This design comes from an exercise in tuning for small area, a short achievable clock period and few clock cycles per item on the open sky130 flow, not from production work. At most, simulation tests tie the RTL to the original design; equivalence was not proved. Some runs may be left out. An edit can pass the tests and still lose a function that they never use. Only the layout flow was run in runs 2, 3 and 7; the RTL was not checked for function there.

$ cat design/flow/design.v
module mult32x32_fast_fsm (
    input logic clk,               
    input logic reset,             
    input logic start,             
    input logic a_msb_is_0,        
    input logic b_msw_is_0,        
    output logic busy,             
    output logic [1:0] a_sel,      
    output logic b_sel,            
    output logic [2:0] shift_sel,  
    output logic upd_prod,         
    output logic clr_prod          
);
typedef enum { Idle, FirstByte1b, SecondByte1b, ThirdByte1b, FourthByte1b, FirstByte2b, SecondByte2b, ThirdByte2b, FourthByte2b } sm_type;
	sm_type current_state;
	sm_type next_state;
	always_ff @(posedge clk, posedge reset) begin
		if (reset == 1'b1) begin
			current_state <= Idle;  
		end
		else begin
			current_state <= next_state;
		end
	end
	always_comb begin
		next_state = current_state;
		busy = 1'b0;
		a_sel = 2'd0;
		b_sel = 1'b0;
		shift_sel = 3'd0;
		upd_prod = 1'b1;
		clr_prod = 1'b0;
		case (current_state)
			Idle: begin
				if (start == 1'b1) begin
					next_state = FirstByte1b;
					clr_prod = 1'b1;
				end
				else begin
					upd_prod = 0;
				end
			end
			FirstByte1b: begin
				next_state = SecondByte1b;
				busy = 1'b1;
			end
			SecondByte1b: begin
				next_state = ThirdByte1b;
				busy = 1'b1;
				a_sel= 2'd1;
				shift_sel = 3'd1;
			end
			ThirdByte1b: begin
				if (a_msb_is_0 == 1 && b_msw_is_0 == 1) begin
					next_state = Idle;
				end
				else if (a_msb_is_0 == 1) begin
					next_state = FirstByte2b;
				end
				else begin
					next_state = FourthByte1b;
				end
				busy = 1'b1;
				a_sel = 2'd2;
				shift_sel = 3'd2;
			end
			FourthByte1b: begin
				if (b_msw_is_0 == 1) begin
					next_state = Idle;
				end
				else begin
					next_state = FirstByte2b;
				end
				busy = 1'b1;
				a_sel = 2'd3;
				shift_sel = 3'd3;
			end
			FirstByte2b: begin
				next_state = SecondByte2b;
				busy = 1'b1;
				b_sel = 1'd1;
				shift_sel = 3'd2;
			end
			SecondByte2b: begin
				next_state = ThirdByte2b;
				busy = 1'b1;
				a_sel = 2'd1;
				b_sel = 1'b1;
				shift_sel = 3'd3;
			end
			ThirdByte2b: begin
				if (a_msb_is_0 == 1) begin
					next_state = Idle;
				end
				else begin
					next_state = FourthByte2b;
				end
				busy = 1'b1;
				a_sel = 2'd2;
				b_sel = 1'b1;
				shift_sel = 3'd4;
			end
			FourthByte2b: begin
				next_state = Idle;
				a_sel = 2'd3;
				b_sel = 1'b1;
				shift_sel = 3'd5;
				busy = 1'b1;
			end
		endcase
	end
endmodule
module mult32x32_fast_arith (
    input logic clk,              
    input logic reset,            
    input logic [31:0] a,         
    input logic [31:0] b,         
    input logic [1:0] a_sel,      
    input logic b_sel,            
    input logic [2:0] shift_sel,  
    input logic upd_prod,         
    input logic clr_prod,         
    output logic a_msb_is_0,      
    output logic b_msw_is_0,      
    output logic [63:0] product   
);
logic [7:0] mux4ToMult;
	logic [15:0] mux2ToMult;
	logic [23:0] multToShifter;
	logic [63:0] shifterToAdder;
	always_ff @(posedge clk, posedge reset) begin  
		if (reset == 1'b1) begin
			product <= 64'b0;
		end
		else begin 
			if (clr_prod == 1'b1) begin 
				product <= 64'b0;
			end
			else if (upd_prod == 1'b1) begin
				product <= product + shifterToAdder;  
			end
		end
	end
	always_comb begin  
		case (a_sel)
			2'd0: begin
				mux4ToMult = a[7:0];
			end
			2'd1: begin
				mux4ToMult = a[15:8];
			end
			2'd2: begin
				mux4ToMult = a[23:16];
			end
			2'd3: begin
				mux4ToMult = a[31:24];
			end
		endcase
	end
	always_comb begin  
		if (b_sel == 1'b0) begin
			mux2ToMult = b[15:0];
		end
		else begin
			mux2ToMult = b[31:16];
		end
	end
	assign multToShifter = mux2ToMult * mux4ToMult;  
	always_comb begin  
		case (shift_sel)
			3'd0: shifterToAdder = multToShifter << 0;
			3'd1: shifterToAdder = multToShifter << 8;
			3'd2: shifterToAdder = multToShifter << 16;
			3'd3: shifterToAdder = multToShifter << 24;
			3'd4: shifterToAdder = multToShifter << 32;
			3'd5: shifterToAdder = multToShifter << 40;
			default: shifterToAdder = 64'd0;
		endcase
	end
	always_comb begin
	a_msb_is_0 = (a[31:24] == 8'b0);
	b_msw_is_0 = (b[31:16] == 16'b0);
	end
endmodule
module mult32x32_fast (
    input logic clk,             
    input logic reset,           
    input logic start,           
    input logic [31:0] a,        
    input logic [31:0] b,        
    output logic busy,           
    output logic [63:0] product  
);
	logic [1:0] a_sel;
	logic b_sel;
	logic [2:0] shift_sel;
	logic upd_prod;
	logic clr_prod;
	logic a_msb_is_0;
	logic b_msw_is_0;
	mult32x32_fast_fsm fsm (
		.clk(clk),
		.reset(reset),
		.start(start),
		.busy(busy),
		.a_sel(a_sel),
		.b_sel(b_sel),
		.shift_sel(shift_sel),
		.upd_prod(upd_prod),
		.clr_prod(clr_prod),
		.a_msb_is_0(a_msb_is_0),
		.b_msw_is_0(b_msw_is_0)
	);
	mult32x32_fast_arith arithUnit (
		.clk(clk),
		.reset(reset),
		.a(a),
		.b(b),
		.a_sel(a_sel),
		.b_sel(b_sel),
		.shift_sel(shift_sel),
		.upd_prod(upd_prod),
		.clr_prod(clr_prod),
		.product(product),
		.a_msb_is_0(a_msb_is_0),
		.b_msw_is_0(b_msw_is_0)
	);
endmodule
$ cat design/flow/run.sh
#!/bin/bash
# synth_recipe.tcl (not shown) runs the flow's synth.tcl, then flattens the netlist and writes it again
# the make line also repeats each setting of config.mk as NAME=value (left out here)
make -C /OpenROAD-flow-scripts/flow DESIGN_CONFIG=/design/flow/config.mk WORK_HOME=/design/flow/orfs CLKGATE_MAP_FILE= SYNTH_SCRIPT=/design/flow/synth_recipe.tcl finish
$ cat design/flow/config.mk
export PLATFORM = sky130hd
export DESIGN_NAME = mult32x32_fast
export DESIGN_NICKNAME = mult32x32_fast
export VERILOG_FILES = /design/flow/design.v
export SDC_FILE = /design/flow/constraint.sdc
export NUM_CORES = 4
export LEC_CHECK = 0
export CAP_MARGIN = 20
export CORE_MARGIN = 2
export CORE_UTILIZATION = 40
export SLEW_MARGIN = 20
$ cat design/flow/constraint.sdc
create_clock -name core_clock -period 10.0 [get_ports {clk}]
set_input_delay 2.0000 -clock core_clock [delete_from_list [all_inputs] [get_ports {clk}]]
set_output_delay 2.0000 -clock core_clock [all_outputs]
set_load 0.01 [all_outputs]
### Cell classes on the final placement, run 1

Drawn at 3 px/um.
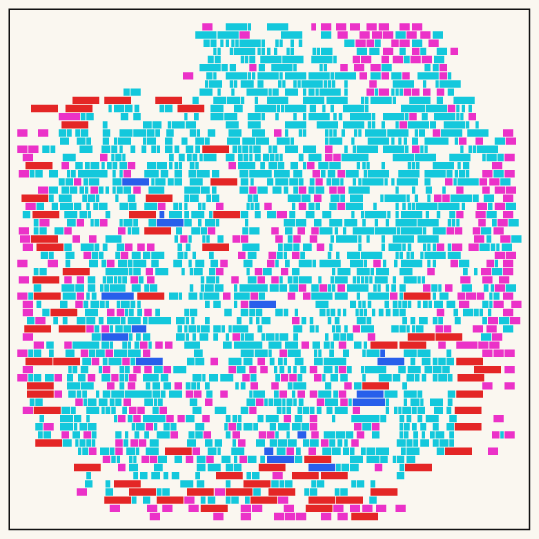
remaining buffers and delay cells -> magenta  # cells 366, share of their area 21%
clock drivers and dummy loads -> blue  # cells 16, share of their area 2.2%
combinational and other logic -> cyan  # cells 1309, share of their area 66%
sequential cells -> red  # cells 68, share of their area 11%
number of placement rows: 61
final instance area: 0.0154 mm2
final core utilization: 0.552
register fraction of the total cell area: 0.110
area inside the core boundary: 0.0279 mm2

### Selected gate families, run 1

Drawn at 2 px/um.
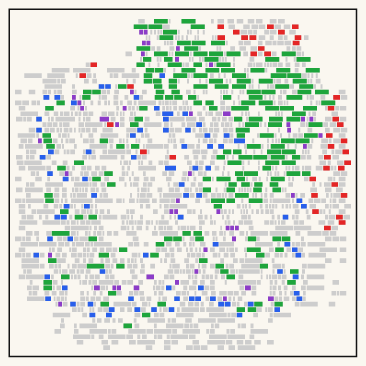
fa/ha/maj cells -> green  # cells 192
mux cells -> red  # cells 39
xor and xnor cells -> blue  # cells 82
and/or cells -> purple  # cells 48, where spread over the die

### Worst path highlighted, run 1

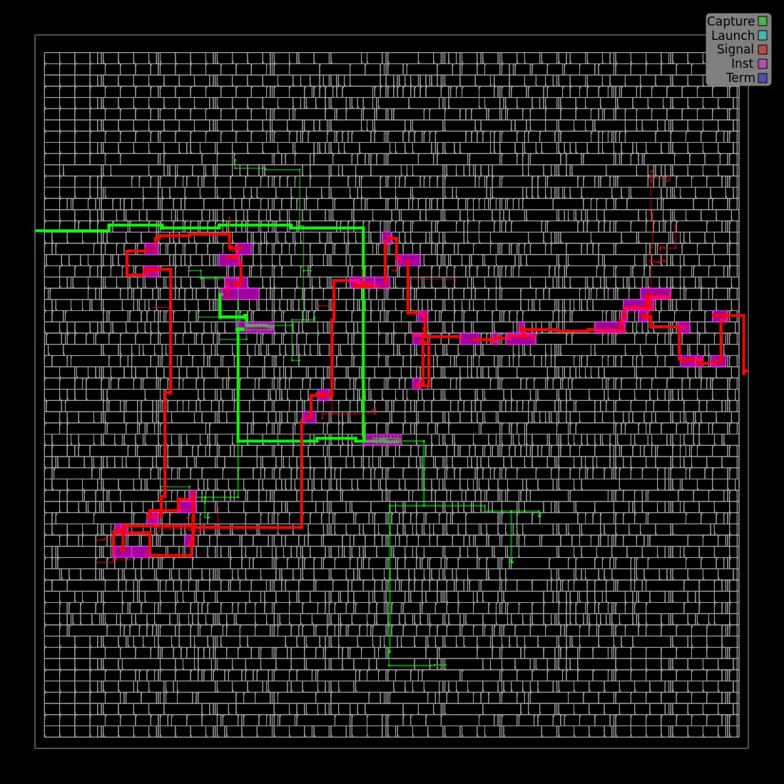
final standard cell count with taps included and fillers excluded: 2137
time the final worst path needs with I/O delays and setup: 9.67 ns

### Sizing map, run 1

Drawn at 4 px/um.
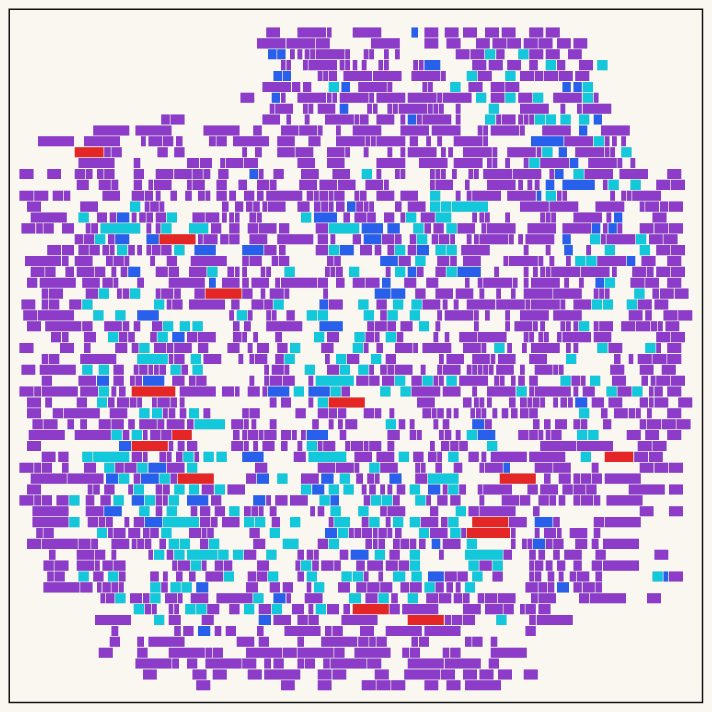
_3 and _4 cells -> cyan  # cells 251
_6 and larger -> red  # cells 14
_2 cells -> blue  # cells 90
_0 and _1 cells -> purple  # cells 1404

==> summary.md, run 1 <==
| Metric | Value |
|---|---|
| Status | complete, no violations |
| Number of multi-input logic gates | 1188 |
| GP Congestion | 0.930 |
| Overflow left after global routing | 0 |
| Number of port buffers | 131 |
| WP data required | 10.27 ns |
| Part of the Yosys area used for sequential elements | 0.149 |
| Post-detailed-route via-to-cell ratio | 5.38 |
| Worst Clk Skew | 0.0138 ns |
| Mapped Cells | 1443 |
| Library cells used by synthesis | 64 |
| Non-clock inverters | 121 |
| Worst setup startpoint | a[22] |
| Most crowded layer after global routing | met2 |
| Area growth from synthesis to layout | 35.2% |
| Top-count cell post-synth | nor2_1 |
| Start point of the worst min-delay path | arithUnit.product[33] |
| Number of setup violations in the final report | 0 |
| Signal buf overhead | 0.201 |
| I/O pin total | 132 |
| Diode count | 0 |
| Vias in the first global route | 11400 |
| Layout cells sized above 1 | 0.202 |
| Clk Latency, worst-skew pair | 0.36 ns |
| Post-CTS Hold Fix Bufs | 0 |
| Final Max Slew Viols | 0 |
| Tap cell count | 378 |
| Count of nets left with antenna violations after detail routing | 0 |
| Buffers excl. clock | 366 |
| Leading cell types by total area after synthesis | dfrtp_1 (15%), fa_1 (15%), ha_1 (12%) |
| Cell type contributing the most total cell area after synthesis | dfrtp_1 |
| Die Footprint | 0.0299 mm2 |
| Initial cell density of the core | 0.409 |
| Buffers from clock root to sink, at most | 2 |
| Highest achievable clock rate | 103 MHz |
| Sum of net half-perimeters after detailed placement | 29500 um |
| Area used by sequential logic in the layout | 0.00170 mm2 |
| CTS Sinks | 68 |
| Met3 GRT Util | 0.0352 |
| Cell with the largest stage delay on the worst path | fa_1 |
| Critical path arrival | 9.94 ns |
| Post-CTS Setup Repair Bufs | 1 |
| Post-synthesis cell area | 0.0114 mm2 |
| Top class by area | multi-input gates |
| Logic depth of the worst setup path including buffers | 37 |
| Worst slew slack as a fraction of its limit | 0.384 |
| Biggest fanout along the worst timing path | 9 |
| Area fraction of the dominant cell type after synthesis | 0.149 |
| Crit start category | primary input |
| Clock network contribution to total cell area | 0.0212 |
| Overall global routing resource usage | 0.245 |
| CP max stage delay | 0.56 ns |
| Clock tree from TritonCTS | yes |
| Ratio of final minimum period to clock period | 0.967 |
| Per-cell routed wire length | 17.2 um |
| Clock tree root buffer cell | clkbuf_16 |
| Endpoint of the worst setup timing path | arithUnit.product[61] |
| Post-route DRC | 0 |
| Layout Nets | 2013 |
| Mapped Avg Cell Area | 7.91 um2 |
| Topmost layer with routed signal wires | met4 |
| FILL cells | 2678 |
| Cell count after placement | 2116 |
| Area used by multi-input combinational logic | 0.00938 mm2 |
| Vias after detailed routing | 11500 |
| Endpoint with the worst hold slack | arithUnit.product[33] |
| Met2 Use GR | 0.395 |
| Fin. Hold Viols | 0 |
| Number of synthesized register bits | 68 |
| CTS buffer count | 9 |
| Slew at the pin closest to its max-slew limit | 0.924 ns |
| Synth Warn # | 2 |
| Most frequent cells after synthesis | nor2_1 (176), o21ai_0 (127), inv_1 (121) |
| Type of element capturing the critical path | register |
| DR pass1 iterations | 5 |
| Crit-path leading delay family | adder cells |
| Wire length of the first global-routing pass | 60000 um |
| Met2 Routed Length | 17300 um |
| Die extent in x | 173 um |
| Met3 wire length | 1750 um |
| Number of buffers and inverters on the critical path | 8 |
| Classification of the worst setup path | in2reg |
| Number of antenna violations at the first check in global routing | 0 |
| Number of DRC violations after detailed-routing iteration 0 | 651 |
| Height of the chip | 173 um |
| PostCTS Resize Cnt | 7 |
| Hold Crit Depth | 2 |
| H-Tree Level Count | 3 |
| Largest net degree at the start of global routing | 69 |
| Capturing point of the worst reg2reg path | arithUnit.product[61] |
| Number of synthesized flops with an enable pin | 0 |
| Final Routed Wirelength | 36900 um |
| Detailed-routing wirelength on met1 | 17300 um |
| Sequential cell count of the final layout | 68 |
| R2R Setup Slk | 0.96 ns |
| Clock-pin slew reported for the worst setup and hold paths after clock tree synthesis | 0.07 ns |
| Hold crit path type | reg2reg |
| Count of maximum capacitance violations | 0 |
| Multi-input combinational area share | 0.608 |
| Number of clock-tree buffers in the layout | 10 |
| Cell depth of the worst flop-to-flop path | 36 |
| Most instantiated flip-flop cell in the synthesis netlist | dfrtp_1 |
| Met1 Usage GRT | 0.349 |
| Proportion of register bits with asynchronous set or reset after synthesis | 1.00 |
| Origin of the critical flop-to-flop path | fsm.current_state[0] |
Testbench counts for the RTL of run 1, summed over its fixed seeds: cycles 20,034, items 3,200.
[run 1: cell families after synthesis]
logic type | synth area share
adders and majority gates | 0.266
buffers and inverters | 0.0626
xor gates and xnor gates | 0.0629
DFF | 0.149
AOI/OAI and AO/OA | 0.221
muxes | 0.0343
and+or+nand+nor | 0.203
[run 1: cell usage in the layout (no fill, tap or decap), drive strengths merged, types with 6 or more instances in the layout]
| cell type | netlist | layout |
|---|---|---|
| a211oi | 11 | 11 |
| a21o | 39 | 39 |
| a21oi | 100 | 100 |
| a22oi | 8 | 8 |
| a31oi | 16 | 16 |
| and2 | 13 | 13 |
| and3 | 11 | 11 |
| buf | 8 | 236 |
| clkbuf | 58 | 10 |
| clkdlybuf4s50 | 0 | 130 |
| dfrtp | 68 | 68 |
| fa | 85 | 85 |
| ha | 107 | 107 |
| inv | 121 | 121 |
| mux2i | 38 | 38 |
| nand2 | 117 | 117 |
| nand2b | 11 | 11 |
| nand3 | 19 | 19 |
| nand3b | 61 | 61 |
| nand4 | 13 | 13 |
| nor2 | 176 | 176 |
| nor2b | 8 | 8 |
| nor3 | 12 | 12 |
| nor4 | 7 | 7 |
| o211ai | 6 | 6 |
| o21ai | 135 | 135 |
| o21bai | 22 | 22 |
| o221ai | 24 | 24 |
| o22ai | 6 | 6 |
| or2 | 15 | 15 |
| xnor2 | 46 | 46 |
| xor2 | 36 | 36 |
[run 1: metrics by stage]
step	hold WS [ns]	instance area [um2]	setup slack, ns	TNS (ns)
5_1_grt	0.571	15400	-0.0282	-0.0282
4_1_cts	0.559	15000	-0.0162	-0.0162
3_3_place_gp	0.534	14700	-0.404	-4.24
2_1_floorplan	0.509	11400	0.327	0
3_5_place_dp	0.538	14700	-0.510	-5.56
6_report	0.552	15400	0.327	0
[run 1: state kept, by name, summed over array words and instances, names as in the netlist]
register,count
arithUnit.product,64
fsm.current_state,4
### Wire density map, run 1

Drawn at 2 px/um. The die is cut into 35 by 35 equal tiles; dark purple is low, yellow is high, scaled to the fullest tile. Values are wire area over tile area, all layers added.
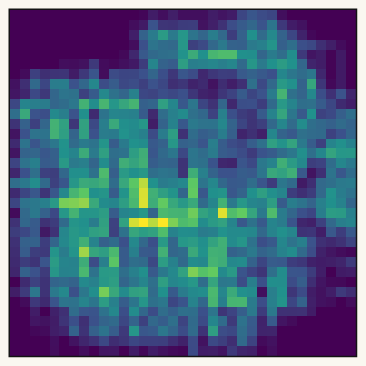

==> run 2: too many edits to list; what changed since run 1 <==
design/flow/design.v: 228 -> 1486 lines; modules unchanged: 0
  mult32x32_fast: edited, 44 -> 1471 lines
  mfa: new, 4 lines
  mha: new, 4 lines
  menc: new, 4 lines
  mbpp: new, 3 lines
  removed: mult32x32_fast_fsm, mult32x32_fast_arith
==> module mfa as of run 2 <==
module mfa (input logic x, input logic y, input logic z, output logic s, output logic c);
	assign s = x ^ y ^ z;
	assign c = (x & y) | (x & z) | (y & z);
endmodule
==> module menc as of run 2 <==
module menc (input logic b2, input logic b1, input logic b0, output logic one, output logic two);
	assign one = b1 ^ b0;
	assign two = (b2 & ~b1 & ~b0) | (~b2 & b1 & b0);
endmodule
==> module mbpp as of run 2 <==
module mbpp (input logic one, input logic two, input logic neg, input logic aj, input logic ajm, output logic p);
	assign p = ((one & aj) | (two & ajm)) ^ neg;
endmodule
==> module mha as of run 2 <==
module mha (input logic x, input logic y, output logic s, output logic c);
	assign s = x ^ y;
	assign c = x & y;
endmodule
--- a/design/flow/config.mk
+++ b/design/flow/config.mk
@@ -10,2 +10,4 @@
 export CORE_UTILIZATION = 40
 export SLEW_MARGIN = 20
+export SYNTH_HIERARCHICAL = 1
+export SYNTH_MINIMUM_KEEP_SIZE = 0
### Wire density map, run 2

Drawn at 2 px/um. The die is cut into 21 by 21 equal tiles; dark purple is low, yellow is high, scaled to the fullest tile. Values are wire area over tile area, all layers added.
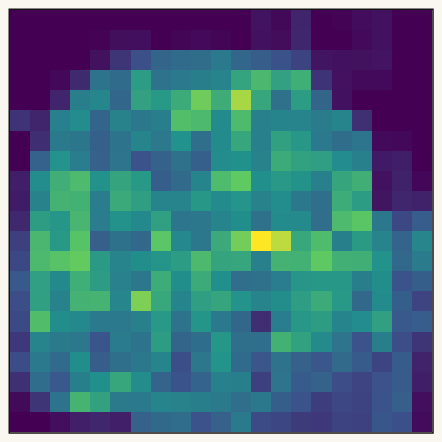
mean over tiles = 0.19
densest ninth of the die = center
emptiest ninth of the die = north-east
fullest tile = 0.55
Final Routed Wirelength: 54400 um
per-cell routed wire length: 24.6 um

==> summary.md, run 2 <==
| Metric | Value |
|---|---|
| Layout cells sized above 1 | 0.288 (was 0.202) |
| Status | complete, no violations (unchanged) |
| Mapped Avg Cell Area | 12.2 um2 (was 7.91 um2) |
| Number of port buffers | 131 (unchanged) |
| WP data required | 10.16 ns (was 10.27 ns) |
| Number of setup violations in the final report | 0 (unchanged) |
| Count of nets left with antenna violations after detail routing | 0 (unchanged) |
| Proportion of register bits with asynchronous set or reset after synthesis | 0.0152 (was 1.00) |
| Buffers from clock root to sink, at most | 2 (unchanged) |
| Clock-pin slew reported for the worst setup and hold paths after clock tree synthesis | 0.06 ns (was 0.07 ns) |
| Leading cell type in the layout, fill and taps excluded | xnor2_1 (was buf_4) |
| Largest net degree at the start of global routing | 65 (was 69) |
| I/O pin total | 132 (unchanged) |
| Diode count | 0 (unchanged) |
| Most instantiated flip-flop cell in the synthesis netlist | edfxtp_1 (was dfrtp_1) |
| Critical path arrival | 9.26 ns (was 9.94 ns) |
| Layout Nets | 2067 (was 2013) |
| Classification of the worst setup path | in2reg (unchanged) |
| Met1 Usage GRT | 0.333 (was 0.349) |
| Part of the Yosys area used for sequential elements | 0.115 (was 0.149) |
| CTS Sinks | 66 (was 68) |
| Biggest fanout along the worst timing path | 17 (was 9) |
| Cell count after placement | 2197 (was 2116) |
| Post-detailed-route via-to-cell ratio | 5.71 (was 5.38) |
| Met3 wire length | 2190 um (was 1750 um) |
| Library cells used by synthesis | 55 (was 64) |
| CTS buffer count | 9 (unchanged) |
| Sum of net half-perimeters after detailed placement | 43500 um (was 29500 um) |
| Met2 Routed Length | 27600 um (was 17300 um) |
| Mapped Cells | 1412 (was 1443) |
| Leading cell types by total area after synthesis | fa_1 (30%), a22oi_2 (19%), xnor2_1 (15%) (was dfrtp_1 (15%), fa_1 (15%), ha_1 (12%)) |
| Most crowded layer after global routing | met2 (unchanged) |
| Detailed-routing wirelength on met1 | 23200 um (was 17300 um) |
| Worst Clk Skew | 0.00988 ns (was 0.0138 ns) |
| Worst slew slack as a fraction of its limit | 0.259 (was 0.384) |
| Area fraction of the dominant cell type after synthesis | 0.304 (was 0.149) |
| Top library cells by usage in the layout, fill and taps aside | xnor2_1 (287), a22oi_2 (264), fa_1 (261) (was buf_4 (233), nor2_1 (161), clkdlybuf4s50_1 (130)) |
| Overall global routing resource usage | 0.250 (was 0.245) |
| Area inside the core boundary | 0.0421 mm2 (was 0.0279 mm2) |
| Number of DRC violations after detailed-routing iteration 0 | 783 (was 651) |
| Cell type contributing the most total cell area after synthesis | fa_1 (was dfrtp_1) |
| DR pass1 iterations | 5 (unchanged) |
| FILL cells | 3839 (was 2678) |
| Vias in the first global route | 13400 (was 11400) |
| Die extent in x | 211 um (was 173 um) |
| Ratio of final minimum period to clock period | 0.910 (was 0.967) |
| Vias after detailed routing | 12600 (was 11500) |
| Topmost layer with routed signal wires | met4 (unchanged) |
| Initial cell density of the core | 0.407 (was 0.409) |
| Clk Latency, worst-skew pair | 0.35 ns (was 0.36 ns) |
| Most frequent cells after synthesis | xnor2_1 (287), a22oi_2 (264), fa_1 (261) (was nor2_1 (176), o21ai_0 (127), inv_1 (121)) |
| Tightest hold margin | 0.470 ns (was 0.552 ns) |
| Synth Warn # | 7 (was 2) |
| Area growth from synthesis to layout | 18.1% (was 35.2%) |
| Largest Register | H (was arithUnit.product) |
| Number of flip-flops in the largest register | 48 (was 64) |
| Setup tns final | 0 ns (unchanged) |
| Post-synthesis cell area | 0.0172 mm2 (was 0.0114 mm2) |
| Number of synthesized register bits | 66 (was 68) |
| H-Tree Level Count | 3 (unchanged) |
| Post-route DRC | 0 (unchanged) |
| Number of placement rows | 75 (was 61) |
| Post-CTS Hold Fix Bufs | 0 (unchanged) |
| Post-CTS Setup Repair Bufs | 0 (was 1) |
| Clock tree from TritonCTS | yes (unchanged) |
| Die Footprint | 0.0446 mm2 (was 0.0299 mm2) |
| Wire length of the first global-routing pass | 83700 um (was 60000 um) |
| PostCTS Resize Cnt | 0 (was 7) |
| Type of element capturing the critical path | register (unchanged) |
| Count of maximum capacitance violations | 0 (unchanged) |
| Crit start category | primary input (unchanged) |
| GP Congestion | 0.933 (was 0.930) |
| Overflow left after global routing | 0 (unchanged) |
| Number of synthesized flops with an enable pin | 65 (was 0) |
| Clock tree root buffer cell | clkbuf_16 (unchanged) |
| Met3 GRT Util | 0.0208 (was 0.0352) |
| Fin. Hold Viols | 0 (unchanged) |
| Height of the chip | 211 um (was 173 um) |
| Highest achievable clock rate | 110 MHz (was 103 MHz) |
| Final Max Slew Viols | 0 (unchanged) |
| Slew at the pin closest to its max-slew limit | 1.11 ns (was 0.924 ns) |
| Number of antenna violations at the first check in global routing | 0 (unchanged) |
| Top-count cell post-synth | xnor2_1 (was nor2_1) |
| Met2 Use GR | 0.438 (was 0.395) |
### Worst path highlighted, run 2

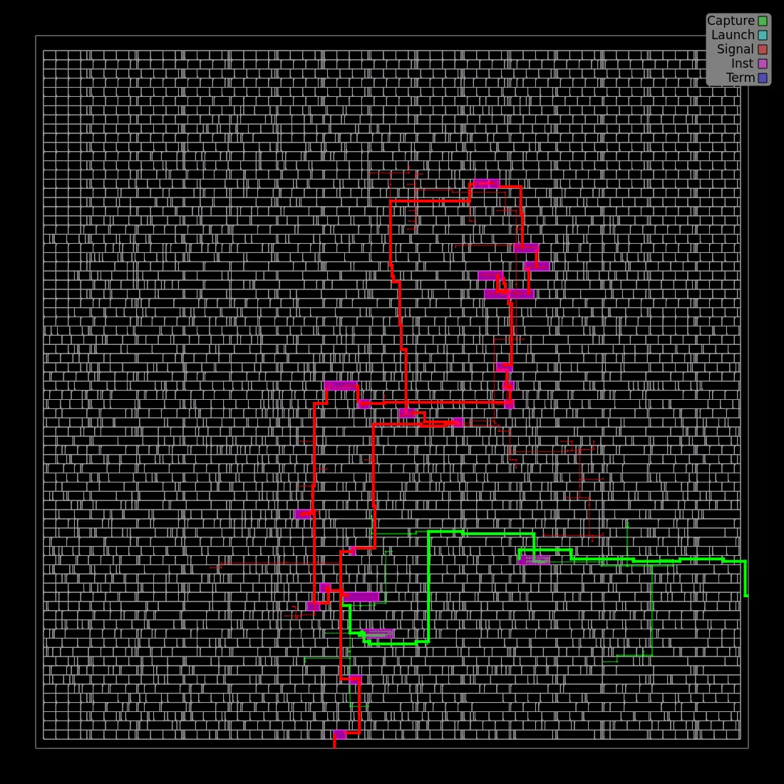
final standard cell count with taps included and fillers excluded: 2213
final core utilization: 0.481
time the final worst path needs with I/O delays and setup: 9.10 ns

run 2: cell types whose count changed after synthesis, moves of 59 or more:
cell	delta
dfrtp_1	-67
o21ai_0	-119
xnor2_1	+241
nor2_1	-153
edfxtp_1	+65
fa_1	+176
nand3b_1	-59
a22oi_2	+264
nand2_1	-84
a21oi_1	-75
inv_1	-91
run 2: layout make-up:
class                   count  area, um2  share of cell area
clock inverters             7       76.3             0.00376
clock buffers               9        225              0.0111
repair buffers            233       2070               0.102
flip-flops and latches     66       1980              0.0976
well taps                 539        674              0.0333
inverters                  30        113             0.00555
multi-input cells        1329      15100               0.747
run 2: through the flow:
stage           util  setup slack [ns]  cell area [um2]
6_report       0.481             0.897            20300
5_1_grt        0.481             0.535            20300
4_1_cts        0.481             0.843            20300
3_5_place_dp   0.474             0.492            20000
3_3_place_gp   0.474             0.539            20000
2_1_floorplan      -             0.692            17300
run 2: path summary, 6_finish.rpt:
kind                        from    end  slack [ns]  cells after the start
max                        b[21]  H[41]        0.90                     21
min                         H[4]   L[4]        0.47                      0
max reg2reg                 busy  H[41]        2.28                     20
min reg2reg                 H[4]   L[4]        0.47                      0
max in group asynchronous  reset   busy        8.11                      2
min in group asynchronous  reset   busy        1.79                      2
run 2: Yosys stat by module, one instance, submodules excluded:
module	flops+latches	cell area, um2	cells
mbpp	0	21.3	2
menc	0	31.3	4
mfa	0	20.0	1
mha	0	12.5	1
mult32x32_fast	66	5400	509
run 2: critical path: stages:
cell,delay [ns]
clkdlybuf4s50_1,0.43
mux2i_1,0.44
inv_2,0.33
buf_4,0.33
o22ai_2,0.51
a22oi_2,0.11
xnor2_1,0.31
fa_1,0.47
fa_1,0.43
fa_1,0.43
fa_1,0.55
fa_1,0.45
ha_1,0.34
nand2_1,0.09
nor2_1,0.04
a211oi_1,0.38
o221ai_1,0.28
a221oi_4,0.50
o31ai_2,0.19
or4b_1,0.53
o311ai_1,0.10
run 2: cells by family (layout without fill, tap and decap cells):
kind of cell | count (synthesis) | count (layout) | share of synthesized area
mux | 66 | 66 | 0.0426
buf+inv | 48 | 279 | 0.0105
flops | 66 | 66 | 0.115
compound gates | 376 | 376 | 0.247
other cells | 2 | 33 | 0.000437
fa+ha+maj | 331 | 331 | 0.355
simple gates | 201 | 201 | 0.0648
xor+xnor | 322 | 322 | 0.164
### Cell classes on the final placement, run 2

Drawn at 3 px/um.
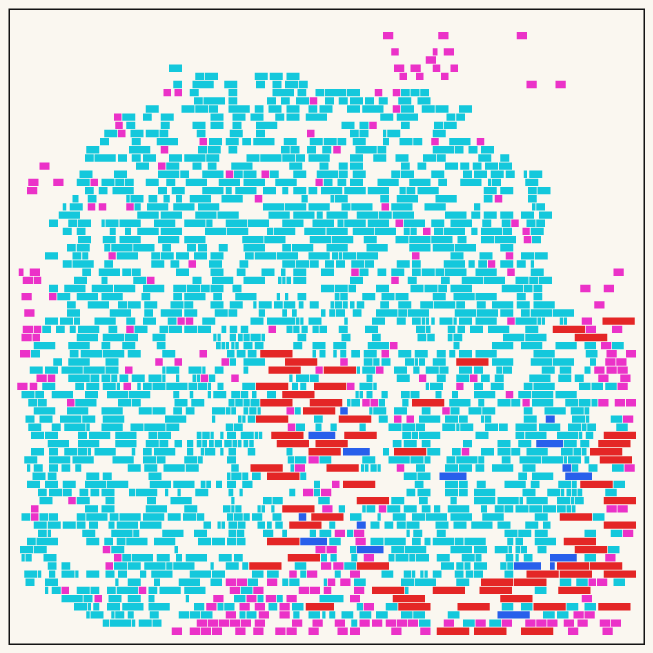

==> run 2 -> run 3 <==
==> design/flow/flow/run.sh (new file) <==
#!/bin/bash
set -euo pipefail
R=orfs/results/sky130hd/mult32x32_fast/base
export BUFFER_PORTS_ARGS="-buffer_cell sky130_fd_sc_hd__buf_2"
bash standard.sh synth > synth.log 2>&1
python3 flow/resize.py $R/1_2_yosys.v > resize.log 2>&1
touch $R/1_2_yosys.v
bash standard.sh > layout.log 2>&1
==> design/flow/flow/resize.py (new file) <==
#!/usr/bin/env python3
"""Change the drive strength of combinational cells in the synthesized netlist.
Only cell types listed in MAP are changed; each pair has the same function and pins."""
import re, sys
MAP = {
    "sky130_fd_sc_hd__a22oi_2": "sky130_fd_sc_hd__a22oi_1",
}
path = sys.argv[1]
text = open(path).read()
for old, new in MAP.items():
    n = len(re.findall(r"\b%s\b" % old, text))
    text = re.sub(r"\b%s\b" % old, new, text)
    print(f"{old} -> {new}: {n} instances")
open(path, "w").write(text)
==> design/flow/standard.sh (new file) <==
#!/bin/bash
# synth_recipe.tcl (not shown) runs the flow's synth.tcl, then flattens the netlist and writes it again
# the make line also repeats each setting of config.mk as NAME=value (left out here)
make -C /OpenROAD-flow-scripts/flow DESIGN_CONFIG=/design/flow/config.mk WORK_HOME=/design/flow/orfs CLKGATE_MAP_FILE= SYNTH_SCRIPT=/design/flow/synth_recipe.tcl "${@:-finish}"
removed: design/flow/run.sh
### Cell classes on the final placement, run 3

Drawn at 3 px/um.
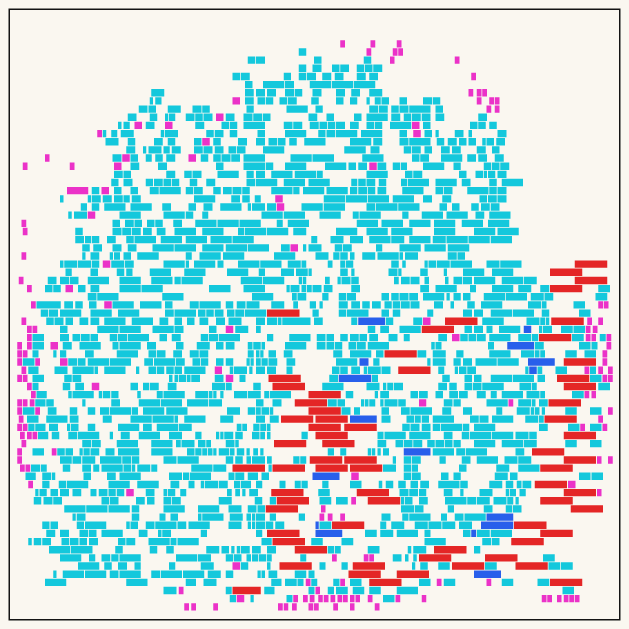
remaining buffers and delay cells -> magenta  # cells 165, share of their area 5.4%
sequential cells -> red  # cells 66, share of their area 12%
clock drivers and dummy loads -> blue  # cells 16, share of their area 1.9%
combinational and other logic -> cyan  # cells 1359, share of their area 81%

### Worst path highlighted, run 3

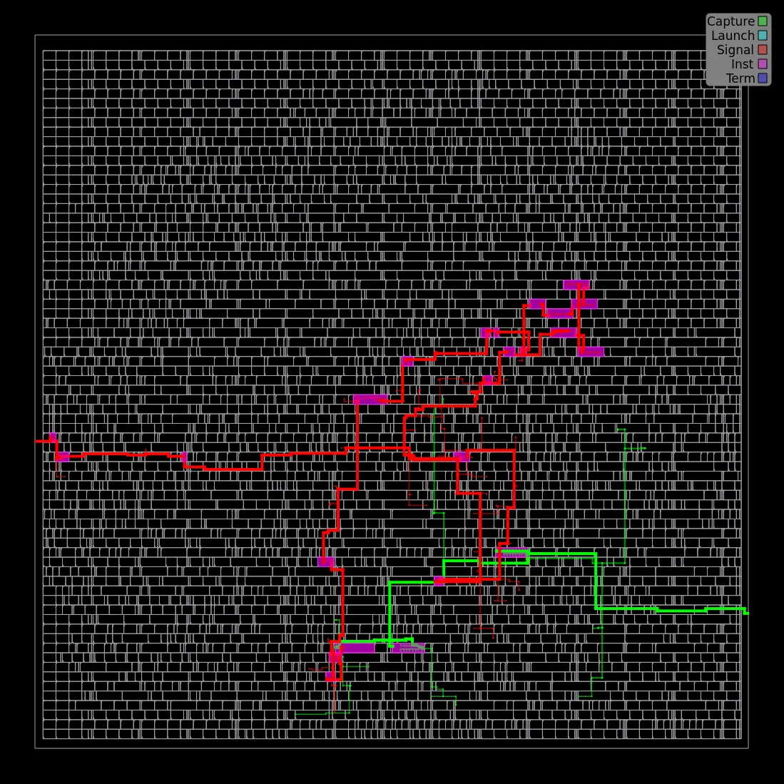
post-route setup slack: 1.19 ns
setup tns final: 0 ns

==> summary.md, run 3 <==
| Metric | Value |
|---|---|
| Post-synthesis cell area | 0.0158 mm2 (was 0.0172 mm2) |
| Clock tree from TritonCTS | yes (unchanged) |
| H-Tree Level Count | 3 (unchanged) |
| I/O pin total | 132 (unchanged) |
| Area inside the core boundary | 0.0389 mm2 (was 0.0421 mm2) |
| Status | complete, no violations (unchanged) |
| Post-detailed-route via-to-cell ratio | 5.88 (was 5.71) |
| Post-route DRC | 0 (unchanged) |
| Hold crit path type | reg2reg (unchanged) |
| Highest achievable clock rate | 113 MHz (was 110 MHz) |
| DR pass1 iterations | 8 (was 5) |
| Cell depth of the worst flop-to-flop path | 20 (unchanged) |
| Die extent in x | 203 um (was 211 um) |
| Crit start category | primary input (unchanged) |
| Final Routed Wirelength | 50200 um (was 54400 um) |
| Type of element capturing the critical path | register (unchanged) |
| Clock-pin slew reported for the worst setup and hold paths after clock tree synthesis | 0.06 ns (about the same) |
| Critical path arrival | 8.91 ns (was 9.26 ns) |
| Per-cell routed wire length | 23.6 um (was 24.6 um) |
| Post-CTS Setup Repair Bufs | 0 (unchanged) |
| Origin of the critical flop-to-flop path | busy (unchanged) |
| Clock tree root buffer cell | clkbuf_16 (unchanged) |
| R2R Setup Slk | 2.11 ns (was 2.28 ns) |
| Ratio of final minimum period to clock period | 0.881 (was 0.910) |
| Height of the chip | 203 um (was 211 um) |
| Count of nets left with antenna violations after detail routing | 0 (unchanged) |
| Worst setup startpoint | b[17] (was b[21]) |
| Synth Warn # | 7 (unchanged) |
| Vias after detailed routing | 12500 (was 12600) |
| Buffers from clock root to sink, at most | 2 (unchanged) |
| Largest net degree at the start of global routing | 52 (was 65) |
| Area growth from synthesis to layout | 12.3% (was 18.1%) |
| Post-CTS Hold Fix Bufs | 0 (unchanged) |
| Initial cell density of the core | 0.407 (about the same) |
| Worst Clk Skew | 0.00962 ns (was 0.00988 ns) |
| Layout cells sized above 1 | 0.173 (was 0.288) |
| Largest Register | H (unchanged) |
| Slew at the pin closest to its max-slew limit | 1.01 ns (was 1.11 ns) |
| Overall global routing resource usage | 0.245 (was 0.250) |
| Count of maximum capacitance violations | 0 (unchanged) |
| WP data required | 10.10 ns (was 10.16 ns) |
| Wire length of the first global-routing pass | 77200 um (was 83700 um) |
| Number of placement rows | 72 (was 75) |
| Mapped Cells | 1412 (unchanged) |
| Number of DRC violations after detailed-routing iteration 0 | 1066 (was 783) |
| Leading cell type in the layout, fill and taps excluded | xnor2_1 (unchanged) |
| Largest registers in the final layout | H (48), L (16) (unchanged) |
| Sum of net half-perimeters after detailed placement | 39800 um (was 43500 um) |
| Overflow left after global routing | 0 (unchanged) |
| Top library cells by usage in the layout, fill and taps aside | xnor2_1 (287), a22oi_1 (264), fa_1 (261) (was xnor2_1 (287), a22oi_2 (264), fa_1 (261)) |
| CTS Sinks | 66 (unchanged) |
| Final core utilization | 0.457 (was 0.481) |
| Die Footprint | 0.0412 mm2 (was 0.0446 mm2) |
| GP Congestion | 0.892 (was 0.933) |
| Time the final worst path needs with I/O delays and setup | 8.81 ns (was 9.10 ns) |
| Clk Latency, worst-skew pair | 0.35 ns (about the same) |
| Fin. Hold Viols | 0 (unchanged) |
| Classification of the worst setup path | in2reg (unchanged) |
| Worst slew slack as a fraction of its limit | 0.327 (was 0.259) |
| RSZ-0062 raised after global routing | false (unchanged) |
| PostCTS Resize Cnt | 0 (unchanged) |
| Number of port buffers | 131 (unchanged) |
| Vias in the first global route | 13100 (was 13400) |
| CTS buffer count | 9 (unchanged) |
| Start point of the worst min-delay path | H[3] (was H[4]) |
| Hold Crit Depth | 0 (unchanged) |
| Number of antenna violations at the first check in global routing | 0 (unchanged) |
| Layout Nets | 1999 (was 2067) |
| Number of setup violations in the final report | 0 (unchanged) |
| Final Max Slew Viols | 0 (unchanged) |
| Number of flip-flops in the largest register | 48 (unchanged) |
| Biggest fanout along the worst timing path | 20 (was 17) |
| Mapped Avg Cell Area | 11.2 um2 (was 12.2 um2) |
-- run 3: worst paths after layout --
kind | to
worst max-delay path | H[42]
worst min-delay path | L[3]
worst max register to register | H[42]
worst min register to register | L[3]
max in group asynchronous | busy
min in group asynchronous | busy
-- run 3: area by class of cell --
type | instances | area (um2)
diodes | 1 | 2.50
clock buffers | 9 | 225
clock inverters | 7 | 92.6
fillers | 3709 | 21100
inverters | 30 | 113
multi-input cells | 1329 | 13800
flip-flops and latches | 66 | 1980
well taps | 518 | 648
repair buffers | 165 | 923
-- run 3: worst max-delay path: stages --
cell,delay (ns)
buf_2,0.11
mux2i_1,0.35
inv_2,0.29
buf_4,0.33
o22ai_2,0.50
a22oi_1,0.18
xnor2_1,0.27
fa_1,0.49
fa_1,0.48
fa_1,0.52
fa_1,0.43
fa_1,0.43
ha_1,0.36
a21oi_1,0.17
nor2_1,0.07
a211oi_1,0.34
o221ai_1,0.28
a221oi_4,0.51
o31ai_2,0.20
or4_1,0.43
o211a_1,0.14
-- run 3: per-layer routing --
| metal | GRT usage | routed length (um) | up-vias | share of wire |
|---|---|---|---|---|
| li1 | - | - | 5503 | - |
| met5 | 0 | 0 | - | 0 |
| met2 | 0.436 | 25800 | 474 | 0.51 |
| met4 | 0.0952 | 1900 | 0 | 0.038 |
| met3 | 0.0228 | 2460 | 90 | 0.049 |
| met1 | 0.308 | 20100 | 6423 | 0.40 |
-- run 3: metrics by stage --
step / worst slack [ns] / instance area, um2 / hold WS (ns) / std cells
global route: 0.667 / 17800 / 0.485 / 2124
global placement: 0.963 / 17500 / 0.454 / 2108
floorplan: 0.954 / 16000 / 0.440 / 1443
CTS: 1.21 / 17800 / 0.477 / 2124
finish: 1.19 / 17800 / 0.473 / 2125
detailed placement: 0.854 / 17500 / 0.463 / 2108
### Selected gate families, run 3

Drawn at 2 px/um.
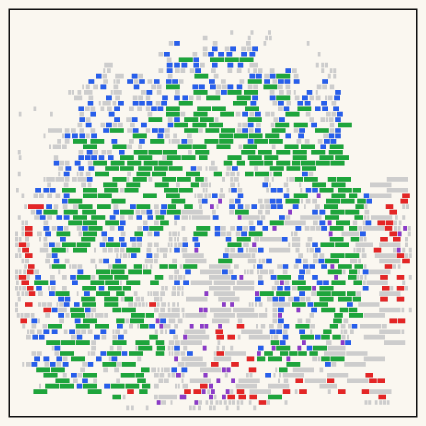

--- run 4: outline of the changes from run 3 ---
design/flow/design.v: 1486 -> 1192 lines; modules unchanged: 3
  mult32x32_fast: edited, 1471 -> 1181 lines
  removed: menc
==> design/flow/run.sh (new file) <==
#!/bin/bash
# synth_recipe.tcl (not shown) runs the flow's synth.tcl, then flattens the netlist and writes it again
# the make line also repeats each setting of config.mk as NAME=value (left out here)
make -C /OpenROAD-flow-scripts/flow DESIGN_CONFIG=/design/flow/config.mk WORK_HOME=/design/flow/orfs CLKGATE_MAP_FILE= SYNTH_SCRIPT=/design/flow/synth_recipe.tcl finish
removed: design/flow/flow/run.sh
removed: design/flow/flow/resize.py
removed: design/flow/standard.sh
### Selected gate families, run 4

Drawn at 2 px/um.
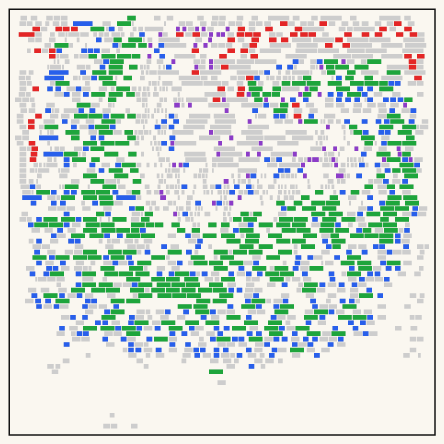
and/or cells -> purple  # cells 67
xor and xnor cells -> blue  # cells 314
mux cells -> red  # cells 64, where a band across the top
fa/ha/maj cells -> green  # cells 327
multi-input combinational area share: 0.753
leading cell type in the layout, fill and taps excluded: xnor2_1

### Sizing map, run 4

Drawn at 4 px/um.
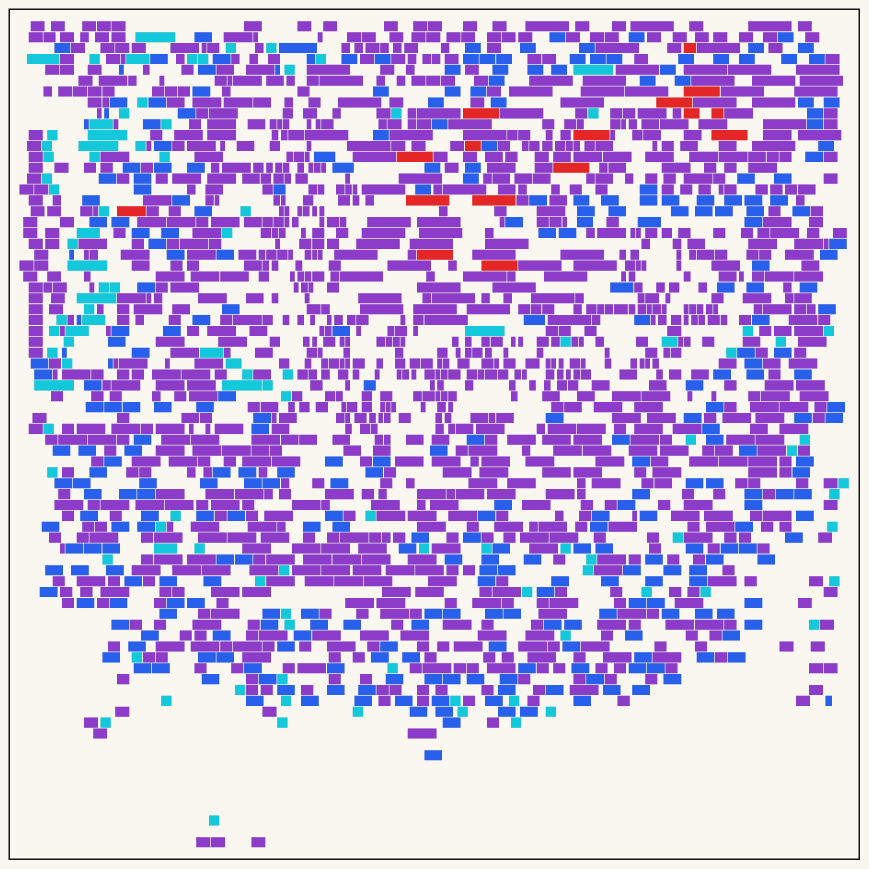
_2 cells -> blue  # cells 333
_0 and _1 cells -> purple  # cells 1256
_3 and _4 cells -> cyan  # cells 104
_6 and larger -> red  # cells 16

==> summary.md, run 4 <==
| Metric | Value |
|---|---|
| Clock tree root buffer cell | clkbuf_16 (unchanged) |
| Part of the Yosys area used for sequential elements | 0.114 |
| Ratio of final minimum period to clock period | 0.895 (was 0.881) |
| Critical path arrival | 9.03 ns (was 8.91 ns) |
| Number of antenna violations at the first check in global routing | 2 (was 0) |
| Post-synthesis cell area | 0.0173 mm2 (was 0.0158 mm2) |
| Cell type contributing the most total cell area after synthesis | fa_1 |
| Number of synthesized flops with an enable pin | 65 |
| Time the final worst path needs with I/O delays and setup | 8.95 ns (was 8.81 ns) |
| Top-count cell post-synth | xnor2_1 |
| Per-cell routed wire length | 25.2 um (was 23.6 um) |
| Wire length of the first global-routing pass | 88400 um (was 77200 um) |
| Synth Warn # | 7 (unchanged) |
| Biggest fanout along the worst timing path | 35 (was 20) |
| Most frequent cells after synthesis | xnor2_1 (296), a22oi_2 (264), fa_1 (256) |
| FILL cells | 3978 (was 3709) |
| CP max stage delay | 0.61 ns (was 0.52 ns) |
| Number of setup violations in the final report | 0 (unchanged) |
| Diode count | 0 (was 1) |
| H-Tree Level Count | 3 (unchanged) |
| Initial cell density of the core | 0.404 (was 0.407) |
| Worst Clk Skew | 0.0114 ns (was 0.00962 ns) |
| Critical Path, Cell by Cell | clkdlybuf4s50_1, mux2i_1, inv_2, buf_4, nand3_1, o21ai_4, buf_4, a22oi_2, xnor2_1, fa_1, fa_1, fa_1, fa_1, ha_1, a21oi_1, a21oi_1, a211o_1, or4_1, o21ai_1, o21ai_1, a41oi_1, xnor2_1 (was buf_2, mux2i_1, inv_2, buf_4, o22ai_2, a22oi_1, xnor2_1, fa_1, fa_1, fa_1, fa_1, fa_1, ha_1, a21oi_1, nor2_1, a211oi_1, o221ai_1, a221oi_4, o31ai_2, or4_1, o211a_1) |
| Library cells used by synthesis | 67 |
| Mapped Cells | 1484 (was 1412) |
| CTS buffer count | 9 (unchanged) |
| Area growth from synthesis to layout | 18.6% (was 12.3%) |
| PostCTS Resize Cnt | 0 (unchanged) |
| I/O pin total | 132 (unchanged) |
| Vias in the first global route | 14400 (was 13100) |
| Clock tree from TritonCTS | yes (unchanged) |
| Count of nets left with antenna violations after detail routing | 0 (unchanged) |
| Post-CTS Setup Repair Bufs | 0 (unchanged) |
| DR pass1 iterations | 7 (was 8) |
| Final Max Slew Viols | 0 (unchanged) |
| Die extent in x | 212 um (was 203 um) |
| Fin. Hold Viols | 0 (unchanged) |
| Number of synthesized register bits | 66 |
| Overall global routing resource usage | 0.261 (was 0.245) |
| Classification of the worst setup path | in2reg (unchanged) |
| Clock-pin slew reported for the worst setup and hold paths after clock tree synthesis | 0.06 ns (about the same) |
| Most instantiated flip-flop cell in the synthesis netlist | edfxtp_1 |
| Final core utilization | 0.479 (was 0.457) |
| Number of placement rows | 76 (was 72) |
| Largest Register | H (unchanged) |
| Status | complete, no violations (unchanged) |
| Setup Slack @ Placement | 0.763 ns (was 0.854 ns) |
| Buffers from clock root to sink, at most | 2 (unchanged) |
| Post-CTS Hold Fix Bufs | 0 (unchanged) |
| Number of port buffers | 131 (unchanged) |
| Slew at the pin closest to its max-slew limit | 1.15 ns (was 1.01 ns) |
| Cell count after placement | 2278 (was 2108) |
| Area inside the core boundary | 0.0429 mm2 (was 0.0389 mm2) |
| Height of the chip | 212 um (was 203 um) |
| RSZ-0062 raised after global routing | false (unchanged) |
| Hold crit path type | reg2reg (unchanged) |
| Cell with the largest stage delay on the worst path | buf_4 (was fa_1) |
| Type of element capturing the critical path | register (unchanged) |
| Overflow left after global routing | 0 (unchanged) |
| Tightest hold margin | 0.471 ns (was 0.473 ns) |
| Layout cells sized above 1 | 0.265 (was 0.173) |
| Count of maximum capacitance violations | 0 (unchanged) |
Testbench counts for the RTL of run 4, summed over its fixed seeds: cycles 4,794, items 3,200.
-- run 4: path summary, 6_finish.rpt --
kind                        from  endpoint  slack (ns)  depth (start not counted)
max                        b[19]     H[44]        1.05                         22
min                        H[11]     L[11]        0.47                          0
max reg2reg                 busy     H[45]        2.18                         19
min reg2reg                H[11]     L[11]        0.47                          0
max in group asynchronous  reset      busy        8.10                          2
min in group asynchronous  reset      busy        1.80                          2
-- run 4: layout make-up --
cell class                 count  area (um2)  share of cell area
multi-input combinational   1392       15500               0.753
sequential                    66        1980              0.0963
timing repair buffer         216        1960              0.0952
tap                          585         732              0.0356
clock buffer                   9         225              0.0110
clock inverter                 7         108             0.00524
inverter                      19        71.3             0.00347
-- run 4: per-stage QoR --
stage	instance area (um2)
final	20600
after global routing	20600
after CTS	20600
after detailed placement	20200
after global placement	20200
after floorplan	17500
-- run 4: worst max-delay path, delay by kind of cell --
family                   cells  cell delay (ns)
adder cells (fa/ha/maj)      5             2.41
AO/OA/AOI/OAI                8             1.93
buffers and inverters        4             1.56
AND/OR/NAND/NOR              2             0.64
XOR/XNOR                     2             0.29
multiplexers                 1             0.18
-- run 4: cells by family (layout without fill, tap and decap cells) --
logic type / count (synthesis) / in the layout / synth area share
muxes: 64 / 64 / 0.0405
and+or+nand+nor: 224 / 224 / 0.0679
xor gates and xnor gates: 314 / 314 / 0.159
buffers and inverters: 48 / 251 / 0.0108
adders and majority gates: 327 / 327 / 0.347
other: 2 / 24 / 0.000433
DFF: 66 / 66 / 0.114
AOI/OAI and AO/OA: 439 / 439 / 0.261
-- run 4: modules after synthesis, one instance, submodules excluded --
module / copies in the design / area (um2) / flip-flops and latches
mbpp: 264 / 21.3 / 0
mfa: 255 / 20.0 / 0
mha: 24 / 12.5 / 0
mult32x32_fast: 1 / 6310 / 66
-- run 4: metal layers --
metal	GRT usage	up-vias	wire length (um)
met2	0.461	459	29000
li1	-	5895	-
met4	0.0884	0	2160
met1	0.333	6931	23800
met3	0.0285	102	2740
met5	0	-	0
### Worst path highlighted, run 4

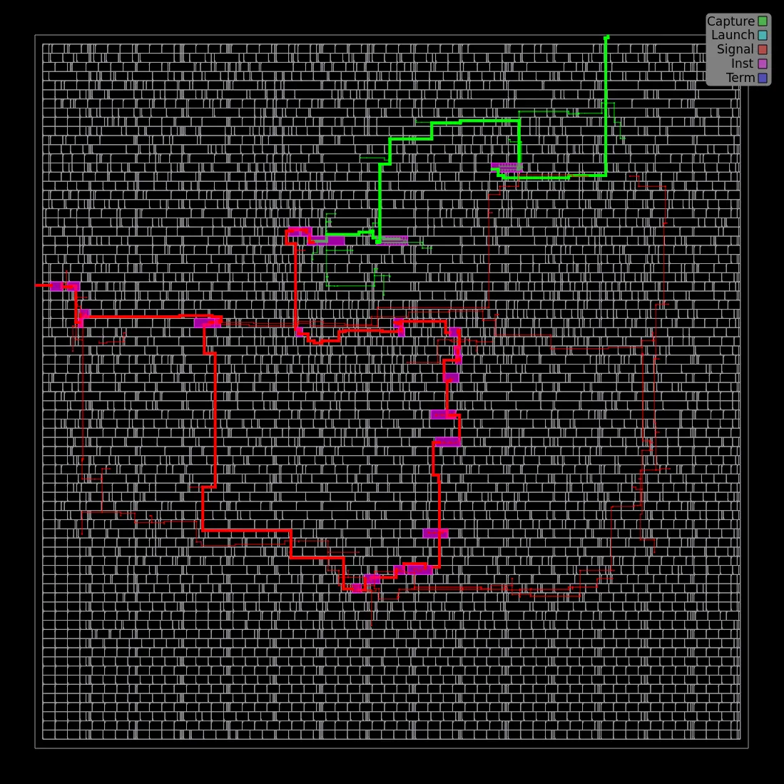

==> run 4 -> run 5 <==
--- a/design/flow/config.mk
+++ b/design/flow/config.mk
@@ -8,6 +8,8 @@
 export CAP_MARGIN = 20
 export CORE_MARGIN = 2
 export CORE_UTILIZATION = 40
+export SETUP_SLACK_MARGIN = 3
 export SLEW_MARGIN = 20
 export SYNTH_HIERARCHICAL = 1
 export SYNTH_MINIMUM_KEEP_SIZE = 0
+export TNS_END_PERCENT = 0
### Worst path highlighted, run 5

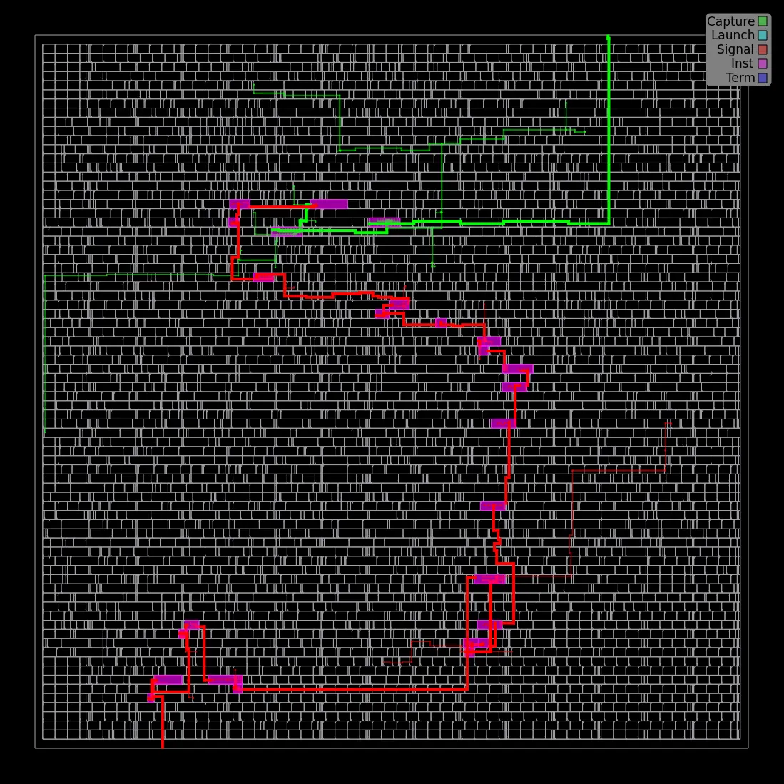
post-route setup slack: 2.48 ns
time the final worst path needs with I/O delays and setup: 7.52 ns
final core utilization: 0.565
final standard cell count with taps included and fillers excluded: 2490

### Cell classes on the final placement, run 5

Drawn at 3 px/um.
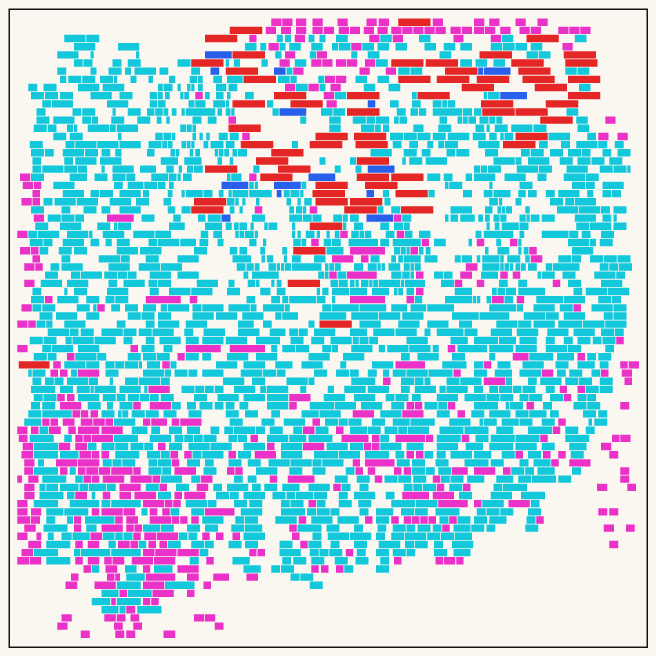
combinational and other logic -> cyan  # cells 1415, share of their area 72%
clock drivers and dummy loads -> blue  # cells 16, share of their area 1.2%
remaining buffers and delay cells -> magenta  # cells 408, share of their area 19%
sequential cells -> red  # cells 66, share of their area 8.4%

==> summary.md, run 5 <==
| Metric | Value |
|---|---|
| Die Footprint | 0.0450 mm2 (unchanged) |
| Number of port buffers | 131 (unchanged) |
| RSZ-0062 raised after global routing | true (was false) |
| Most instantiated flip-flop cell in the synthesis netlist | edfxtp_1 (unchanged) |
| CP max stage delay | 0.60 ns (was 0.61 ns) |
| Final Routed Wirelength | 67100 um (was 57700 um) |
| Largest net degree at the start of global routing | 65 (was 56) |
| Overflow left after global routing | 0 (unchanged) |
| Vias after detailed routing | 14800 (was 13400) |
| Area growth from synthesis to layout | 39.7% (was 18.6%) |
| Top library cells by usage in the layout, fill and taps aside | a22oi_2 (264), xnor2_1 (258), fa_1 (222) (was xnor2_1 (289), a22oi_2 (264), fa_1 (256)) |
| Vias in the first global route | 15700 (was 14400) |
| Area fraction of the dominant cell type after synthesis | 0.296 (unchanged) |
| Diode count | 0 (unchanged) |
| Slew at the pin closest to its max-slew limit | 1.08 ns (was 1.15 ns) |
| Type of element capturing the critical path | register (unchanged) |
| CTS Sinks | 66 (unchanged) |
| Clock-pin slew reported for the worst setup and hold paths after clock tree synthesis | 0.07 ns (was 0.06 ns) |
| Placement-stage cell area | 0.0204 mm2 (was 0.0202 mm2) |
| Cell depth of the worst flop-to-flop path | 22 (was 19) |
| Cell with the largest stage delay on the worst path | fa_1 (was buf_4) |
| Clk Latency, worst-skew pair | 0.35 ns (was 0.33 ns) |
| Origin of the critical flop-to-flop path | busy (unchanged) |
| GP Congestion | 0.883 (was 0.891) |
| Hold crit path type | reg2reg (unchanged) |
| Synth Warn # | 7 (unchanged) |
| Ratio of final minimum period to clock period | 0.752 (was 0.895) |
| Post-route DRC | 0 (unchanged) |
| Buffers from clock root to sink, at most | 2 (unchanged) |
| Cell type contributing the most total cell area after synthesis | fa_1 (unchanged) |
| Overall global routing resource usage | 0.295 (was 0.261) |
| Clock tree from TritonCTS | yes (unchanged) |
| DR pass1 iterations | 5 (was 7) |
| Highest achievable clock rate | 133 MHz (was 112 MHz) |
| Per-cell routed wire length | 27.0 um (was 25.2 um) |
| Leading cell types by total area after synthesis | fa_1 (30%), a22oi_2 (19%), xnor2_1 (15%) (unchanged) |
| Number of synthesized flops with an enable pin | 65 (unchanged) |
| Final instance area | 0.0242 mm2 (was 0.0206 mm2) |
| Status | complete, no violations (unchanged) |
| Most frequent cell on the critical path | fa_1 (unchanged) |
| Tightest hold margin | 0.474 ns (was 0.471 ns) |
| CTS buffer count | 9 (unchanged) |
| Post-detailed-route via-to-cell ratio | 5.95 (was 5.84) |
| Number of antenna violations at the first check in global routing | 0 (was 2) |
| Top-count cell post-synth | xnor2_1 (unchanged) |
| Crit start category | primary input (unchanged) |
| Count of nets left with antenna violations after detail routing | 0 (unchanged) |
| Crit-path leading delay family | adder cells (unchanged) |
| Post-synthesis cell area | 0.0173 mm2 (unchanged) |
| Initial cell density of the core | 0.404 (unchanged) |
| Part of the Yosys area used for sequential elements | 0.114 (unchanged) |
| Final Max Slew Viols | 0 (unchanged) |
| Area inside the core boundary | 0.0429 mm2 (unchanged) |
| WP data required | 10.10 ns (was 10.08 ns) |
| Count of maximum capacitance violations | 0 (unchanged) |
| Largest Register | H (unchanged) |
| Sum of net half-perimeters after detailed placement | 44300 um (was 44900 um) |
| Fin. Hold Viols | 0 (unchanged) |
| Setup tns final | 0 ns (unchanged) |
| Layout cells sized above 1 | 0.431 (was 0.265) |
| Library cells used by synthesis | 67 (unchanged) |
| Number of placement rows | 76 (unchanged) |
| Height of the chip | 212 um (unchanged) |
| Worst slew slack as a fraction of its limit | 0.281 (was 0.232) |
| Endpoint with the worst hold slack | L[3] (was L[11]) |
| Number of synthesized register bits | 66 (unchanged) |
| Critical Path, Cell by Cell | buf_2, mux2i_4, clkinvlp_4, buf_6, xnor2_4, buf_4, clkbuf_16, buf_4, a22oi_2, xnor2_1, fa_1, fa_1, fa_1, fa_1, ha_4, a21o_1, o21bai_4, a211o_1, or4_4, o21ai_4, o21ai_4, a21oi_2, xnor2_2 (was clkdlybuf4s50_1, mux2i_1, inv_2, buf_4, nand3_1, o21ai_4, buf_4, a22oi_2, xnor2_1, fa_1, fa_1, fa_1, fa_1, ha_1, a21oi_1, a21oi_1, a211o_1, or4_1, o21ai_1, o21ai_1, a41oi_1, xnor2_1) |
| R2R Setup Slk | 3.23 ns (was 2.18 ns) |
| Die extent in x | 212 um (unchanged) |
| Hold Crit Depth | 0 (unchanged) |
| Number of flip-flops in the largest register | 48 (unchanged) |
| Worst Clk Skew | 0.0140 ns (was 0.0114 ns) |
| Most frequent cells after synthesis | xnor2_1 (296), a22oi_2 (264), fa_1 (256) (unchanged) |
| Layout Nets | 2294 (was 2098) |
| Classification of the worst setup path | in2reg (unchanged) |
| Critical path arrival | 7.62 ns (was 9.03 ns) |
| H-Tree Level Count | 3 (unchanged) |
| Biggest fanout along the worst timing path | 6 (was 35) |
| Mapped Cells | 1484 (unchanged) |
| Proportion of register bits with asynchronous set or reset after synthesis | 0.0152 (unchanged) |
| Wire length of the first global-routing pass | 98100 um (was 88400 um) |
| Capturing point of the worst reg2reg path | H[40] (was H[45]) |
| Number of DRC violations after detailed-routing iteration 0 | 1227 (was 926) |
| Start point of the worst min-delay path | H[3] (was H[11]) |
| Number of setup violations in the final report | 0 (unchanged) |
| Leading cell type in the layout, fill and taps excluded | a22oi_2 (was xnor2_1) |
| Largest registers in the final layout | H (48), L (16) (unchanged) |
| Clock tree root buffer cell | clkbuf_16 (unchanged) |
| I/O pin total | 132 (unchanged) |
| Number of buffers and inverters on the critical path | 6 (was 4) |
| Mapped Avg Cell Area | 11.7 um2 (unchanged) |
run 5: cell counts after synthesis:
No cell type changed its count.
run 5: area by class of cell:
| cell class | instances | area (um2) |
|---|---|---|
| Fill cell | 3662 | 18700 |
| Multi-Input combinational cell | 1396 | 16800 |
| Timing Repair Buffer | 408 | 4360 |
| Sequential cell | 66 | 1980 |
| Tap cell | 585 | 732 |
| Clock buffer | 9 | 225 |
| Inverter | 19 | 103 |
| Clock inverter | 7 | 53.8 |
run 5: worst max path at each step:
stage | startpoint | to | slack [ns] | cells past startpoint
CTS | b[19] | H[40] | 2.55 | 22
detailed placement | b[21] | H[47] | 0.75 | 22
global route | b[1] | H[42] | 2.36 | 23
finish | b[1] | H[40] | 2.48 | 23
global placement | b[19] | H[42] | 0.65 | 22
floorplan | b[1] | H[44] | 1.55 | 18
run 5: modules after synthesis (local to each module, per instance):
module | copies in the design | cells inside | flip-flops and latches | area (um2)
mbpp | 264 | 2 | 0 | 21.3
mfa | 255 | 1 | 0 | 20.0
mha | 24 | 1 | 0 | 12.5
mult32x32_fast | 1 | 677 | 66 | 6310
run 5: cell families after synthesis:
group           count (synthesis)  synth area share
flops                          66             0.114
compound gates                439             0.261
buf+inv                        48            0.0108
simple gates                  224            0.0679
xor+xnor                      314             0.159
mux                            64            0.0405
fa+ha+maj                     327             0.347
other cells                     2          0.000433
run 5: routing by layer:
metal  track usage  share of wire  vias to the layer above
met5             0              0                        -
met3        0.0433          0.064                      174
li1              -              -                     6310
met4         0.142          0.051                        0
met1         0.376           0.40                     7670
met2         0.490           0.48                      672
run 5: timing repair:
action                                  4_1_cts  5_1_grt
pin swaps                                   118       99
cloned                                       14        4
endpoints found under the setup margin       40       34
hold buffers                                  0        0
resized for setup                           255      105
endpoints found under the hold margin         0        0
setup buffers                               159       35
run 5: per-stage QoR:
stage	utilization	setup WS, ns	instances
5_1_grt	0.565	2.36	2490
2_1_floorplan	-	1.55	1506
4_1_cts	0.545	2.55	2451
6_report	0.565	2.48	2490
3_5_place_dp	0.476	0.748	2262
3_3_place_gp	0.476	0.654	2261
### Sizing map, run 5

Drawn at 4 px/um.
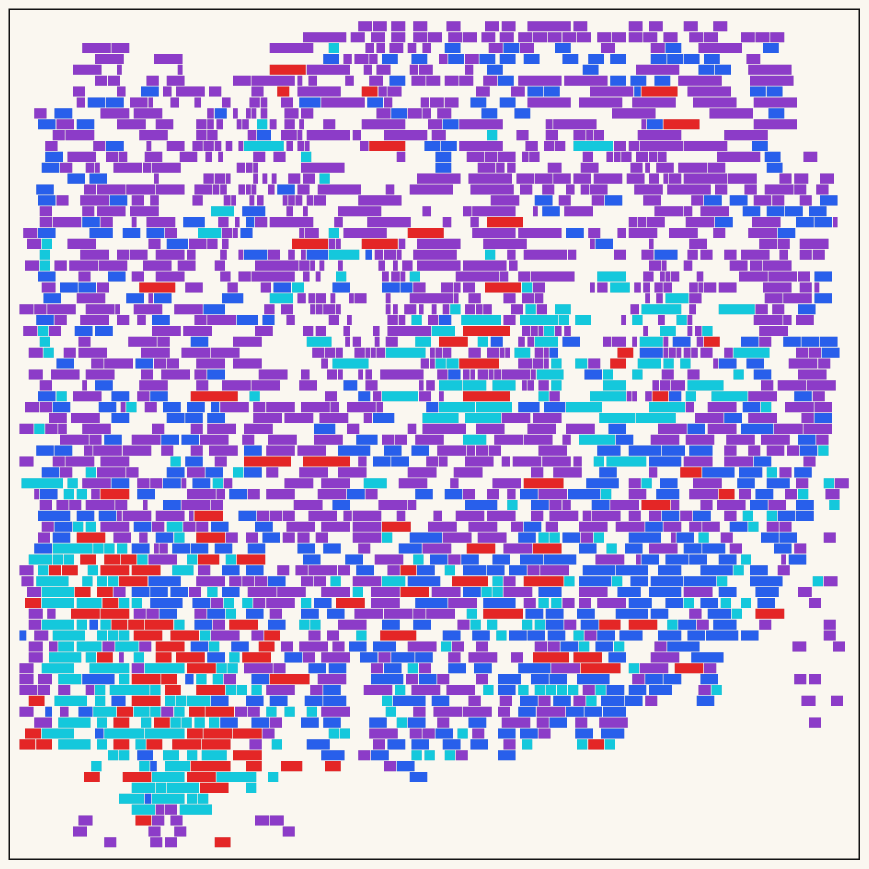

==> run 5 -> run 6 <==
--- a/design/flow/config.mk
+++ b/design/flow/config.mk
@@ -12,4 +12,3 @@
 export SLEW_MARGIN = 20
 export SYNTH_HIERARCHICAL = 1
 export SYNTH_MINIMUM_KEEP_SIZE = 0
-export TNS_END_PERCENT = 0
### Sizing map, run 6

Drawn at 4 px/um.
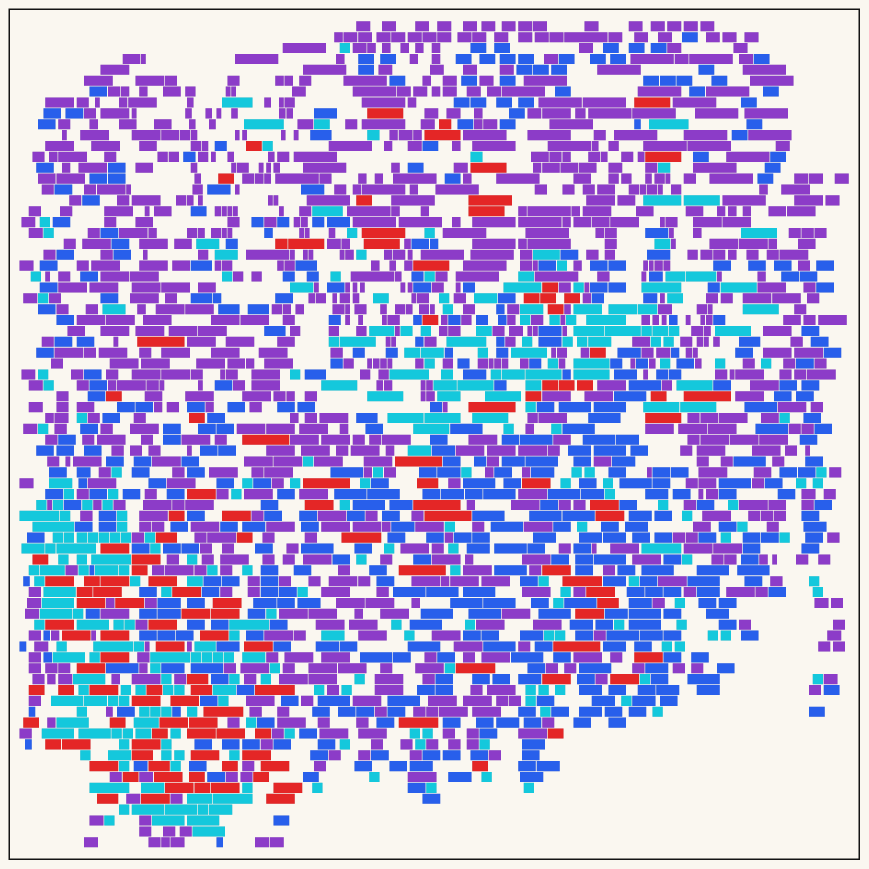
area growth from synthesis to layout: 45.0%
final instance area: 0.0251 mm2

==> summary.md, run 6 <==
| Metric | Value |
|---|---|
| Cell count after placement | 2260 (was 2262) |
| Placement-stage cell area | 0.0206 mm2 (was 0.0204 mm2) |
| CTS Sinks | 66 (unchanged) |
| Status | complete, no violations (unchanged) |
| GP Congestion | 0.879 (was 0.883) |
| Met3 wire length | 4790 um (was 4310 um) |
| RSZ-0062 raised after global routing | true (unchanged) |
| Leading cell type in the layout, fill and taps excluded | a22oi_2 (unchanged) |
| Final Routed Wirelength | 68200 um (was 67100 um) |
| CTS buffer count | 9 (unchanged) |
| Count of maximum capacitance violations | 0 (unchanged) |
| Start point of the worst min-delay path | H[8] (was H[3]) |
| CP max stage delay | 0.64 ns (was 0.60 ns) |
| Slew at the pin closest to its max-slew limit | 1.10 ns (was 1.08 ns) |
| Post-synthesis cell area | 0.0173 mm2 (unchanged) |
| Crit start category | primary input (unchanged) |
| Sum of net half-perimeters after detailed placement | 44700 um (was 44300 um) |
| Hold crit path type | reg2reg (unchanged) |
| Met3 GRT Util | 0.0518 (was 0.0433) |
| Layout Nets | 2313 (was 2294) |
| Die Footprint | 0.0450 mm2 (unchanged) |
| Clk Latency, worst-skew pair | 0.34 ns (was 0.35 ns) |
| Final Max Slew Viols | 0 (unchanged) |
| Number of flip-flops in the largest register | 48 (unchanged) |
| Critical path arrival | 7.55 ns (was 7.62 ns) |
| Biggest fanout along the worst timing path | 7 (was 6) |
| Top library cells by usage in the layout, fill and taps aside | a22oi_2 (265), xnor2_1 (234), fa_1 (198) (was a22oi_2 (264), xnor2_1 (258), fa_1 (222)) |
| Critical Path, Cell by Cell | buf_6, mux2i_4, buf_4, buf_4, nand2_2, o21ai_4, buf_12, buf_4, a22oi_2, xnor2_2, fa_1, fa_2, fa_2, fa_1, ha_4, a21oi_4, o21bai_4, a211o_1, or4_4, o21ai_4, o21ai_4, buf_6, xor2_2 (was buf_2, mux2i_4, clkinvlp_4, buf_6, xnor2_4, buf_4, clkbuf_16, buf_4, a22oi_2, xnor2_1, fa_1, fa_1, fa_1, fa_1, ha_4, a21o_1, o21bai_4, a211o_1, or4_4, o21ai_4, o21ai_4, a21oi_2, xnor2_2) |
| Clock-pin slew reported for the worst setup and hold paths after clock tree synthesis | 0.06 ns (was 0.07 ns) |
| Overall global routing resource usage | 0.304 (was 0.295) |
| Per-cell routed wire length | 27.2 um (was 27.0 um) |
| Cell with the largest stage delay on the worst path | fa_2 (was fa_1) |
| Fin. Hold Viols | 0 (unchanged) |
| Endpoint with the worst hold slack | L[8] (was L[3]) |
| Number of placement rows | 76 (unchanged) |
| Met2 Use GR | 0.511 (was 0.490) |
| Leading cell types by total area after synthesis | fa_1 (30%), a22oi_2 (19%), xnor2_1 (15%) (unchanged) |
| Proportion of register bits with asynchronous set or reset after synthesis | 0.0152 (unchanged) |
| Area fraction of the dominant cell type after synthesis | 0.296 (unchanged) |
| Top-count cell post-synth | xnor2_1 (unchanged) |
| Largest registers in the final layout | H (48), L (16) (unchanged) |
| Worst slew slack as a fraction of its limit | 0.265 (was 0.281) |
| Mapped Cells | 1484 (unchanged) |
| Most frequent cells after synthesis | xnor2_1 (296), a22oi_2 (264), fa_1 (256) (unchanged) |
| Type of element capturing the critical path | register (unchanged) |
| Setup tns final | 0 ns (unchanged) |
| I/O pin total | 132 (unchanged) |
| Count of nets left with antenna violations after detail routing | 0 (unchanged) |
| Largest Register | H (unchanged) |
| Number of antenna violations at the first check in global routing | 2 (was 0) |
| H-Tree Level Count | 3 (unchanged) |
| Wire length of the first global-routing pass | 101000 um (was 98100 um) |
| Initial cell density of the core | 0.404 (unchanged) |
| Post-CTS Hold Fix Bufs | 0 (unchanged) |
| Synth Warn # | 7 (unchanged) |
| Ratio of final minimum period to clock period | 0.749 (was 0.752) |
| Topmost layer with routed signal wires | met4 (unchanged) |
| Hold Crit Depth | 0 (unchanged) |
| Die extent in x | 212 um (unchanged) |
| Mapped Avg Cell Area | 11.7 um2 (unchanged) |
| Library cells used by synthesis | 67 (unchanged) |
| Classification of the worst setup path | in2reg (unchanged) |
| Most crowded layer after global routing | met2 (unchanged) |
| Clock tree from TritonCTS | yes (unchanged) |
| Worst Clk Skew | 0.0154 ns (was 0.0140 ns) |
| R2R Setup Slk | 2.98 ns (was 3.23 ns) |
| Post-route DRC | 0 (unchanged) |
| Origin of the critical flop-to-flop path | busy (unchanged) |
| Most instantiated flip-flop cell in the synthesis netlist | edfxtp_1 (unchanged) |
| Vias after detailed routing | 15000 (was 14800) |
| WP data required | 10.07 ns (was 10.10 ns) |
| Part of the Yosys area used for sequential elements | 0.114 (unchanged) |
| Detailed-routing wirelength on met1 | 26300 um (was 27000 um) |
| Clock tree root buffer cell | clkbuf_16 (unchanged) |
| Number of synthesized register bits | 66 (unchanged) |
| Capturing point of the worst reg2reg path | H[36] (was H[40]) |
| Number of port buffers | 131 (unchanged) |
| Number of synthesized flops with an enable pin | 65 (unchanged) |
| Buffers from clock root to sink, at most | 2 (unchanged) |
| Highest achievable clock rate | 134 MHz (was 133 MHz) |
| Cell type contributing the most total cell area after synthesis | fa_1 (unchanged) |
| Cell depth of the worst flop-to-flop path | 21 (was 22) |
| Layout cells sized above 1 | 0.488 (was 0.431) |
| Vias in the first global route | 16100 (was 15700) |
| Number of DRC violations after detailed-routing iteration 0 | 1108 (was 1227) |
| Met2 Routed Length | 33000 um (was 32400 um) |
| Largest net degree at the start of global routing | 65 (unchanged) |
| Overflow left after global routing | 0 (unchanged) |
| Height of the chip | 212 um (unchanged) |
| Number of setup violations in the final report | 0 (unchanged) |
| Area inside the core boundary | 0.0429 mm2 (unchanged) |
| DR pass1 iterations | 7 (was 5) |
| Met1 Usage GRT | 0.376 (about the same) |
| Post-detailed-route via-to-cell ratio | 5.96 (was 5.95) |
### Worst path highlighted, run 6

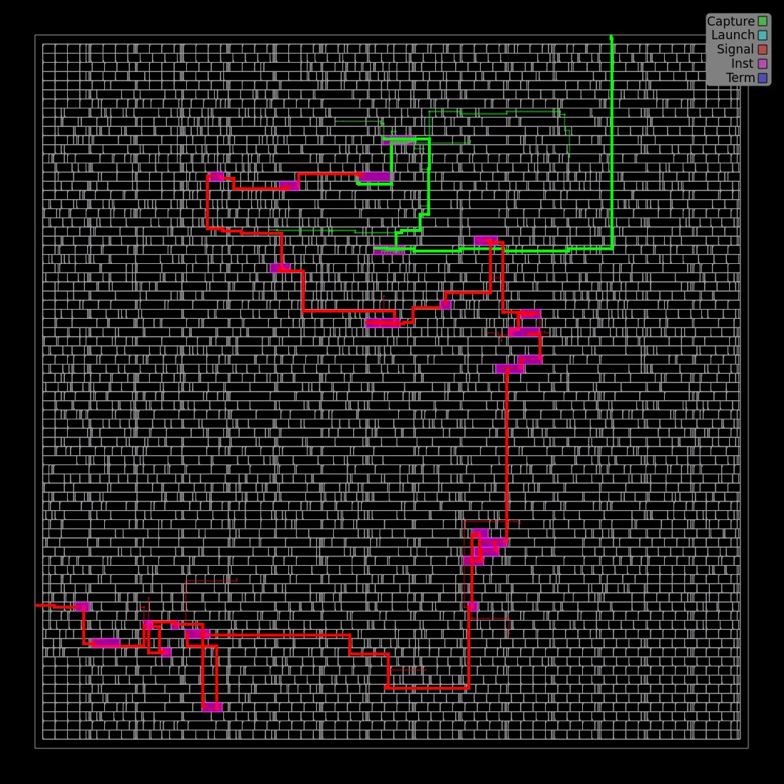
final core utilization: 0.586
time the final worst path needs with I/O delays and setup: 7.49 ns
final standard cell count with taps included and fillers excluded: 2510

==> run 6: cell counts after synthesis <==
Identical to the previous run, type by type.
==> run 6: layout make-up <==
cell class	count	area, um2
clock buffer	9	225
clock inverter	7	100
timing repair buffer	425	4660
antenna	1	2.50
inverter	19	97.6
multi-input combinational	1398	17300
fill	3462	17800
tap	585	732
sequential	66	1980
==> run 6: modules after synthesis, one instance, submodules excluded <==
module	area [um2]	cells
mha	12.5	1
mfa	20.0	1
mult32x32_fast	6310	677
mbpp	21.3	2
==> run 6: worst max path at each step <==
stage          start  endpoint  slack [ns]  cells past startpoint
6_report        b[3]     H[36]        2.51                     23
2_1_floorplan   b[1]     H[44]        1.55                     18
4_1_cts         b[9]     H[47]        2.60                     22
3_5_place_dp   b[19]     H[47]        0.87                     22
5_1_grt         b[3]     H[46]        2.43                     24
3_3_place_gp   b[29]     H[47]        0.82                     20
==> run 6: logic make-up (layout without fill, tap and decap cells) <==
family          after synthesis  after routing  share of synthesized area
buf+inv                      48            460                     0.0108
xor+xnor                    314            316                      0.159
flops                        66             66                      0.114
other cells                   2             25                   0.000433
simple gates                224            224                     0.0679
compound gates              439            443                      0.261
fa+ha+maj                   327            327                      0.347
mux                          64             64                     0.0405
==> run 6: what timing repair did <==
item / 4_1_cts / 5_1_grt
setup buffers: 183 / 28
pin swaps: 152 / 104
resized for setup: 376 / 76
gates cloned: 21 / 1
endpoints found under the setup margin: 39 / 31
==> run 6: through the flow <==
| step | worst slack, ns | hold slack, ns |
|---|---|---|
| floorplan | 1.55 | 0.440 |
| CTS | 2.60 | 0.484 |
| detailed placement | 0.874 | 0.470 |
| global route | 2.43 | 0.500 |
| finish | 2.51 | 0.475 |
| global placement | 0.821 | 0.456 |
==> run 6: critical path, delay by kind of cell <==
| kind | cells | cell delay, ns |
|---|---|---|
| adder cells (fa/ha/maj) | 5 | 2.42 |
| AO/OA/AOI/OAI | 7 | 1.25 |
| buffers and inverters | 6 | 0.81 |
| AND/OR/NAND/NOR | 2 | 0.56 |
| XOR/XNOR | 2 | 0.31 |
| multiplexers | 1 | 0.19 |
### Wire density map, run 6

Drawn at 2 px/um. The die is cut into 21 by 21 equal tiles; dark purple is low, yellow is high, scaled to the fullest tile. Values are wire area over tile area, all layers added.
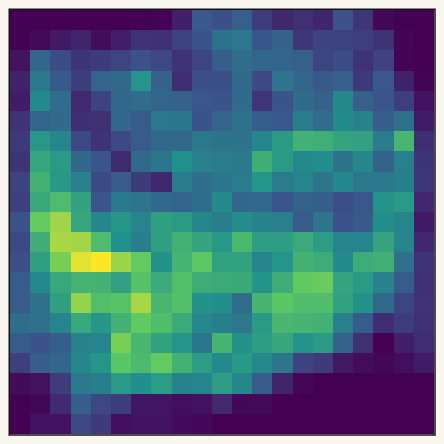

--- run 7: outline of the changes from run 6 ---
design/flow/design.v: 1192 -> 1450 lines; modules unchanged: 3
  mult32x32_fast: edited, 1181 -> 1439 lines
--- a/design/flow/config.mk
+++ b/design/flow/config.mk
@@ -9,5 +9,4 @@
 export CORE_MARGIN = 2
 export CORE_UTILIZATION = 40
-export SETUP_SLACK_MARGIN = 3
 export SLEW_MARGIN = 20
 export SYNTH_HIERARCHICAL = 1
### Wire density map, run 7

Drawn at 2 px/um. The die is cut into 21 by 21 equal tiles; dark purple is low, yellow is high, scaled to the fullest tile. Values are wire area over tile area, all layers added.
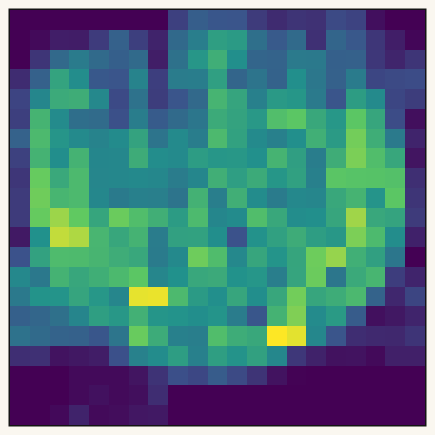
fullest tile = 0.50
nearly empty tiles = 13%
mean over tiles = 0.19

### Worst path highlighted, run 7

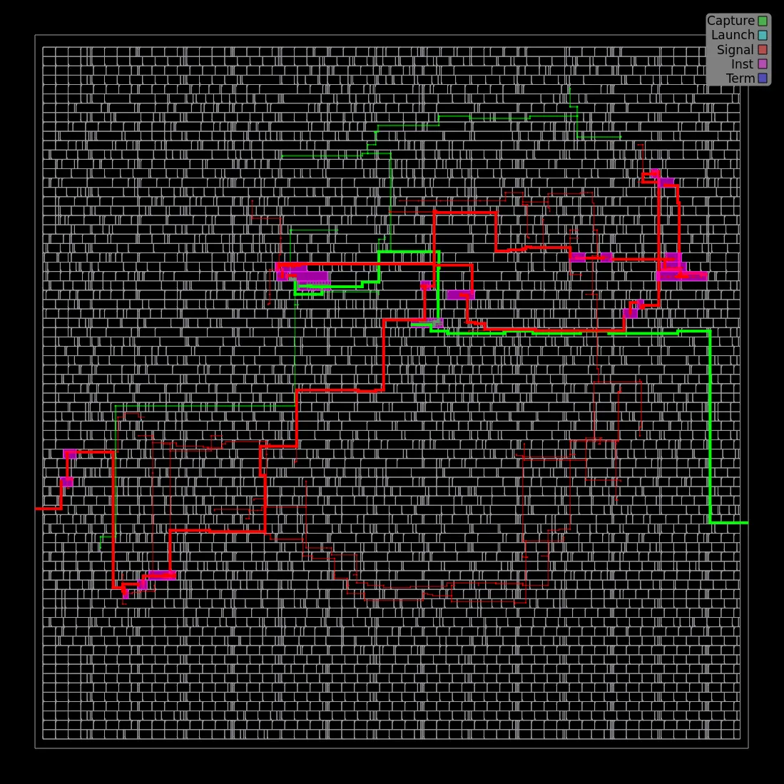
final core utilization: 0.484
final standard cell count with taps included and fillers excluded: 2100
post-route setup slack: 1.12 ns
time the final worst path needs with I/O delays and setup: 8.88 ns

==> summary.md, run 7 <==
| Metric | Value |
|---|---|
| Clock tree root buffer cell | clkbuf_16 (unchanged) |
| Die extent in x | 208 um (was 212 um) |
| CTS buffer count | 9 (unchanged) |
| Number of antenna violations at the first check in global routing | 0 (was 2) |
| Wire length of the first global-routing pass | 82000 um (was 101000 um) |
| Buffers from clock root to sink, at most | 2 (unchanged) |
| Classification of the worst setup path | in2reg (unchanged) |
| Number of setup violations in the final report | 0 (unchanged) |
| Cell with the largest stage delay on the worst path | buf_4 (was fa_2) |
| RSZ-0062 raised after global routing | false (was true) |
| Most frequent cells after synthesis | xnor2_1 (295), a22oi_2 (264), fa_1 (261) (was xnor2_1 (296), a22oi_2 (264), fa_1 (256)) |
| Number of placement rows | 74 (was 76) |
| Post-synthesis cell area | 0.0166 mm2 (was 0.0173 mm2) |
| Worst slew slack as a fraction of its limit | 0.217 (was 0.265) |
| Origin of the critical flop-to-flop path | busy (unchanged) |
| Leading cell type in the layout, fill and taps excluded | xnor2_1 (was a22oi_2) |
| Worst setup startpoint | b[19] (was b[3]) |
| Clk Latency, worst-skew pair | 0.35 ns (was 0.34 ns) |
| Number of synthesized flops with an enable pin | 65 (unchanged) |
| Post-route DRC | 0 (unchanged) |
| Slew at the pin closest to its max-slew limit | 1.17 ns (was 1.10 ns) |
| Post-CTS Hold Fix Bufs | 0 (unchanged) |
| Post-detailed-route via-to-cell ratio | 5.77 (was 5.96) |
| Mapped Cells | 1331 (was 1484) |
| FILL cells | 3744 (was 3462) |
| Largest net degree at the start of global routing | 62 (was 65) |
| Highest achievable clock rate | 113 MHz (was 134 MHz) |
| Most instantiated flip-flop cell in the synthesis netlist | edfxtp_1 (unchanged) |
| Cell type contributing the most total cell area after synthesis | fa_1 (unchanged) |
| Height of the chip | 208 um (was 212 um) |
| Overall global routing resource usage | 0.247 (was 0.304) |
| Vias after detailed routing | 12100 (was 15000) |
| Setup tns final | 0 ns (unchanged) |
| Layout cells sized above 1 | 0.287 (was 0.488) |
| Worst Clk Skew | 0.0205 ns (was 0.0154 ns) |
| DR pass1 iterations | 4 (was 7) |
| Final instance area | 0.0197 mm2 (was 0.0251 mm2) |
| Proportion of register bits with asynchronous set or reset after synthesis | 0.0152 (unchanged) |
| Mapped Avg Cell Area | 12.5 um2 (was 11.7 um2) |
| Clock-pin slew reported for the worst setup and hold paths after clock tree synthesis | 0.07 ns (was 0.06 ns) |
| Area inside the core boundary | 0.0408 mm2 (was 0.0429 mm2) |
| H-Tree Level Count | 3 (unchanged) |
| Library cells used by synthesis | 58 (was 67) |
| Count of nets left with antenna violations after detail routing | 0 (unchanged) |
| Area used by sequential logic in the layout | 0.00198 mm2 (about the same) |
| Final Routed Wirelength | 52200 um (was 68200 um) |
| Final Max Slew Viols | 0 (unchanged) |
| Number of buffers and inverters on the critical path | 4 (was 6) |
| Area used by multi-input combinational logic | 0.0148 mm2 (was 0.0173 mm2) |
| Number of DRC violations after detailed-routing iteration 0 | 705 (was 1108) |
| Critical path arrival | 8.99 ns (was 7.55 ns) |
| Area fraction of the dominant cell type after synthesis | 0.315 (was 0.296) |
| WP data required | 10.11 ns (was 10.07 ns) |
| Layout Nets | 1960 (was 2313) |
| Sum of net half-perimeters after detailed placement | 40400 um (was 44700 um) |
| Critical Path, Cell by Cell | clkdlybuf4s50_1, mux2i_1, inv_2, buf_4, nand3_1, o21ai_4, buf_4, a22oi_2, xnor2_1, ha_1, fa_1, fa_1, fa_1, ha_1, a21oi_1, a21oi_1, a2111o_1, a31oi_4, nand2_1, fa_1, xor2_1 (was buf_6, mux2i_4, buf_4, buf_4, nand2_2, o21ai_4, buf_12, buf_4, a22oi_2, xnor2_2, fa_1, fa_2, fa_2, fa_1, ha_4, a21oi_4, o21bai_4, a211o_1, or4_4, o21ai_4, o21ai_4, buf_6, xor2_2) |
| Die Footprint | 0.0431 mm2 (was 0.0450 mm2) |
| CP max stage delay | 0.54 ns (was 0.64 ns) |
| Overflow left after global routing | 0 (unchanged) |
| Placement-stage cell area | 0.0194 mm2 (was 0.0206 mm2) |
| I/O pin total | 132 (unchanged) |
| Area growth from synthesis to layout | 19.1% (was 45.0%) |
| Top library cells by usage in the layout, fill and taps aside | xnor2_1 (288), a22oi_2 (264), fa_1 (261) (was a22oi_2 (265), xnor2_1 (234), fa_1 (198)) |
| Type of element capturing the critical path | register (unchanged) |
| Crit start category | primary input (unchanged) |
| Part of the Yosys area used for sequential elements | 0.119 (was 0.114) |
| Start point of the worst min-delay path | H[2] (was H[8]) |
| CTS Sinks | 66 (unchanged) |
| Top-count cell post-synth | xnor2_1 (unchanged) |
| Vias in the first global route | 13300 (was 16100) |
| Largest registers in the final layout | H (48), L (16) (unchanged) |
| Per-cell routed wire length | 24.9 um (was 27.2 um) |
| Number of synthesized register bits | 66 (unchanged) |
| Initial cell density of the core | 0.406 (was 0.404) |
| Fin. Hold Viols | 0 (unchanged) |
| Synth Warn # | 7 (unchanged) |
| Clock tree from TritonCTS | yes (unchanged) |
| Leading cell types by total area after synthesis | fa_1 (32%), a22oi_2 (20%), xnor2_1 (16%) (was fa_1 (30%), a22oi_2 (19%), xnor2_1 (15%)) |
| Count of maximum capacitance violations | 0 (unchanged) |
| Crit-path leading delay family | adder cells (unchanged) |
| Largest Register | H (unchanged) |
| Number of flip-flops in the largest register | 48 (unchanged) |
| Hold crit path type | reg2reg (unchanged) |
| GP Congestion | 0.898 (was 0.879) |
| Number of port buffers | 131 (unchanged) |
| Post-CTS Setup Repair Bufs | 0 (was 183) |
| Biggest fanout along the worst timing path | 35 (was 7) |
| Ratio of final minimum period to clock period | 0.888 (was 0.749) |
| Status | complete, no violations (unchanged) |
| PostCTS Resize Cnt | 0 (was 376) |
| Most frequent cell on the critical path | fa_1 |
==> run 7: cell types whose count changed after synthesis, moves of 5 or more <==
cell / delta
o21ai_0: -18
nor2_1: -18
fa_1: +5
clkbuf_1: -6
nand2_1: -35
o21bai_1: -5
and3_1: -5
a21o_1: -15
xor2_1: -5
a21oi_1: -31
buf_2: -5
o21ai_1: -7
==> run 7: logic make-up (layout without fill, tap and decap cells) <==
logic type                 after synthesis  in the layout  synth area share
AOI/OAI and AO/OA                      350            350             0.239
other                                    2             25          0.000453
muxes                                   65             65            0.0430
buffers and inverters                   38            252           0.00861
and+or+nand+nor                        171            171            0.0592
DFF                                     66             66             0.119
adders and majority gates              331            331             0.368
xor gates and xnor gates               308            308             0.163
==> run 7: final timing paths <==
| check | to | slack, ns | cells past startpoint |
|---|---|---|---|
| min in group asynchronous | busy | 1.77 | 2 |
| max in group asynchronous | busy | 8.13 | 2 |
| setup reg to reg | H[33] | 2.42 | 20 |
| setup / recovery | H[33] | 1.12 | 21 |
| hold reg to reg | L[2] | 0.47 | 0 |
| hold / removal | L[2] | 0.47 | 0 |
==> run 7: metrics by stage <==
step | std cells | hold WS (ns) | setup slack [ns]
floorplan | 1353 | 0.440 | 0.00576
CTS | 2099 | 0.477 | 1.11
global placement | 2083 | 0.452 | 0.754
detailed placement | 2083 | 0.464 | 0.771
global route | 2099 | 0.492 | 0.786
finish | 2100 | 0.470 | 1.12
==> run 7: cell type report <==
type	instances	share of cell area
Multi-Input combinational cell	1249	0.748
Sequential cell	66	0.100
Timing Repair Buffer	215	0.0981
Tap cell	532	0.0337
Clock buffer	9	0.0114
Clock inverter	7	0.00469
Inverter	21	0.00399
Antenna cell	1	0.000127
==> run 7: modules after synthesis (local to each module, per instance) <==
module,flops+latches,cell area [um2],cells
mha,0,12.5,1
mbpp,0,21.3,2
mult32x32_fast,66,5550,524
mfa,0,20.0,1
==> run 7: layer usage <==
metal	part of all wire	vias up	track usage
li1	-	5334	-
met1	0.42	6328	0.309
met2	0.52	371	0.451
met3	0.035	90	0.0256
met4	0.029	0	0.0704
met5	0	-	0

==> gallery <==
Cell classes on the final placement.
Drawn at 3 px/um.
picture 1
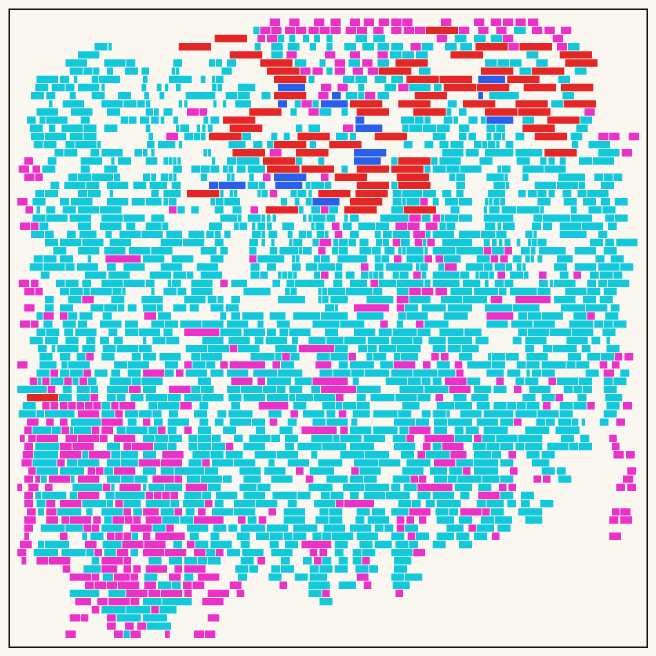
picture 2
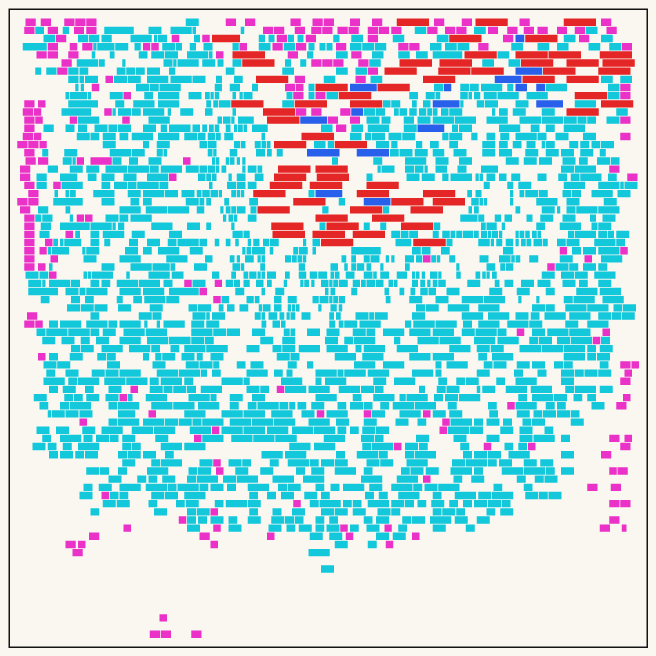
- picture 2 = run 4
- picture 1 = run 6
- highest utilization: picture 1

[static timing again, ports no longer ideal]
How much do the figures lean on ideal ports? The routed layouts below were timed once more, with nothing changed but the port constraints. Step 1 assumes that a clkbuf_16 drives the clock port and a buf_2 every other input. Step 2 adds t to the input delays and takes it off the output delays; t is the mean of the earliest and latest rising clock arrival at the registers after step 1. Input paths then give back, and output paths get back, about the clock's delay inside the block. Three values: ideal, step 1, step 2; two values: the first two.
| run | t, ns | setup slack, ns | hold WS [ns] | clock arrival spread, ns | pins driven straight from the clock port |
|---|---|---|---|---|---|
| run 1 | 0.399 | 0.327 / 0.339 / -0.060 | 0.552 / 0.552 / 0.552 | 0.013 / 0.014 | 1 |
| run 2 | 0.378 | 0.897 / 0.914 / 0.536 | 0.470 / 0.470 / 0.470 | 0.009 / 0.010 | 1 |
| run 3 | 0.378 | 1.187 / 1.205 / 0.827 | 0.473 / 0.473 / 0.473 | 0.010 / 0.011 | 1 |
| run 4 | 0.367 | 1.054 / 1.068 / 0.700 | 0.471 / 0.471 / 0.471 | 0.012 / 0.013 | 1 |
| run 5 | 0.389 | 2.476 / 2.493 / 2.104 | 0.474 / 0.474 / 0.474 | 0.014 / 0.014 | 1 |
| run 6 | 0.383 | 2.514 / 2.528 / 2.145 | 0.475 / 0.475 / 0.475 | 0.016 / 0.016 | 1 |
| run 7 | 0.395 | 1.118 / 1.136 / 0.741 | 0.470 / 0.470 / 0.470 | 0.020 / 0.021 | 1 |
Met with ideal ports but missed after step 2: setup timing in run 1. For run 1, which loses most, drivers alone change the setup slack by +0.012 ns; drivers and shift together by -0.387 ns.
